This design comes from an exercise in tuning for small area, a short achievable clock period and few clock cycles on the open sky130 flow, not from production work.
Only simulation tests tie the RTL to the original design; equivalence was not proved.
Not every run is shown, and edits may drop behaviour that the tests do not exercise.
Power figures rest on the tool's default switching activity, not on a simulated workload.

File: design/flow/design.v
`timescale 1ns / 1ps
module RISC_V(
    input clk,
    input reset,
    output [31:0] imem_addr,
    input [31:0] imem_data,
    output [31:0] dmem_addr,
    output [31:0] dmem_wdata,
    output dmem_we,
    input [31:0] dmem_rdata
    );
    reg  [9:0]  pc;
    reg         d_valid;
    reg  [31:0] d_ins;
    reg  [9:0]  d_pc;
    reg         e_rw, e_mr, e_mw, e_br, e_pred;
    reg  [4:0]  e_rd;
    reg  [31:0] e_a, e_b, e_sd;
    reg  [9:0]  e_alt;
    reg         e_fa1, e_fa2, e_fb1, e_fb2, e_fs1, e_fs2;
    reg         e_sub, e_s_sum, e_s_slt, e_s_sltu, e_s_xor, e_s_or, e_s_and, e_s_sll, e_s_sr, e_arith;
    reg  [2:0]  e_f3;
    reg         m_rw, m_mr, m_mw;
    reg  [4:0]  m_rd;
    reg  [31:0] m_res, m_sd;
    reg         w_rw;
    reg  [4:0]  w_rd;
    reg  [31:0] w_val;
    reg  [31:0] rf [1:31];
    reg  [31:1] rf_ok;
    wire [6:0] op  = d_ins[6:0];
    wire [4:0] rd  = d_ins[11:7];
    wire [4:0] rs1 = d_ins[19:15];
    wire [4:0] rs2 = d_ins[24:20];
    wire [2:0] f3  = d_ins[14:12];
    wire is_r  = (op == 7'b0110011);
    wire is_i  = (op == 7'b0010011);
    wire is_lw = (op == 7'b0000011);
    wire is_sw = (op == 7'b0100011);
    wire is_br = (op == 7'b1100011);
    wire use1 = is_r | is_i | is_lw | is_sw | is_br;
    wire use2 = is_r | is_sw | is_br;
    wire wr   = (is_r | is_i | is_lw) & (rd != 5'd0);
    wire [31:0] imm_i = {{20{d_ins[31]}}, d_ins[31:20]};
    wire [31:0] imm_s = {{20{d_ins[31]}}, d_ins[31:25], d_ins[11:7]};
    wire [9:0]  off_b = {d_ins[7], d_ins[30:25], d_ins[11:9]};    
    wire [31:0] rd1 = (w_rw && w_rd == rs1) ? w_val : ((rs1 != 5'd0 && rf_ok[rs1]) ? rf[rs1] : 32'd0);
    wire [31:0] rd2 = (w_rw && w_rd == rs2) ? w_val : ((rs2 != 5'd0 && rf_ok[rs2]) ? rf[rs2] : 32'd0);
    wire stall = d_valid & e_mr & ((use1 & (e_rd == rs1)) | (use2 & (e_rd == rs2)));
    wire [9:0] br_tgt = d_pc + off_b;
    wire [9:0] pc_seq = d_pc + 10'd1;
    wire pred = is_br & d_ins[31];
    wire id_redirect = d_valid & pred & ~stall;
    wire alu_rr = is_r;
    wire alu_ri = is_i;
    wire alu_op = alu_rr | alu_ri;
    wire d_sub    = (alu_rr & f3 == 3'b000 & d_ins[30]) | (alu_op & f3[2:1] == 2'b01) | is_br;
    wire d_s_sum  = (alu_op & f3 == 3'b000) | is_lw | is_sw;
    wire d_s_slt  = alu_op & f3 == 3'b010;
    wire d_s_sltu = alu_op & f3 == 3'b011;
    wire d_s_xor  = alu_op & f3 == 3'b100;
    wire d_s_or   = alu_op & f3 == 3'b110;
    wire d_s_and  = alu_op & f3 == 3'b111;
    wire d_s_sll  = alu_op & f3 == 3'b001;
    wire d_s_sr   = alu_op & f3 == 3'b101;
    wire ex_fw  = e_rw;
    wire mem_fw = m_rw;
    wire fa1 = use1 & ex_fw & (e_rd == rs1);
    wire fa2 = use1 & ~fa1 & mem_fw & (m_rd == rs1);
    wire fs1 = use2 & ex_fw & (e_rd == rs2);
    wire fs2 = use2 & ~fs1 & mem_fw & (m_rd == rs2);
    wire bimm = is_i | is_lw | is_sw;
    wire [31:0] opa = e_fa1 ? m_res : e_fa2 ? w_val : e_a;
    wire [31:0] opb = e_fb1 ? m_res : e_fb2 ? w_val : e_b;
    wire [31:0] sdv = e_fs1 ? m_res : e_fs2 ? w_val : e_sd;
    wire [31:0] bx = opb ^ {32{e_sub}};
    wire [32:0] sum = {1'b0, opa} + {1'b0, bx} + {32'd0, e_sub};
    wire ltu = ~sum[32];
    wire lts = (opa[31] ^ opb[31]) ? opa[31] : sum[31];
    wire eq  = (opa == opb);
    wire [4:0]  sh = opb[4:0];
    wire [31:0] ra = {opa[0], opa[1], opa[2], opa[3], opa[4], opa[5], opa[6], opa[7],
                      opa[8], opa[9], opa[10], opa[11], opa[12], opa[13], opa[14], opa[15],
                      opa[16], opa[17], opa[18], opa[19], opa[20], opa[21], opa[22], opa[23],
                      opa[24], opa[25], opa[26], opa[27], opa[28], opa[29], opa[30], opa[31]};
    wire [31:0] shin = e_s_sll ? ra : opa;
    wire [63:0] shx = {{32{e_arith & opa[31]}}, shin} >> sh;
    wire [31:0] shr = shx[31:0];
    wire [31:0] shl = {shr[0], shr[1], shr[2], shr[3], shr[4], shr[5], shr[6], shr[7],
                       shr[8], shr[9], shr[10], shr[11], shr[12], shr[13], shr[14], shr[15],
                       shr[16], shr[17], shr[18], shr[19], shr[20], shr[21], shr[22], shr[23],
                       shr[24], shr[25], shr[26], shr[27], shr[28], shr[29], shr[30], shr[31]};
    wire [31:0] res = ({32{e_s_sum}}  & sum[31:0])
                    | ({32{e_s_slt}}  & {31'd0, lts})
                    | ({32{e_s_sltu}} & {31'd0, ltu})
                    | ({32{e_s_xor}}  & (opa ^ opb))
                    | ({32{e_s_or}}   & (opa | opb))
                    | ({32{e_s_and}}  & (opa & opb))
                    | ({32{e_s_sll}}  & shl)
                    | ({32{e_s_sr}}   & shr);
    wire taken = e_f3[2] ? ((e_f3[1] ? ltu : lts) ^ e_f3[0]) : (eq ^ e_f3[0]);
    wire mispredict = e_br & (taken ^ e_pred);
    assign imem_addr  = {20'd0, pc, 2'b00};
    assign dmem_addr  = m_res;
    assign dmem_wdata = m_sd;
    assign dmem_we    = m_mw;
    wire [31:0] m_val = m_mr ? dmem_rdata : m_res;
    always @(posedge clk or negedge reset) begin
        if (!reset) begin
            pc <= 10'd0;
            d_valid <= 1'b0;
            e_rw <= 1'b0; e_mr <= 1'b0; e_mw <= 1'b0; e_br <= 1'b0;
            m_rw <= 1'b0; m_mr <= 1'b0; m_mw <= 1'b0;
            w_rw <= 1'b0;
            rf_ok <= 31'd0;
        end else begin
            if (mispredict) pc <= e_alt;
            else if (stall) pc <= pc;
            else if (id_redirect) pc <= br_tgt;
            else pc <= pc + 10'd1;
            if (mispredict | id_redirect) d_valid <= 1'b0;
            else if (!stall) d_valid <= 1'b1;
            if (mispredict | stall | ~d_valid) begin
                e_rw <= 1'b0; e_mr <= 1'b0; e_mw <= 1'b0; e_br <= 1'b0;
            end else begin
                e_rw <= wr; e_mr <= is_lw; e_mw <= is_sw; e_br <= is_br;
            end
            m_rw <= e_rw; m_mr <= e_mr; m_mw <= e_mw;
            w_rw <= m_rw;
            if (w_rw) rf_ok[w_rd] <= 1'b1;
        end
    end
    always @(posedge clk) begin
        if (!stall) begin
            d_ins <= imem_data;
            d_pc  <= pc;
        end
        e_rd   <= rd;
        e_a    <= rd1;
        e_b    <= bimm ? (is_sw ? imm_s : imm_i) : rd2;
        e_sd   <= rd2;
        e_alt  <= pred ? pc_seq : br_tgt;
        e_pred <= pred;
        e_f3   <= f3;
        e_fa1  <= fa1; e_fa2 <= fa2;
        e_fb1  <= fs1 & ~bimm; e_fb2 <= fs2 & ~bimm;
        e_fs1  <= fs1; e_fs2 <= fs2;
        e_sub  <= d_sub;
        e_s_sum <= d_s_sum; e_s_slt <= d_s_slt; e_s_sltu <= d_s_sltu;
        e_s_xor <= d_s_xor; e_s_or <= d_s_or; e_s_and <= d_s_and;
        e_s_sll <= d_s_sll; e_s_sr <= d_s_sr;
        e_arith <= d_ins[30];
        m_rd  <= e_rd;
        m_res <= res;
        m_sd  <= sdv;
        w_rd  <= m_rd;
        w_val <= m_val;
        if (w_rw) rf[w_rd] <= w_val;
    end
endmodule
File: design/flow/run.sh
#!/bin/bash
# synth_recipe.tcl (not shown) runs the flow's synth.tcl, then flattens the netlist and writes it again
# the make line also repeats each setting of config.mk as NAME=value (left out here)
make -C /OpenROAD-flow-scripts/flow DESIGN_CONFIG=/design/flow/config.mk WORK_HOME=/design/flow/orfs CLKGATE_MAP_FILE= SYNTH_SCRIPT=/design/flow/synth_recipe.tcl finish
File: design/flow/config.mk
export PLATFORM = sky130hd
export DESIGN_NAME = RISC_V
export DESIGN_NICKNAME = RISC_V
export VERILOG_FILES = /design/flow/design.v
export SDC_FILE = /design/flow/constraint.sdc
export NUM_CORES = 4
export LEC_CHECK = 0
export CAP_MARGIN = 20
export CORE_MARGIN = 2
export CORE_UTILIZATION = 30
export SLEW_MARGIN = 20
File: design/flow/constraint.sdc
create_clock -name core_clock -period 10.0 [get_ports {clk}]
set_input_delay 2.0000 -clock core_clock [delete_from_list [all_inputs] [get_ports {clk}]]
set_output_delay 2.0000 -clock core_clock [all_outputs]
set_load 0.01 [all_outputs]
Figure 1. Signal wires on met1 (run 1).
(1 px per um)
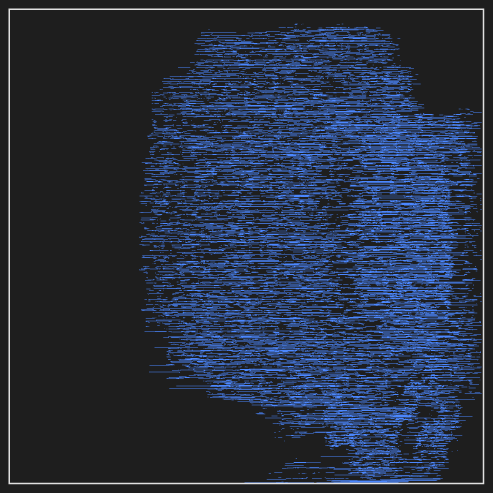
main direction: horizontal
nets with wire on the layer: 4312
longest straight run: 113 um
share of all routed wire: 41%
Post-Route WL: 206000 um
vias post-DR: 41000
met1 GRT Util: 24.8%

Figure 2. The metal 2 layer (run 1).
(1 px per um)
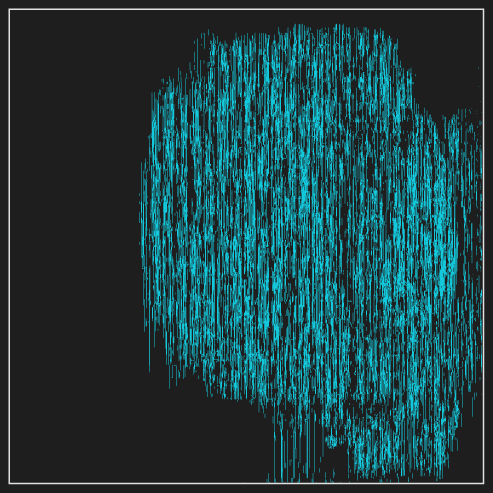
nets with wire on the layer: 3912
main direction: vertical
share of all routed wire: 47%
longest straight run: 129 um

==> results_dict.tcl, run 1 <==
set metrics [dict create \
    status "timing/DRC/antenna clean" \
    cts_tree "yes" \
    drc 0 \
    drt_iter0_markers 5510 \
    grt_usage_pct 18.1 \
    ys_dominant_reg_cell "edfxtp_1" \
    grt_max_degree 105 \
    period_share_pct 53.4 \
    fmax_mhz 187 \
    final_max_slew_viol_count 0 \
    nets 4580 \
    ys_warn_count 1 \
    layout_common_cells "1034 x edfxtp_1, 621 x mux4_2, 291 x nand2_1, 259 x mux2i_1, 244 x nor2_1" \
    synth_seq_cells 1331 \
    grt.overflow.total 0 \
    grt_pass1_vias 40600 \
    coreArea_um2 219000 \
    hold_viol_final 0 \
    seq_area_frac_synth_pct 56.5 \
    dpl.hpwl_um 125000 \
    numClockSinks 1331 \
    place_ws_ps 4520 \
    crit_top_cell "mux2_2" \
    chipWidth_um 473 \
    cp_slowest_stage_delay_ps 500 \
    hold_class "register to register" \
    post_cts_resized 0 \
    dr.pass1.iters 5 \
    rsz0062_at_grt "no" \
    area_growth_pct 14.2 \
    synth-edff-count 1034 \
    crit_chain "buf_4 -> mux2_2 -> mux2i_1 -> inv_1 -> ha_1 -> nand4_1 -> nor3_1 -> nand4b_4 -> a21o_1 -> o41ai_1 -> nor4_1 -> o21ai_1 -> mux2_4 -> mux2_2" \
    ctsHoldBuffers 0 \
    cts_buffers 140 \
    synthArstFlopShare_pct 3.76 \
    dpl_cell_area_um2 70800 \
    antenna_left 0 \
    via_per_inst 5.56 \
    wire_per_inst_um 27.9 \
    io_pins 163 \
    crit_path_start_kind "register" \
    wl_met1_um 83900 \
    cts_setup_buffers 0 \
    met3_length_um 18700 \
    slew_headroom_pct 24.9 \
    final_common_cell "edfxtp_1" \
    worstSkewPairLatency_ps 820 \
    fp-row-count 172 \
    finalCriticalPeriod_ps 5340 \
    worstPathMaxFanout 32 \
    syn_area_um2 65900 \
    tns_ps 0 \
    initial_core_util_pct 30.1 \
    synth_cells 4300 \
    die_area_um2 223000 \
    cp.required_ps 10670 \
    critPathCaptureType "register" \
    grt_pass1_wl_um 295000 \
    finalClockSkew_ps 40.1 \
    place_congestion 0.939 \
    drive_above_1_share_pct 24.5 \
    p_leak_uw 0.0249 \
    routed-wl-met2_um 97400 \
    power.density_nw_per_um2 164 \
    ir_drop_mv 0.133 \
    setup_ws_ps 4660 \
]
Testbench counts for the RTL of run 1, summed over its fixed seeds: cycles 23,858.
Figure 3. M3 wires (run 1).
(1 px per um)
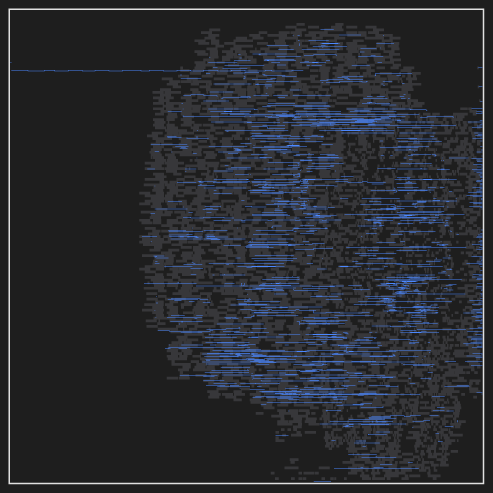
nets with wire on the layer: 574
longest straight run: 212 um
wire length on this layer: 18700 um
met3 Track Usage GR: 3.38%

## run 1: layer usage
metal  vias to the layer above  track usage [%]
met5                         -                0
met4                         4             5.58
met3                       315             3.38
met2                      2085             29.1
met1                     21400             24.8
li1                      17200                -
## run 1: registers in the layout (all words and copies together), names as in the netlist, 10 cells and up, named ones only
name,cells
rf_ok,31
m_res,32
m_sd,32
w_val,32
e_alt,10
e_b,32
e_sd,32
d_ins,32
e_a,32
pc,10
d_pc,10
rf,992
## run 1: per-stage QoR
stage               utilization (%)  hold WS, ps  power [uW]  instances
global placement               32.3          337        7330       7121
global route                   34.4          358       12700       7374
detailed placement             32.3          343        7340       7121
finish                         34.4          353       12300       7377
CTS                            34.3          355       12400       7374
floorplan                         -          331        6950       4321
## run 1: critical path: cells and delay by family, from the launching register on
family | cells | cell delay [ps]
adders and majority gates | 1 | 460
AOI/OAI and AO/OA | 3 | 1150
buffers and inverters | 2 | 580
muxes | 4 | 1690
and+or+nand+nor | 4 | 930
DFF | 1 | 310
## run 1: worst paths after layout
path	startpoint	to	slack (ps)	depth (start not counted)
max	e_fa2	pc[0]	4660	14
min	e_mw	m_mw	350	0
max reg2reg	e_fa2	pc[0]	4660	14
min reg2reg	e_mw	m_mw	350	0
max in group asynchronous	reset	m_mr	8190	2
min in group asynchronous	reset	rf_ok[5]	1320	2
## run 1: power by group
part / switching [uW] / internal [uW]
Sequential: 137 / 6000
Clock: 2300 / 2810
Combinational: 597 / 492
Total: 3040 / 9300
## run 1: cells in the mapped netlist (35+ instances only)
cell      instances  share of area, %
o21ai_0         214               1.6
edfxtp_1       1034                47
mux4_2          621                21
nand2_1         291               1.7
nand3_1          41              0.31
mux2_2           83               1.4
dfxtp_1         247               7.5
ha_1            120               2.3
buf_1            78              0.44
xnor2_1          77               1.0
dfrtp_1          50               1.9
inv_1           100              0.57
a21oi_1         191               1.5
nor2_1          266               1.5
nor3_1           35              0.27
xor2_1           41              0.54
clkbuf_1        199               1.1
mux2i_1         259               3.9
a21o_1           36              0.41
## run 1: kinds of logic (layout without fill, tap and decap cells)
group / Yosys count / count (layout) / synth area share [%]
DFF: 1331 / 1331 / 56.5
AOI/OAI and AO/OA: 599 / 599 / 5.43
other: 1 / 25 / 0.00569
and+or+nand+nor: 742 / 742 / 4.92
muxes: 966 / 966 / 26.6
xor gates and xnor gates: 118 / 118 / 1.57
adders and majority gates: 122 / 122 / 2.34
buffers and inverters: 421 / 603 / 2.59
## run 1: final cells by class
type | count | area [um2]
fill | 20800 | 144000
sequential | 1331 | 37300
multi-input combinational | 2569 | 27300
clock buffer | 180 | 3750
tap | 2871 | 3590
timing repair buffer | 248 | 2240
clock inverter | 73 | 704
inverter | 102 | 383
antenna | 3 | 7.51
## Run 2: files that changed since run 1, shown whole
removed: design/flow/run.sh
==> design/flow/design.v <==
`timescale 1ns / 1ps
module RISC_V(
    input clk,
    input reset,
    output [31:0] imem_addr,
    input [31:0] imem_data,
    output [31:0] dmem_addr,
    output [31:0] dmem_wdata,
    output dmem_we,
    input [31:0] dmem_rdata
    );
    reg  [9:0]  pc;
    reg         d_valid, d_pred;
    reg  [31:0] d_ins;
    reg  [9:0]  d_pc;
    reg  [9:0]  pc_out;    
    reg  [15:0] bht;
    reg         u_v, u_val;
    reg  [3:0]  u_idx;
    reg         e_rw, e_mr, e_mw, e_ceq, e_clt, e_cltu;
    reg         e_x, e_pb, e_cin, kill;
    reg  [3:0]  e_idx;
    reg  [4:0]  e_rd, e_sh;
    reg  [31:0] e_a, e_b, e_sd;
    reg  [9:0]  e_base, e_off;
    reg         e_sub, e_s_sum, e_s_slt, e_s_sltu, e_s_xor, e_s_or, e_s_and, e_s_sll, e_s_sr, e_arith;
    reg         m_rw, m_mr, m_mw;
    reg  [4:0]  m_rd;
    reg  [31:0] m_res, m_sd;
    reg  [31:0] rf [1:31];
    reg  [31:1] rf_ok;
    wire [31:0] ins = d_ins;
    wire [6:0] op  = ins[6:0];
    wire [4:0] rd  = ins[11:7];
    wire [4:0] rs1 = ins[19:15];
    wire [4:0] rs2 = ins[24:20];
    wire [2:0] f3  = ins[14:12];
    wire is_r  = (op == 7'b0110011);
    wire is_i  = (op == 7'b0010011);
    wire is_lw = (op == 7'b0000011);
    wire is_sw = (op == 7'b0100011);
    wire is_br = (op == 7'b1100011);
    wire use1 = is_r | is_i | is_lw | is_sw | is_br;
    wire use2 = is_r | is_sw | is_br;
    wire wr   = (is_r | is_i | is_lw) & (rd != 5'd0);
    wire bimm = is_i | is_lw | is_sw;
    wire [31:0] imm_i = {{20{ins[31]}}, ins[31:20]};
    wire [31:0] imm_s = {{20{ins[31]}}, ins[31:25], ins[11:7]};
    wire alu_op   = is_r | is_i;
    wire d_sub    = is_r & f3 == 3'b000 & ins[30];
    wire d_s_sum  = (alu_op & f3 == 3'b000) | is_lw | is_sw;
    wire d_s_slt  = alu_op & f3 == 3'b010;
    wire d_s_sltu = alu_op & f3 == 3'b011;
    wire d_s_xor  = alu_op & f3 == 3'b100;
    wire d_s_or   = alu_op & f3 == 3'b110;
    wire d_s_and  = alu_op & f3 == 3'b111;
    wire d_s_sll  = alu_op & f3 == 3'b001;
    wire d_s_sr   = alu_op & f3 == 3'b101;
    wire [31:0] fi = imem_data;
    wire f_isbr  = (fi[6:0] == 7'b1100011);
    wire f_sign  = fi[31];
    wire [5:0] f_up = {fi[7], fi[30:27], f_sign};             
    wire f_short = (f_up == 6'b000000) | (f_up == 6'b111111);
    wire [4:0] f_off = {fi[26:25], fi[11:9]};                  
    wire f_pred  = f_isbr & f_short & (f_sign ^ bht[pc[3:0]]);
    wire [4:0] hi_inc, hi_dec, lo_inc, f_lo;
    wire       lo_c, f_c;
    pfx_add #(5, 3) add_hi (.a(pc[9:5]), .b(5'd0),  .cin(1'b1), .s(hi_inc), .cout());
    pfx_add #(5, 3) add_hd (.a(pc[9:5]), .b(5'h1f), .cin(1'b0), .s(hi_dec), .cout());
    pfx_add #(5, 3) add_lo (.a(pc[4:0]), .b(5'd0),  .cin(1'b1), .s(lo_inc), .cout(lo_c));
    pfx_add #(5, 3) add_ft (.a(pc[4:0]), .b(f_off), .cin(1'b0), .s(f_lo),   .cout(f_c));
    wire [9:0] pc_inc = {lo_c ? hi_inc : pc[9:5], lo_inc};
    wire [4:0] f_hi   = f_sign ? (f_c ? pc[9:5] : hi_dec) : (f_c ? hi_inc : pc[9:5]);
    wire [9:0] f_tgt  = {f_hi, f_lo};
    wire [31:0] res;
    wire [31:0] m_val;
    wire [31:1] okm;
    genvar g;
    generate
        for (g = 1; g < 32; g = g + 1) begin : okg
            assign okm[g] = rf_ok[g] & ~(m_rw & (m_rd == g));
        end
    endgenerate
    wire fa1 = x_rw & (e_rd == rs1);
    wire fb1 = x_rw & (e_rd == rs2);
    wire fam = m_rw & (m_rd == rs1);
    wire fbm = m_rw & (m_rd == rs2);
    reg  [31:0] rf1, rf2;
    integer k;
    always @(*) begin
        rf1 = {32{fam}} & m_val;
        rf2 = {32{fbm}} & m_val;
        for (k = 1; k < 32; k = k + 1) begin
            rf1 = rf1 | ({32{rs1 == k[4:0] && okm[k]}} & rf[k]);
            rf2 = rf2 | ({32{rs2 == k[4:0] && okm[k]}} & rf[k]);
        end
    end
    wire [31:0] fwd_a = fa1 ? res : rf1;
    wire [31:0] fwd_b = fb1 ? res : rf2;
    wire [31:0] op_b  = bimm ? (is_sw ? imm_s : imm_i) : fwd_b;
    wire stall = d_valid & x_mr & x_rw & ((use1 & (e_rd == rs1)) | (use2 & (e_rd == rs2)));
    wire [31:0] opa = e_a;
    wire [31:0] opb = e_b;
    wire [31:0] sum;
    pfx_add #(32, 5) add_alu (.a(opa), .b(opb ^ {32{e_cin}}), .cin(e_cin), .s(sum), .cout());
    wire eq, ltu, lts;
    cmp32 cmp (.a(opa), .b(opb), .eq(eq), .ltu(ltu), .lts(lts));
    wire [4:0]  sh = e_sh;
    wire [31:0] ra = {opa[0], opa[1], opa[2], opa[3], opa[4], opa[5], opa[6], opa[7],
                      opa[8], opa[9], opa[10], opa[11], opa[12], opa[13], opa[14], opa[15],
                      opa[16], opa[17], opa[18], opa[19], opa[20], opa[21], opa[22], opa[23],
                      opa[24], opa[25], opa[26], opa[27], opa[28], opa[29], opa[30], opa[31]};
    wire [31:0] shin = e_s_sll ? ra : opa;
    wire [63:0] shx = {{32{e_arith & opa[31]}}, shin} >> sh;
    wire [31:0] shr = shx[31:0];
    assign shl = {shr[0], shr[1], shr[2], shr[3], shr[4], shr[5], shr[6], shr[7],
                       shr[8], shr[9], shr[10], shr[11], shr[12], shr[13], shr[14], shr[15],
                       shr[16], shr[17], shr[18], shr[19], shr[20], shr[21], shr[22], shr[23],
                       shr[24], shr[25], shr[26], shr[27], shr[28], shr[29], shr[30], shr[31]};
    wire [31:0] shl;
    assign res = ({32{e_s_sum}}  & sum)
               | ({32{e_s_slt}}  & {31'd0, lts})
               | ({32{e_s_sltu}} & {31'd0, ltu})
               | ({32{e_s_xor}}  & (opa ^ opb))
               | ({32{e_s_or}}   & (opa | opb))
               | ({32{e_s_and}}  & (opa & opb))
               | ({32{e_s_sll}}  & shl)
               | ({32{e_s_sr}}   & shr);
    wire mispredict = ~kill & ((e_ceq & (eq ^ e_x)) | (e_clt & (lts ^ e_x)) | (e_cltu & (ltu ^ e_x)));
    wire x_rw = e_rw & ~kill;
    wire x_mr = e_mr & ~kill;
    wire x_mw = e_mw & ~kill;
    wire [9:0] e_alt;
    pfx_add #(10, 4) add_bt (.a(e_base), .b(e_off), .cin(1'b0), .s(e_alt), .cout());
    assign imem_addr  = {20'd0, pc_out, 2'b00};
    assign dmem_addr  = m_res;
    assign dmem_wdata = m_sd;
    assign dmem_we    = m_mw;
    assign m_val = m_mr ? dmem_rdata : m_res;
    wire issue = d_valid & ~stall;
    wire [9:0] d_pc_inc;
    pfx_add #(10, 4) add_di (.a(d_pc), .b(10'd0), .cin(1'b1), .s(d_pc_inc), .cout());
    wire [9:0] pc_next = mispredict ? e_alt : stall ? pc : f_pred ? f_tgt : pc_inc;
    always @(posedge clk or negedge reset) begin
        if (!reset) begin
            pc <= 10'd0;
            d_valid <= 1'b0;
            bht <= 16'd0;
            u_v <= 1'b0;
            kill <= 1'b0;
            e_rw <= 1'b0; e_mr <= 1'b0; e_mw <= 1'b0;
            e_ceq <= 1'b0; e_clt <= 1'b0; e_cltu <= 1'b0;
            m_rw <= 1'b0; m_mr <= 1'b0; m_mw <= 1'b0;
            rf_ok <= 31'd0;
        end else begin
            pc <= pc_next;
            if (mispredict) d_valid <= 1'b0;
            else if (!stall) d_valid <= 1'b1;
            e_rw   <= issue & wr;
            e_mr   <= issue & is_lw;
            e_mw   <= issue & is_sw;
            e_ceq  <= issue & is_br & ~f3[2];
            e_clt  <= issue & is_br & f3[2] & ~f3[1];
            e_cltu <= issue & is_br & f3[2] & f3[1];
            kill <= mispredict;
            m_rw <= x_rw; m_mr <= x_mr; m_mw <= x_mw;
            u_v <= ~kill & (e_ceq | e_clt | e_cltu);
            if (u_v) bht[u_idx] <= u_val;
            if (m_rw) rf_ok[m_rd] <= 1'b1;
        end
    end
    always @(posedge clk) begin
        pc_out <= reset ? pc_next : 10'd0;
        e_rd   <= rd;
        e_a    <= fwd_a;
        e_b    <= op_b;
        e_cin  <= d_sub;
        e_sd   <= fwd_b;
        e_sh   <= (d_s_sll | d_s_sr) ? (bimm ? imm_i[4:0] : fwd_b[4:0]) : 5'd0;
        if (!stall) begin
            d_ins  <= imem_data;
            d_pc   <= pc;
            d_pred <= f_pred;
        end
        e_base <= d_pred ? d_pc_inc : d_pc;
        e_off  <= d_pred ? 10'd0 : {ins[7], ins[30:25], ins[11:9]};
        e_x    <= f3[0] ^ d_pred;
        e_pb   <= d_pred ^ ins[31];
        e_idx  <= d_pc[3:0];
        e_sub  <= d_sub;
        e_s_sum <= d_s_sum; e_s_slt <= d_s_slt; e_s_sltu <= d_s_sltu;
        e_s_xor <= d_s_xor; e_s_or <= d_s_or; e_s_and <= d_s_and;
        e_s_sll <= d_s_sll; e_s_sr <= d_s_sr;
        e_arith <= d_s_sr & ins[30];
        u_idx <= e_idx;
        u_val <= e_pb ^ mispredict;
        m_rd  <= e_rd;
        m_res <= res;
        m_sd  <= e_sd;
        if (m_rw) rf[m_rd] <= m_val;
    end
endmodule
module pfx_add #(parameter W = 32, parameter L = 5) (
    input  [W-1:0] a,
    input  [W-1:0] b,
    input          cin,
    output [W-1:0] s,
    output         cout
    );
    wire [W-1:0] p0 = a ^ b;
    wire [W-1:0] g0 = a & b;
    wire [(L+1)*W-1:0] G, P;
    assign G[W-1:0] = {g0[W-1:1], g0[0] | (p0[0] & cin)};
    assign P[W-1:0] = p0;
    genvar l, i;
    generate
        for (l = 0; l < L; l = l + 1) begin : lvl
            for (i = 0; i < W; i = i + 1) begin : bi
                if ((i >> l) & 1) begin : cm
                    localparam integer J = ((i >> l) << l) - 1;
                    assign G[(l+1)*W+i] = G[l*W+i] | (P[l*W+i] & G[l*W+J]);
                    assign P[(l+1)*W+i] = P[l*W+i] & P[l*W+J];
                end else begin : ps
                    assign G[(l+1)*W+i] = G[l*W+i];
                    assign P[(l+1)*W+i] = P[l*W+i];
                end
            end
        end
    endgenerate
    wire [W-1:0] gc = G[(L+1)*W-1:L*W];
    assign s    = p0 ^ {gc[W-2:0], cin};
    assign cout = gc[W-1];
endmodule
module cmp32 (
    input  [31:0] a,
    input  [31:0] b,
    output        eq,
    output        ltu,
    output        lts
    );
    wire [31:0] e0 = {1'b1, ~(a[30:0] ^ b[30:0])};
    wire [31:0] l0 = {1'b0, ~a[30:0] & b[30:0]};
    wire [15:0] e1, l1;
    wire [7:0]  e2, l2;
    wire [3:0]  e3, l3;
    wire [1:0]  e4, l4;
    genvar i;
    generate
        for (i = 0; i < 16; i = i + 1) begin : t1
            assign e1[i] = e0[2*i+1] & e0[2*i];
            assign l1[i] = l0[2*i+1] | (e0[2*i+1] & l0[2*i]);
        end
        for (i = 0; i < 8; i = i + 1) begin : t2
            assign e2[i] = e1[2*i+1] & e1[2*i];
            assign l2[i] = l1[2*i+1] | (e1[2*i+1] & l1[2*i]);
        end
        for (i = 0; i < 4; i = i + 1) begin : t3
            assign e3[i] = e2[2*i+1] & e2[2*i];
            assign l3[i] = l2[2*i+1] | (e2[2*i+1] & l2[2*i]);
        end
        for (i = 0; i < 2; i = i + 1) begin : t4
            assign e4[i] = e3[2*i+1] & e3[2*i];
            assign l4[i] = l3[2*i+1] | (e3[2*i+1] & l3[2*i]);
        end
    endgenerate
    wire e31 = e4[1] & e4[0];
    wire l31 = l4[1] | (e4[1] & l4[0]);
    wire et  = ~(a[31] ^ b[31]);
    assign eq  = et & e31;
    assign ltu = (~a[31] & b[31]) | (et & l31);
    assign lts = (a[31] & ~b[31]) | (et & l31);
endmodule
==> design/flow/flow/run.sh <==
#!/bin/bash
# Layout flow: the standard ORFS flow (standard.sh) with these changes,
# made through a config file that includes the standard flow's config.mk:
#  * the full-adder, half-adder and majority cells are kept out of synthesis
#    and repair, so Yosys does not extract the RTL's parallel-prefix adders
#    into ripple chains of fa/ha cells and ABC does not rebuild carry chains
#    out of maj3 cells (the synthesis script and its register mapping are
#    unchanged);
#  * the delay cells (clkdlybuf4s*, dlygate*, dlymetal*) are kept out, so the
#    port buffers and repair use ordinary buffers;
#  * MATCH_CELL_FOOTPRINT=0, so repair may resize a cell to any drive
#    strength, not only to cells of the same width;
#  * timing repair aims at SETUP_SLACK_MARGIN ns (flow/margin.txt) of slack
#    against the design's clock, so repair_timing keeps working below the
#    10 ns period.
# Each tool's output is in flow.log (make) and the ORFS logs under orfs/logs.
set -euo pipefail
HERE=$(pwd)
MARGIN=$(cat flow/margin.txt)
cat > config_own.mk <<EOF2
include $HERE/config.mk
export DONT_USE_CELLS += sky130_fd_sc_hd__fa_1 sky130_fd_sc_hd__fa_2 sky130_fd_sc_hd__fa_4 sky130_fd_sc_hd__ha_1 sky130_fd_sc_hd__ha_2 sky130_fd_sc_hd__ha_4 sky130_fd_sc_hd__maj3_1 sky130_fd_sc_hd__maj3_2 sky130_fd_sc_hd__maj3_4
export DONT_USE_CELLS += sky130_fd_sc_hd__clkdlybuf4s15_1 sky130_fd_sc_hd__clkdlybuf4s15_2 sky130_fd_sc_hd__clkdlybuf4s18_1 sky130_fd_sc_hd__clkdlybuf4s18_2 sky130_fd_sc_hd__clkdlybuf4s25_1 sky130_fd_sc_hd__clkdlybuf4s25_2 sky130_fd_sc_hd__clkdlybuf4s50_1 sky130_fd_sc_hd__clkdlybuf4s50_2 sky130_fd_sc_hd__dlygate4sd1_1 sky130_fd_sc_hd__dlygate4sd2_1 sky130_fd_sc_hd__dlygate4sd3_1 sky130_fd_sc_hd__dlymetal6s2s_1 sky130_fd_sc_hd__dlymetal6s4s_1 sky130_fd_sc_hd__dlymetal6s6s_1
export SETUP_SLACK_MARGIN = $MARGIN
EOF2
sed "s#DESIGN_CONFIG=[^ ]*#DESIGN_CONFIG=$HERE/config_own.mk#" standard.sh > standard_own.sh
bash standard_own.sh MATCH_CELL_FOOTPRINT=0 finish > flow.log 2>&1
==> design/flow/flow/margin.txt <==
6.8
==> design/flow/standard.sh <==
#!/bin/bash
# synth_recipe.tcl (not shown) runs the flow's synth.tcl, then flattens the netlist and writes it again
# the make line also repeats each setting of config.mk as NAME=value (left out here)
make -C /OpenROAD-flow-scripts/flow DESIGN_CONFIG=/design/flow/config.mk WORK_HOME=/design/flow/orfs CLKGATE_MAP_FILE= SYNTH_SCRIPT=/design/flow/synth_recipe.tcl "${@:-finish}"
==> design/flow/config.mk <==
export PLATFORM = sky130hd
export DESIGN_NAME = RISC_V
export DESIGN_NICKNAME = RISC_V
export VERILOG_FILES = /design/flow/design.v
export SDC_FILE = /design/flow/constraint.sdc
export NUM_CORES = 4
export LEC_CHECK = 0
export CAP_MARGIN = 20
export CORE_MARGIN = 2
export CORE_UTILIZATION = 45
export CTS_CLUSTER_DIAMETER = 80
export CTS_CLUSTER_SIZE = 24
export PLACE_DENSITY = 0.6
export SLEW_MARGIN = 20
Figure 4. Critical path on the layout (run 2).
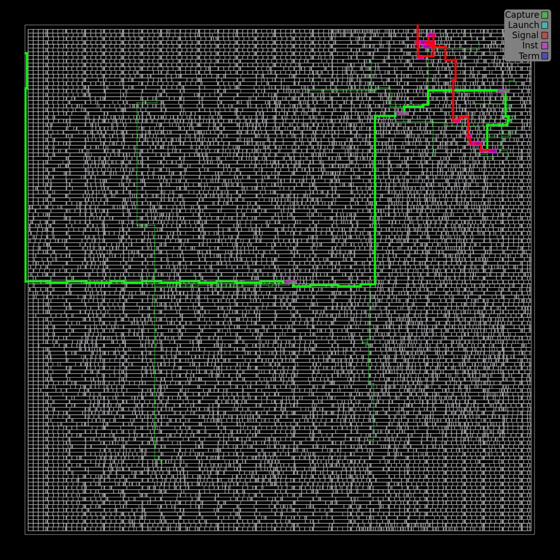
TNS Setup: 0 ps
post-layout util: 53.7%
worst setup margin: 6510 ps

Figure 5. Metal 4 (run 2).
(1 px per um)
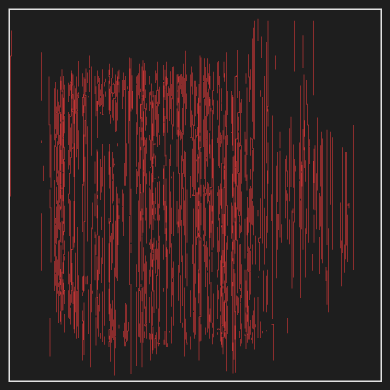
wire length on this layer: 28.9 mm
share of all routed wire: 9.6%
nets with wire on the layer: 392
vias post-DR: 54000
Post-Route WL: 302000 um

Figure 6. M3 wires (run 2).
(1 px per um)
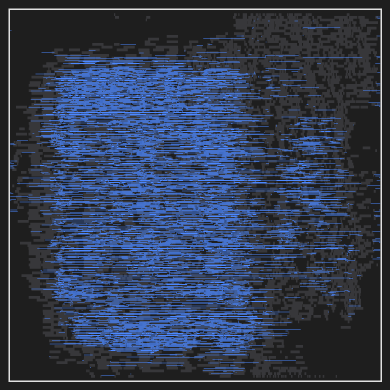
longest straight run: 223 um
main direction: horizontal
met3 Track Usage GR: 20.4%

==> run 2 against run 1 <==
- still clean
- non-clock buffer count increased by 390
- sequential share of layout area up 3.0 points
- final cell count down 6.3%
- area after synthesis fell by 8.4%
- total power decreased by 15%
- maximum frequency increased by 53%
- largest cell class unchanged
- largest power group unchanged
- highest routed layer unchanged
==> results_dict.tcl, run 2 <==
set metrics [dict create \
    synth_cells 4721 \
    largest_reg_flops 992 \
    status "timing/DRC/antenna clean" \
    initial_core_util_pct 45.3 \
    hold_slack_ps 328 \
    via_per_inst 7.81 \
    finalClockSkew_ps 52.3 \
    place_congestion 1.04 \
    seq_area_frac_synth_pct 61.8 \
    dr.pass1.iters 17 \
    antenna_found_initial 24 \
    synth_largest_area_cell "edfxtp_1" \
    cts_tree "yes" \
    rsz0062_at_grt "yes" \
    crit_top_cell "buf_6" \
    grt_pass1_wl_um 393000 \
    synth_top_area_share_pct 51.4 \
    crit_path_start_kind "primary input" \
    power.density_nw_per_um2 146 \
    crit_chain "buf_6 -> or4_4 -> nor3_4 -> a31oi_2 -> nor4_4 -> buf_6 -> inv_6 -> o311a_1 -> xor2_1 -> mux2_4 -> and2_1" \
    fp-row-count 134 \
    worstPathMaxFanout 5 \
    wire_per_inst_um 43.7 \
    cp_slowest_stage_delay_ps 540 \
    slew_headroom_pct 12.4 \
    numClockSinks 1330 \
    hold_class "register to register" \
    cts_buffers 77 \
    nets 5141 \
    wl_met1_um 97300 \
    final_common_cell "edfxtp_1" \
    synth_common_cells "1035 x edfxtp_1, 488 x a22oi_1, 270 x clkbuf_1, 234 x a221oi_1, 233 x nand2_1" \
    finalCriticalPeriod_ps 3490 \
    drc 0 \
    dpl_cell_area_um2 63200 \
    r2r_slack_ps 6550 \
    fmax_mhz 287 \
    final_max_slew_viol_count 0 \
    grt_usage_pct 41.6 \
    dpl.hpwl_um 170000 \
    synthArstFlopShare_pct 5.19 \
    p_leak_uw 0.0237 \
    critPathCaptureType "register" \
    area_growth_pct 18.5 \
    ctsHoldBuffers 0 \
    layout_common_cells "1035 x edfxtp_1, 478 x a22oi_1, 217 x buf_1, 209 x nand2_1, 201 x a22o_1" \
    grt_pass1_vias 48100 \
    synth_seq_cells 1330 \
    ys_dominant_reg_cell "edfxtp_1" \
    io_pins 163 \
    die_area_um2 137000 \
    routed-wl-met2_um 120000 \
    antenna_left 0 \
    ys_warn_count 1 \
    worstSkewPairLatency_ps 750 \
    ir_drop_mv 0.118 \
    nFillCells 10900 \
    power.total_uw 10500 \
    synth_area_leaders "edfxtp_1 51%, dfxtp_1 7.5%, a22oi_1 6.1%" \
    top_register "rf" \
    chipWidth_um 370 \
    met3_length_um 55000 \
    dp_cells 6428 \
    cp.required_ps 10620 \
    yosysMostFrequentCell "edfxtp_1" \
    fin_cells 6915 \
    coreArea_um2 133000 \
    criticalPathCategory "primary input to register" \
    grt_max_degree 64 \
    drt_iter0_markers 13500 \
    grt.overflow.total 0 \
    synth-edff-count 1035 \
]
Testbench counts for the RTL of run 2, summed over its fixed seeds: cycles 21,701.
-- run 2: changes by cell type after synthesis, sizes merged, moves of 83 or more --
cell / change
mux4: -578
a22oi: +482
a221oi: +221
mux2i: -202
a22o: +201
nand4: +141
ha: -120
nor2: -98
nor3: +90
o21ai: -83
-- run 2: cell families (layout without fill, tap and decap cells) --
family	count (synthesis)	after routing	share of synthesized area (%)
compound gates	1544	1544	19.7
flops	1330	1330	61.8
simple gates	1057	1059	9.02
buf+inv	468	849	3.33
mux	189	193	4.23
xor+xnor	132	132	1.94
other cells	1	40	0.00621
-- run 2: worst paths after layout --
path | depth (start not counted) | startpoint | to
worst min register to register | 0 | e_sd[30] | m_sd[30]
max in group asynchronous | 2 | reset | m_rw
worst max-delay path | 11 | imem_data[29] | pc_out[9]
min in group asynchronous | 1 | reset | pc[6]
worst min-delay path | 0 | e_sd[30] | m_sd[30]
worst max register to register | 8 | m_rw | rf[10][20]
-- run 2: area by class of cell --
type / instances / area (um2) / area share [%]
Timing Repair Buffer: 638 / 4790 / 6.69
Inverter: 77 / 309 / 0.432
Clock inverter: 35 / 473 / 0.660
Sequential cell: 1330 / 37600 / 52.5
Clock buffer: 98 / 2120 / 2.96
Timing Repair inverter: 1 / 7.51 / 0.0105
Antenna cell: 18 / 45.0 / 0.0629
Multi-Input combinational cell: 2950 / 24000 / 33.5
Tap cell: 1768 / 2210 / 3.09
-- run 2: power by group --
part / switching [uW] / internal (uW) / leakage (uW)
clock network: 2040 / 1650 / 0.00125
logic: 319 / 275 / 0.0105
registers: 166 / 6000 / 0.0119
-- run 2: metal layers --
| layer | track usage [%] | vias up |
|---|---|---|
| li1 | - | 19800 |
| met1 | 50.4 | 26000 |
| met2 | 58.1 | 6111 |
| met3 | 20.4 | 1972 |
| met4 | 26.8 | 44 |
| met5 | 4.48 | - |
-- run 2: what timing repair did --
action                                  CTS  global route
gates cloned                              2            16
buffers inserted                        133           177
gates resized for setup                 707           471
pin swaps                                71           118
endpoints found under the setup margin  577           240
-- run 2: critical path: cells and delay by family --
kind | cells | cell delay, ps
AO/OA/AOI/OAI | 2 | 420
XOR/XNOR | 1 | 140
buffers and inverters | 3 | 310
multiplexers | 1 | 270
AND/OR/NAND/NOR | 4 | 960
-- run 2: per-stage QoR --
stage | util, % | worst slack (ps)
CTS | 51.5 | 6560
global placement | 47.4 | 5040
finish | 53.7 | 6510
global route | 53.7 | 6480
floorplan | - | 5960
detailed placement | 47.4 | 5060
--- run 3 (diff from run 2) ---
--- a/design/flow/config.mk
+++ b/design/flow/config.mk
@@ -8,7 +8,5 @@
 export CAP_MARGIN = 20
 export CORE_MARGIN = 2
 export CORE_UTILIZATION = 45
-export CTS_CLUSTER_DIAMETER = 80
-export CTS_CLUSTER_SIZE = 24
 export PLACE_DENSITY = 0.6
 export SLEW_MARGIN = 20
Figure 7. Critical path on the layout (run 3).
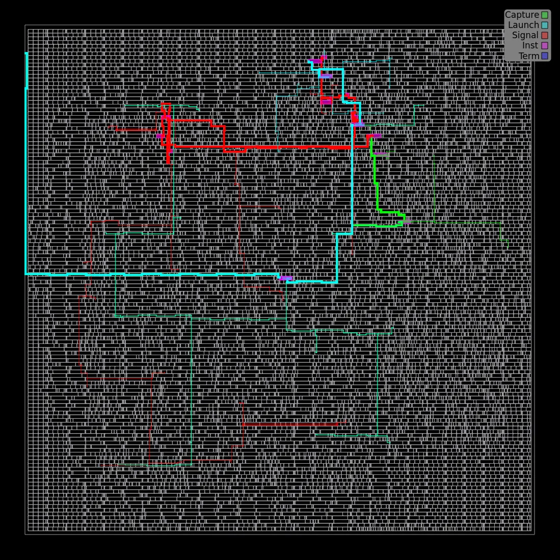
fin crit period: 3430 ps
worst setup margin: 6570 ps
post-route insts no fill: 7014
post-layout util: 54.9%

Figure 8. The metal 2 layer (run 3).
(1.5 px per um)
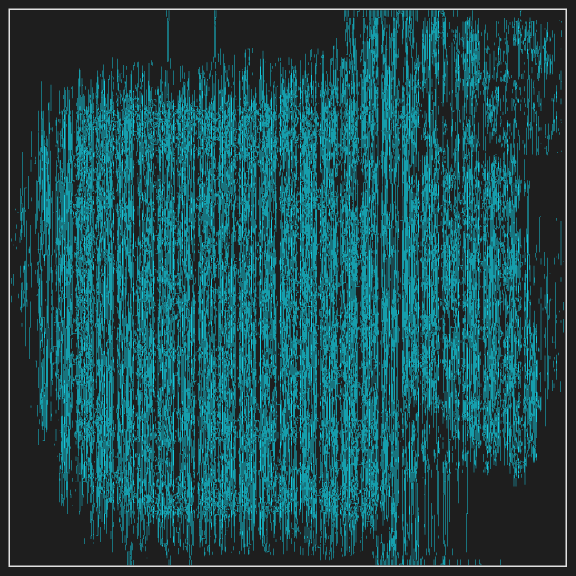
longest straight run: 118 um
nets with wire on the layer: 4557
main direction: vertical
wire length on this layer: 120 mm

Figure 9. Metal 4 (run 3).
(1 px per um)
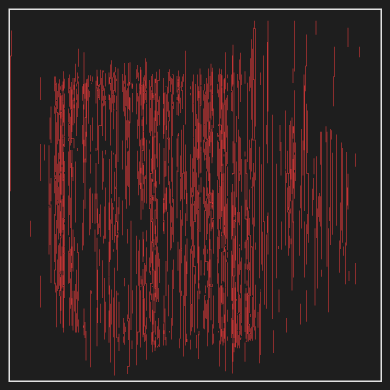
share of all routed wire: 9.7%
longest straight run: 204 um
vias post-DR: 54300
Post-Route WL: 301000 um

==> run 3 against run 2 <==
- area after synthesis is the same
- register-to-register slack better by 20 ps
- global-route usage up 0.46 points
- sequential share of layout area is 1.1 points lower
- final cell count rose by 1.4%
- first-iteration DRC count decreased by 0.25%
- via count up 0.61%
- critical path depth is 1 higher
- utilization increased by 1.2 points
- clock skew is 1.9 ps lower
- highest routed layer unchanged
==> results_dict.tcl, run 3 <==
set metrics [dict create \
    slew_headroom_pct 11.3 \
    hold_slack_ps 316 \
    worstPathMaxFanout 25 \
    die_area_um2 137000 \
    fp-row-count 134 \
    drive_above_1_share_pct 25.3 \
    seq_area_frac_synth_pct 61.8 \
    finalClockSkew_ps 50.3 \
    initial_core_util_pct 45.3 \
    dr.pass1.iters 14 \
    ctsHoldBuffers 0 \
    p_sw_uw 2750 \
    nets 5179 \
    finalSetupViolCount 0 \
    die_h_um 370 \
    hold_class "register to register" \
    cts.reportedPaths.clkPinSlew_ps 70 \
    status "timing/DRC/antenna clean" \
    synth-edff-count 1035 \
    pwr-share-comb_pct 5.2 \
    antenna_left 0 \
    syn_area_per_cell_um2 12.8 \
    io_pins 163 \
    syn_area_um2 60400 \
    yosysMostFrequentCell "edfxtp_1" \
    max_cap_violations 0 \
    synth_cells 4721 \
    synth_area_leaders "edfxtp_1 51%, dfxtp_1 7.5%, a22oi_1 6.1%" \
    tns_ps 0 \
    ys_warn_count 1 \
    wire_per_inst_um 43.0 \
    intPower_uw 9100 \
    dpl.hpwl_um 170000 \
    power.density_nw_per_um2 162 \
    largest_reg_flops 992 \
    clkPwrFrac_pct 42.7 \
    drc 0 \
    grt_pass1_vias 48800 \
    grt_max_degree 64 \
    cts_max_level 4 \
    ys_dominant_reg_cell "edfxtp_1" \
    cts_tree "yes" \
    met3_length_um 54300 \
    criticalPathCategory "register to register" \
    cts-root-buf "clkbuf_16" \
    place_congestion 1.04 \
    final_common_cell "edfxtp_1" \
    port_buffers 140 \
    numClockSinks 1330 \
    fmax_mhz 291 \
    synth_common_cells "1035 x edfxtp_1, 488 x a22oi_1, 270 x clkbuf_1, 234 x a221oi_1, 233 x nand2_1" \
    power_frac_seq_pct 52.1 \
    p_leak_uw 0.0245 \
    synth_top_area_share_pct 51.4 \
    antenna_found_initial 28 \
    chipWidth_um 370 \
    worstSkewPairLatency_ps 820 \
    ir_drop_mv 0.145 \
    period_share_pct 34.3 \
    rsz0062_at_grt "yes" \
    drt_iter0_markers 13500 \
    place_ws_ps 5060 \
    max_slew.worst_pin.slew_ps 1330 \
    top_register "rf" \
    grt.overflow.total 0 \
    via_per_inst 7.75 \
    top_layer "met5" \
    grt_pass1_wl_um 396000 \
    cp.required_ps 10660 \
    cts_buffers 141 \
    arrival_ps 4090 \
    synthArstFlopShare_pct 5.19 \
    crit_path_start_kind "register" \
    final_max_slew_viol_count 0 \
    ctsLongestPathBuffers 3 \
    wl_met1_um 97300 \
    synth_largest_area_cell "edfxtp_1" \
    critPathCaptureType "register" \
    layout_common_cells "1035 x edfxtp_1, 480 x a22oi_1, 213 x nand2_1, 207 x a221oi_1, 201 x a22o_1" \
    p_sw_share_pct 23.2 \
    hold_viol_final 0 \
    synth_cell_type_count 115 \
    grt_usage_pct 42.0 \
    synth_seq_cells 1330 \
    routed-wl-met2_um 120000 \
    coreArea_um2 133000 \
    area_growth_pct 21.1 \
]
## run 3: changes by cell type in the layout (fill, tap and decap cells not counted), moves of 8 or more
cell       change
dfxtp_1       -16
buf_6         +18
clkinv_1      +22
clkinv_2      +24
clkbuf_16     +58
dfxtp_2       +15
clkbuf_1      +17
a221oi_1       +8
clkbuf_2      -18
o21ai_1        +8
buf_1         -18
## run 3: cells by family (layout without fill, tap and decap cells)
logic type,Yosys count,in the layout,synth area share (%)
buffers and inverters,468,951,3.33
AND/OR/NAND/NOR,1057,1058,9.02
AO/OA/AOI/OAI,1544,1544,19.7
flip-flops,1330,1330,61.8
XOR/XNOR,132,132,1.94
other,1,41,0.00621
multiplexers,189,190,4.23
## run 3: final timing paths
check                               from       end  slack, ps  cells after the start
worst max-delay path                m_rw    e_a[3]       6570                     12
worst min-delay path            e_sd[30]  m_sd[30]        320                      0
worst max register to register      m_rw    e_a[3]       6570                     12
worst min register to register  e_sd[30]  m_sd[30]        320                      0
max in group asynchronous          reset      m_rw       7530                      2
min in group asynchronous          reset   bht[13]       1350                      1
## run 3: routing by layer
metal | GRT usage [%] | up-vias
met5 | 2.55 | -
met2 | 58.3 | 6069
li1 | - | 20000
met3 | 21.1 | 2075
met4 | 28.0 | 43
met1 | 50.8 | 26200
## run 3: cell type report
type	count	area [um2]
repair buffers	616	4810
diodes	19	47.5
well taps	1768	2210
multi-input cells	2946	23800
clock buffers	178	3750
repair inverters	1	7.51
clock inverters	79	578
fillers	10900	60100
flip-flops and latches	1330	37700
inverters	77	309
## run 3: critical path: stages, from the launching register on
cell and delay [ps]:
dfrtp_2 370, buf_6 120, buf_1 130, nor4b_4 310, nand2_2 150, nand2_1 110, nor4_2 50, buf_4 350
a22o_1 320, a221oi_1 510, nand4_1 280, nor3_4 450, a21oi_1 70
## run 3: timing repair
action | in CTS | in global routing
setup buffers | 159 | 132
gates cloned | 2 | 10
setup endpoints to repair | 587 | 279
pin swaps | 76 | 111
gates resized for setup | 773 | 435
## run 3: power groups by stage
| stage | clock network (uW) | logic [uW] | registers (uW) |
|---|---|---|---|
| final | 5060 | 620 | 6180 |
| after detailed placement | 0 | 470 | 6310 |
| after CTS | 5050 | 566 | 6170 |
| after global placement | 0 | 461 | 6300 |
| after global routing | 5270 | 667 | 6190 |
| after floorplan | 0 | 371 | 6230 |
## run 3: per-stage QoR
step	cell area [um2]	util [%]	instances	total power (uW)
2_1_floorplan	60700	-	4742	6600
5_1_grt	73100	54.9	6999	12100
6_report	73200	54.9	7014	11900
3_5_place_dp	63200	47.4	6428	6780
4_1_cts	70500	52.9	6846	11800
3_3_place_gp	63200	47.4	6425	6770
--- run 4 (diff from run 3) ---
--- a/design/flow/design.v
+++ b/design/flow/design.v
@@ -23,7 +23,7 @@
     reg  [4:0]  e_rd, e_sh;
     reg  [31:0] e_a, e_b, e_sd;
     reg  [9:0]  e_base, e_off;
-    reg         e_sub, e_s_sum, e_s_slt, e_s_sltu, e_s_xor, e_s_or, e_s_and, e_s_sll, e_s_sr, e_arith;
+    reg         e_s_sum, e_s_slt, e_s_sltu, e_s_xor, e_s_or, e_s_and, e_s_sll, e_s_sr, e_arith;
     reg         m_rw, m_mr, m_mw;
     reg  [4:0]  m_rd;
     reg  [31:0] m_res, m_sd;
@@ -96,6 +96,13 @@
         end
     end
     wire [31:0] fwd_a = fa1 ? res : rf1;
+    wire [31:0] fwd_ar;
+    genvar r;
+    generate
+        for (r = 0; r < 32; r = r + 1) begin : rev
+            assign fwd_ar[r] = fwd_a[31-r];
+        end
+    endgenerate
     wire [31:0] fwd_b = fb1 ? res : rf2;
     wire [31:0] op_b  = bimm ? (is_sw ? imm_s : imm_i) : fwd_b;
     wire stall = d_valid & x_mr & x_rw & ((use1 & (e_rd == rs1)) | (use2 & (e_rd == rs2)));
@@ -106,12 +113,7 @@
     wire eq, ltu, lts;
     cmp32 cmp (.a(opa), .b(opb), .eq(eq), .ltu(ltu), .lts(lts));
     wire [4:0]  sh = e_sh;
-    wire [31:0] ra = {opa[0], opa[1], opa[2], opa[3], opa[4], opa[5], opa[6], opa[7],
-                      opa[8], opa[9], opa[10], opa[11], opa[12], opa[13], opa[14], opa[15],
-                      opa[16], opa[17], opa[18], opa[19], opa[20], opa[21], opa[22], opa[23],
-                      opa[24], opa[25], opa[26], opa[27], opa[28], opa[29], opa[30], opa[31]};
-    wire [31:0] shin = e_s_sll ? ra : opa;
-    wire [63:0] shx = {{32{e_arith & opa[31]}}, shin} >> sh;
+    wire [63:0] shx = {{32{e_arith & opa[31]}}, opa} >> sh;
     wire [31:0] shr = shx[31:0];
     assign shl = {shr[0], shr[1], shr[2], shr[3], shr[4], shr[5], shr[6], shr[7],
                        shr[8], shr[9], shr[10], shr[11], shr[12], shr[13], shr[14], shr[15],
@@ -172,7 +174,7 @@
     always @(posedge clk) begin
         pc_out <= reset ? pc_next : 10'd0;
         e_rd   <= rd;
-        e_a    <= fwd_a;
+        e_a    <= d_s_sll ? fwd_ar : fwd_a;
         e_b    <= op_b;
         e_cin  <= d_sub;
         e_sd   <= fwd_b;
@@ -187,7 +189,6 @@
         e_x    <= f3[0] ^ d_pred;
         e_pb   <= d_pred ^ ins[31];
         e_idx  <= d_pc[3:0];
-        e_sub  <= d_sub;
         e_s_sum <= d_s_sum; e_s_slt <= d_s_slt; e_s_sltu <= d_s_sltu;
         e_s_xor <= d_s_xor; e_s_or <= d_s_or; e_s_and <= d_s_and;
         e_s_sll <= d_s_sll; e_s_sr <= d_s_sr;
Figure 10. Critical path on the layout (run 4).
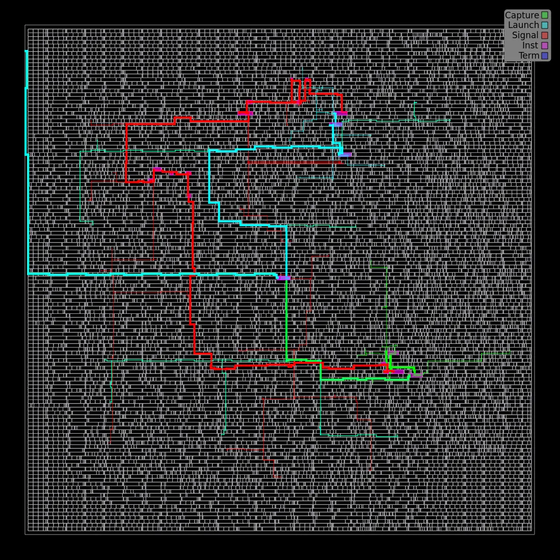
post-route insts no fill: 7178
fin crit period: 3580 ps
post-layout util: 56.4%
worst setup margin: 6420 ps

Figure 11. The metal 2 layer (run 4).
(1.5 px per um)
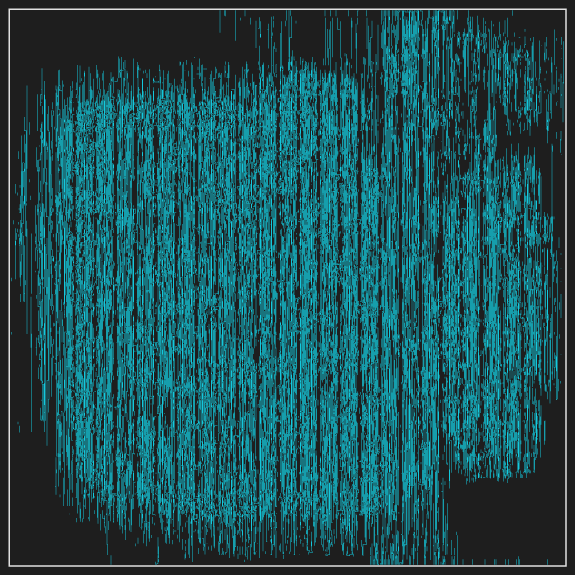
wire length on this layer: 124 mm
main direction: vertical
share of all routed wire: 40%
nets with wire on the layer: 4745
Post-Route WL: 312000 um
met2 GRT Util: 60.7%

Figure 12. Metal 4 (run 4).
(1 px per um)
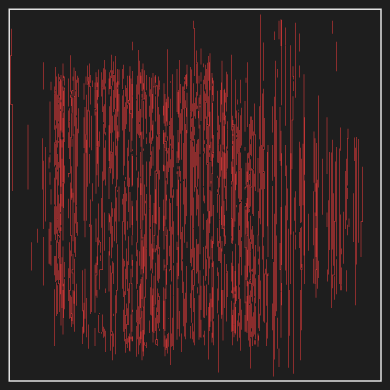
main direction: vertical
wire length on this layer: 33.8 mm
nets with wire on the layer: 448
vias post-DR: 55300

==> run 4 against run 3 <==
- clock-buffer cell count grew 10
- global-route usage rose by 1.1 points
- largest cell class unchanged
- combinational power is 13% higher
- worst setup slack worse by 150 ps
- maximum frequency shrank 4.2%
- cell area up 2.8%
- largest power group unchanged
- still clean on timing, DRC and antenna
==> results_dict.tcl, run 4 <==
set metrics [dict create \
    status "timing/DRC/antenna clean" \
    ys_dominant_reg_cell "edfxtp_1" \
    min_from "e_sd[12]" \
    routed-wl-met2_um 124000 \
    grt_pass1_vias 50100 \
    yosysMostFrequentCell "edfxtp_1" \
    synth_area_leaders "edfxtp_1 52%, dfxtp_1 7.5%, a22oi_1 5.8%" \
    ctsLongestPathBuffers 3 \
    syn_area_um2 60300 \
    max_cap_violations 0 \
    worstSkewPairLatency_ps 830 \
    met3_length_um 54600 \
    final_max_slew_viol_count 0 \
    io_pins 163 \
    antenna_found_initial 19 \
    finalSetupViolCount 0 \
    critPathLaunch "m_rw" \
    grt.overflow.total 0 \
    cp.required_ps 10650 \
    top_register "rf" \
    hold_class "register to register" \
    tns_ps 0 \
    rsz0062_at_grt "yes" \
    criticalPathCategory "register to register" \
    layout_common_cells "1035 x edfxtp_1, 452 x a22oi_1, 233 x buf_1, 209 x nand2_1, 203 x a22o_1" \
    die_h_um 370 \
    wl_met1_um 98500 \
    grt_max_degree 63 \
    antenna_left 0 \
    period_share_pct 35.8 \
    max_slew.worst_pin.slew_ps 1360 \
    synth-edff-count 1035 \
    hold_viol_final 0 \
    synth_common_cells "1035 x edfxtp_1, 465 x a22oi_1, 277 x clkbuf_1, 247 x a221oi_1, 245 x nand2_1" \
    p_leak_uw 0.0250 \
    finalClockSkew_ps 45.2 \
    largest_reg_flops 992 \
    die_area_um2 137000 \
    cts-root-buf "clkbuf_16" \
    via_per_inst 7.70 \
    rr_startpoint "m_rw" \
    area_growth_pct 24.7 \
    slew_headroom_pct 8.36 \
    top_layer "met5" \
    worstPathMaxFanout 26 \
    drive_above_1_share_pct 27.8 \
    numClockSinks 1330 \
    crit_chain "buf_2 -> nand4b_1 -> buf_1 -> o21ai_2 -> nor3_2 -> buf_12 -> a22o_1 -> a221oi_2 -> nand4_1 -> nor3_2 -> nand4_1 -> o21ai_2 -> mux2i_1" \
    ir_drop_mv 0.173 \
    fp-row-count 134 \
    chipWidth_um 370 \
    syn_area_per_cell_um2 12.6 \
    arrival_ps 4230 \
    cts_buffers 143 \
    dpl.hpwl_um 173000 \
    ctsHoldBuffers 0 \
    grt_usage_pct 43.2 \
    critPathSlowestCell "nand4_1" \
    hold_slack_ps 317 \
    nets 5340 \
    power.density_nw_per_um2 163 \
    dr.pass1.iters 14 \
    initial_core_util_pct 45.3 \
    ys_warn_count 1 \
]
Testbench counts for the RTL of run 4, summed over its fixed seeds: cycles 21,701.
## run 4: changes by cell type after synthesis, sizes merged, moves of 14 or more
cell / before / now
a22oi: 488 / 465
mux2i: 58 / 83
mux4: 43 / 25
nand3: 106 / 129
nor3: 125 / 143
o21ai: 134 / 148
or2: 33 / 53
## run 4: critical path, delay by kind of cell, from the launching register on
family,cells,cell delay (ps)
AO/OA/AOI/OAI,4,960
buffers and inverters,3,630
flip-flops,1,400
multiplexers,1,100
AND/OR/NAND/NOR,5,1290
## run 4: routing by layer
layer	GRT usage (%)	vias up
li1	-	20400
met1	50.2	26500
met2	60.7	6111
met3	21.0	2187
met4	33.1	34
met5	2.06	-
## run 4: through the flow
| stage | util (%) | power [uW] | worst slack, ps | instance area, um2 | std cells |
|---|---|---|---|---|---|
| 2_1_floorplan | - | 6630 | 5840 | 60700 | 4817 |
| 3_3_place_gp | 47.5 | 6830 | 4800 | 63400 | 6517 |
| 3_5_place_dp | 47.6 | 6840 | 4880 | 63400 | 6519 |
| 4_1_cts | 54.4 | 12100 | 6480 | 72500 | 6987 |
| 5_1_grt | 56.4 | 12500 | 6440 | 75200 | 7163 |
| 6_report | 56.4 | 12200 | 6420 | 75200 | 7178 |
## run 4: power breakdown
part	internal (uW)	switching, uW
Clock	3010	2330
Combinational	318	381
Sequential	6030	177
## run 4: path summary, 6_finish.rpt
kind / to / slack [ps] / depth (start not counted)
hold / removal: m_sd[12] / 320 / 0
hold reg to reg: m_sd[12] / 320 / 0
min in group asynchronous: pc[0] / 1330 / 1
setup reg to reg: e_a[13] / 6420 / 13
max in group asynchronous: m_rw / 7460 / 2
setup / recovery: e_a[13] / 6420 / 13
## run 4: cell type report
cell class	count	area [um2]
clock inverter	74	682
sequential	1330	37600
fill	10800	58100
inverter	74	315
timing repair inverter	3	25.0
tap	1768	2210
clock buffer	188	3950
antenna	19	47.5
timing repair buffer	693	5430
multi-input combinational	3029	25000
## run 4: kinds of logic (layout without fill, tap and decap cells)
logic type | count (synthesis) | count (layout) | share of synthesized area (%)
other cells | 1 | 41 | 0.00622
xor+xnor | 141 | 141 | 2.09
flops | 1330 | 1330 | 61.9
mux | 193 | 197 | 3.92
buf+inv | 463 | 1032 | 3.13
compound gates | 1547 | 1547 | 19.5
simple gates | 1121 | 1122 | 9.52
## run 4: timing repair
item,in CTS,in global routing
pin swaps,131,147
resized for setup,1097,439
buffers inserted,198,159
cloned,8,11
endpoints found under the setup margin,749,300
--- run 5 (diff from run 4) ---
--- a/design/flow/config.mk
+++ b/design/flow/config.mk
@@ -8,5 +8,7 @@
 export CAP_MARGIN = 20
 export CORE_MARGIN = 2
 export CORE_UTILIZATION = 45
+export CTS_CLUSTER_DIAMETER = 80
+export CTS_CLUSTER_SIZE = 24
 export PLACE_DENSITY = 0.6
 export SLEW_MARGIN = 20
Figure 13. Signal wires on met1 (run 5).
(1 px per um)
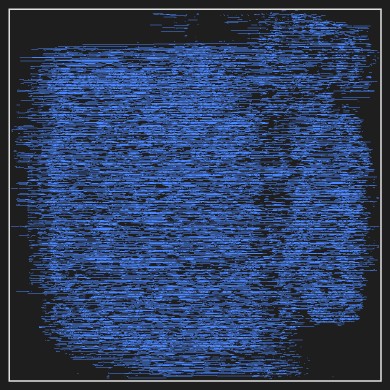
wire length on this layer: 97.8 mm
main direction: horizontal
longest straight run: 121 um
nets with wire on the layer: 4985
share of all routed wire: 32%
Post-Route WL: 310000 um
met1 GRT Util: 50.7%
vias post-DR: 54900

Figure 14. Metal 4 (run 5).
(1 px per um)
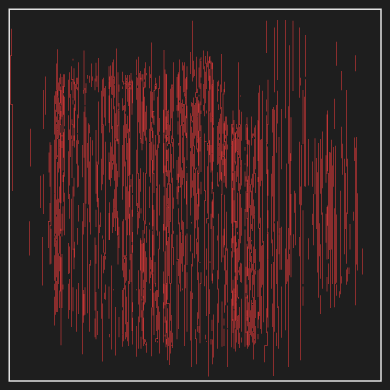
wire length on this layer: 32.5 mm
nets with wire on the layer: 410
main direction: vertical

Figure 15. Critical path on the layout (run 5).
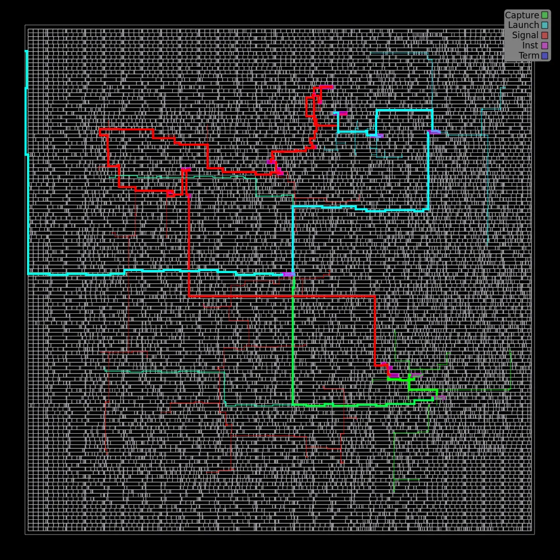
post-layout util: 54.8%
post-route insts no fill: 7052
worst setup margin: 6340 ps

==> run 5 against run 4 <==
- first-iteration DRC count decreased by 1.9%
- maximum frequency is 2.1% lower
- synthesized cell count unchanged
- clock power fell by 31%
- total power decreased by 13%
==> results_dict.tcl, run 5 <==
set metrics [dict create \
    max_cap_violations 0 \
    io_pins 163 \
    antenna_found_initial 26 \
    ys_warn_count 1 \
    grt_pass1_wl_um 410000 \
    dr.pass1.iters 15 \
    synth_largest_area_cell "edfxtp_1" \
    finalClockSkew_ps 54.8 \
    power.total_uw 10600 \
    ys_dominant_reg_cell "edfxtp_1" \
    place_congestion 0.989 \
    largest_reg_flops 992 \
    critPathCaptureType "register" \
    seq_area_frac_synth_pct 61.9 \
    synthArstFlopShare_pct 5.19 \
    syn_area_per_cell_um2 12.6 \
    slew_headroom_pct 7.87 \
    rr_worst_depth 13 \
    seq_area_um2 37600 \
    worstPathMaxFanout 32 \
    cts_max_level 3 \
    drive_above_1_share_pct 26.7 \
    synth_seq_cells 1330 \
    synth_area_leaders "edfxtp_1 52%, dfxtp_1 7.5%, a22oi_1 5.8%" \
    criticalPathCategory "register to register" \
    fmax_mhz 273 \
    crit_path_start_kind "register" \
    cts-root-buf "clkbuf_16" \
    port_buffers 140 \
    area_growth_pct 21.0 \
    rsz0062_at_grt "yes" \
    period_share_pct 36.6 \
    holdPathStages 0 \
    power.density_nw_per_um2 145 \
    yosysMostFrequentCell "edfxtp_1" \
    synth_common_cells "1035 x edfxtp_1, 465 x a22oi_1, 277 x clkbuf_1, 247 x a221oi_1, 245 x nand2_1" \
    multi_input_area_um2 25000 \
    top_register "rf" \
    ctsLongestPathBuffers 3 \
    nets 5273 \
    die_h_um 370 \
    tns_ps 0 \
    worstSkewPairLatency_ps 760 \
    wire_per_inst_um 43.9 \
    cts_buffers 77 \
    synth_cell_type_count 97 \
    arrival_ps 4250 \
    via_per_inst 7.78 \
    grt_usage_pct 43.4 \
    grt_max_degree 63 \
    synth_top_area_share_pct 51.5 \
    die_area_um2 137000 \
    final_common_cell "edfxtp_1" \
    synth_cells 4796 \
    layout_common_cells "1035 x edfxtp_1, 452 x a22oi_1, 234 x buf_1, 207 x nand2_1, 203 x a22o_1" \
    syn_area_um2 60300 \
    cts.reportedPaths.clkPinSlew_ps 90 \
    drc 0 \
    drt_iter0_markers 13100 \
    initial_core_util_pct 45.3 \
    coreArea_um2 133000 \
    numClockSinks 1330 \
    hold_viol_final 0 \
    status "timing/DRC/antenna clean" \
    finalSetupViolCount 0 \
    cp.required_ps 10590 \
    chipWidth_um 370 \
    fp-row-count 134 \
    ctsHoldBuffers 0 \
    finalCriticalPeriod_ps 3660 \
    hold_class "register to register" \
    max_slew.worst_pin.slew_ps 1370 \
]
==> run 5: cell counts after synthesis <==
Identical to the previous run, type by type.
==> run 5: worst max-delay path, stage by stage, from the launching register on <==
cell and delay [ps]:
dfrtp_2 420, buf_1 140, buf_4 160, nand4bb_4 160, buf_2 210, o21ai_4 180, nor3_2 70, buf_6 310
a222oi_1 540, nand3_1 150, nor3_2 160, nand4_1 620, o21ai_2 250, mux2i_1 100
==> run 5: through the flow <==
stage	cell area (um2)	hold WS, ps	worst slack, ps	cells
2_1_floorplan	60700	310	5840	4817
3_3_place_gp	63400	313	4800	6517
3_5_place_dp	63400	313	4880	6519
4_1_cts	71000	330	6420	6916
5_1_grt	73000	337	6350	7033
6_report	73000	330	6340	7052
==> run 5: kinds of logic after synthesis <==
kind of cell | Yosys count | synth area share [%]
other cells | 1 | 0.00622
compound gates | 1547 | 19.5
buf+inv | 463 | 3.13
flops | 1330 | 61.9
simple gates | 1121 | 9.52
mux | 193 | 3.92
xor+xnor | 141 | 2.09
==> run 5: area by class of cell <==
cell class                      count  share of cell area (%)
Antenna cell                       21                  0.0719
Timing Repair inverter              3                  0.0343
Timing Repair Buffer              689                    7.15
Tap cell                         1768                    3.03
Inverter                           74                   0.439
Sequential cell                  1330                    51.5
Clock buffer                       99                    2.84
Clock inverter                     36                   0.740
Multi-Input combinational cell   3032                    34.2
==> run 5: metal layers <==
| metal | vias to the layer above | global-route usage, % | share of wire, % |
|---|---|---|---|
| li1 | 20200 | - | - |
| met1 | 26400 | 50.7 | 32 |
| met5 | - | 2.31 | 0.21 |
| met2 | 6148 | 61.0 | 40 |
| met3 | 2073 | 20.8 | 17 |
| met4 | 41 | 33.5 | 10 |
==> run 5: repair_timing <==
action                      CTS  global route
pin swaps                   163           124
cloned                       13             8
gates resized for setup    1136           335
setup buffers               249           104
setup endpoints to repair   733           249
==> run 5: worst paths after layout <==
| check | startpoint | endpoint | slack (ps) |
|---|---|---|---|
| max in group asynchronous | reset | m_rw | 7400 |
| min reg2reg | e_sd[16] | m_sd[16] | 330 |
| max reg2reg | m_rw | e_a[18] | 6340 |
| min in group asynchronous | reset | pc[2] | 1400 |
| min | e_sd[16] | m_sd[16] | 330 |
| max | m_rw | e_a[18] | 6340 |
==> run 5: power by group <==
group	internal [uW]	leakage, uW	switching [uW]
logic	319	0.0115	387
clock network	1630	0.00125	2050
registers	6020	0.0112	178
total	7970	0.0240	2620

afterwards: timing with drivers on the ports:
The flow's constraints put no driver on any port. The routed layouts listed below were extracted and timed again, unchanged, in two steps. Step 1 assumes that a clkbuf_16 drives the clock port and a buf_2 every other input. Step 2 adds t to the input delays and takes it off the output delays; t is the mean of the earliest and latest rising clock arrival at the registers after step 1. Input paths then give back, and output paths get back, about the clock's delay inside the block. Three values: ideal, step 1, step 2; two values: the first two.
run | shift t [ns] | setup slack, ns | worst slew at a driven data input, ns
run 1 | 0.891 | 4.662 / 4.662 / 4.662 | 0.08
run 2 | 0.800 | 6.513 / 6.553 / 5.755 | 0.07
run 3 | 0.870 | 6.569 / 6.494 / 5.787 | 0.07
run 4 | 0.889 | 6.418 / 6.418 / 5.677 | 0.06
run 5 | 0.816 | 6.342 / 6.342 / 5.683 | 0.06
After both steps setup and hold are still met in every run listed. The setup slack of run 3, which loses most, moves by -0.075 ns with the drivers and by -0.782 ns with both steps.
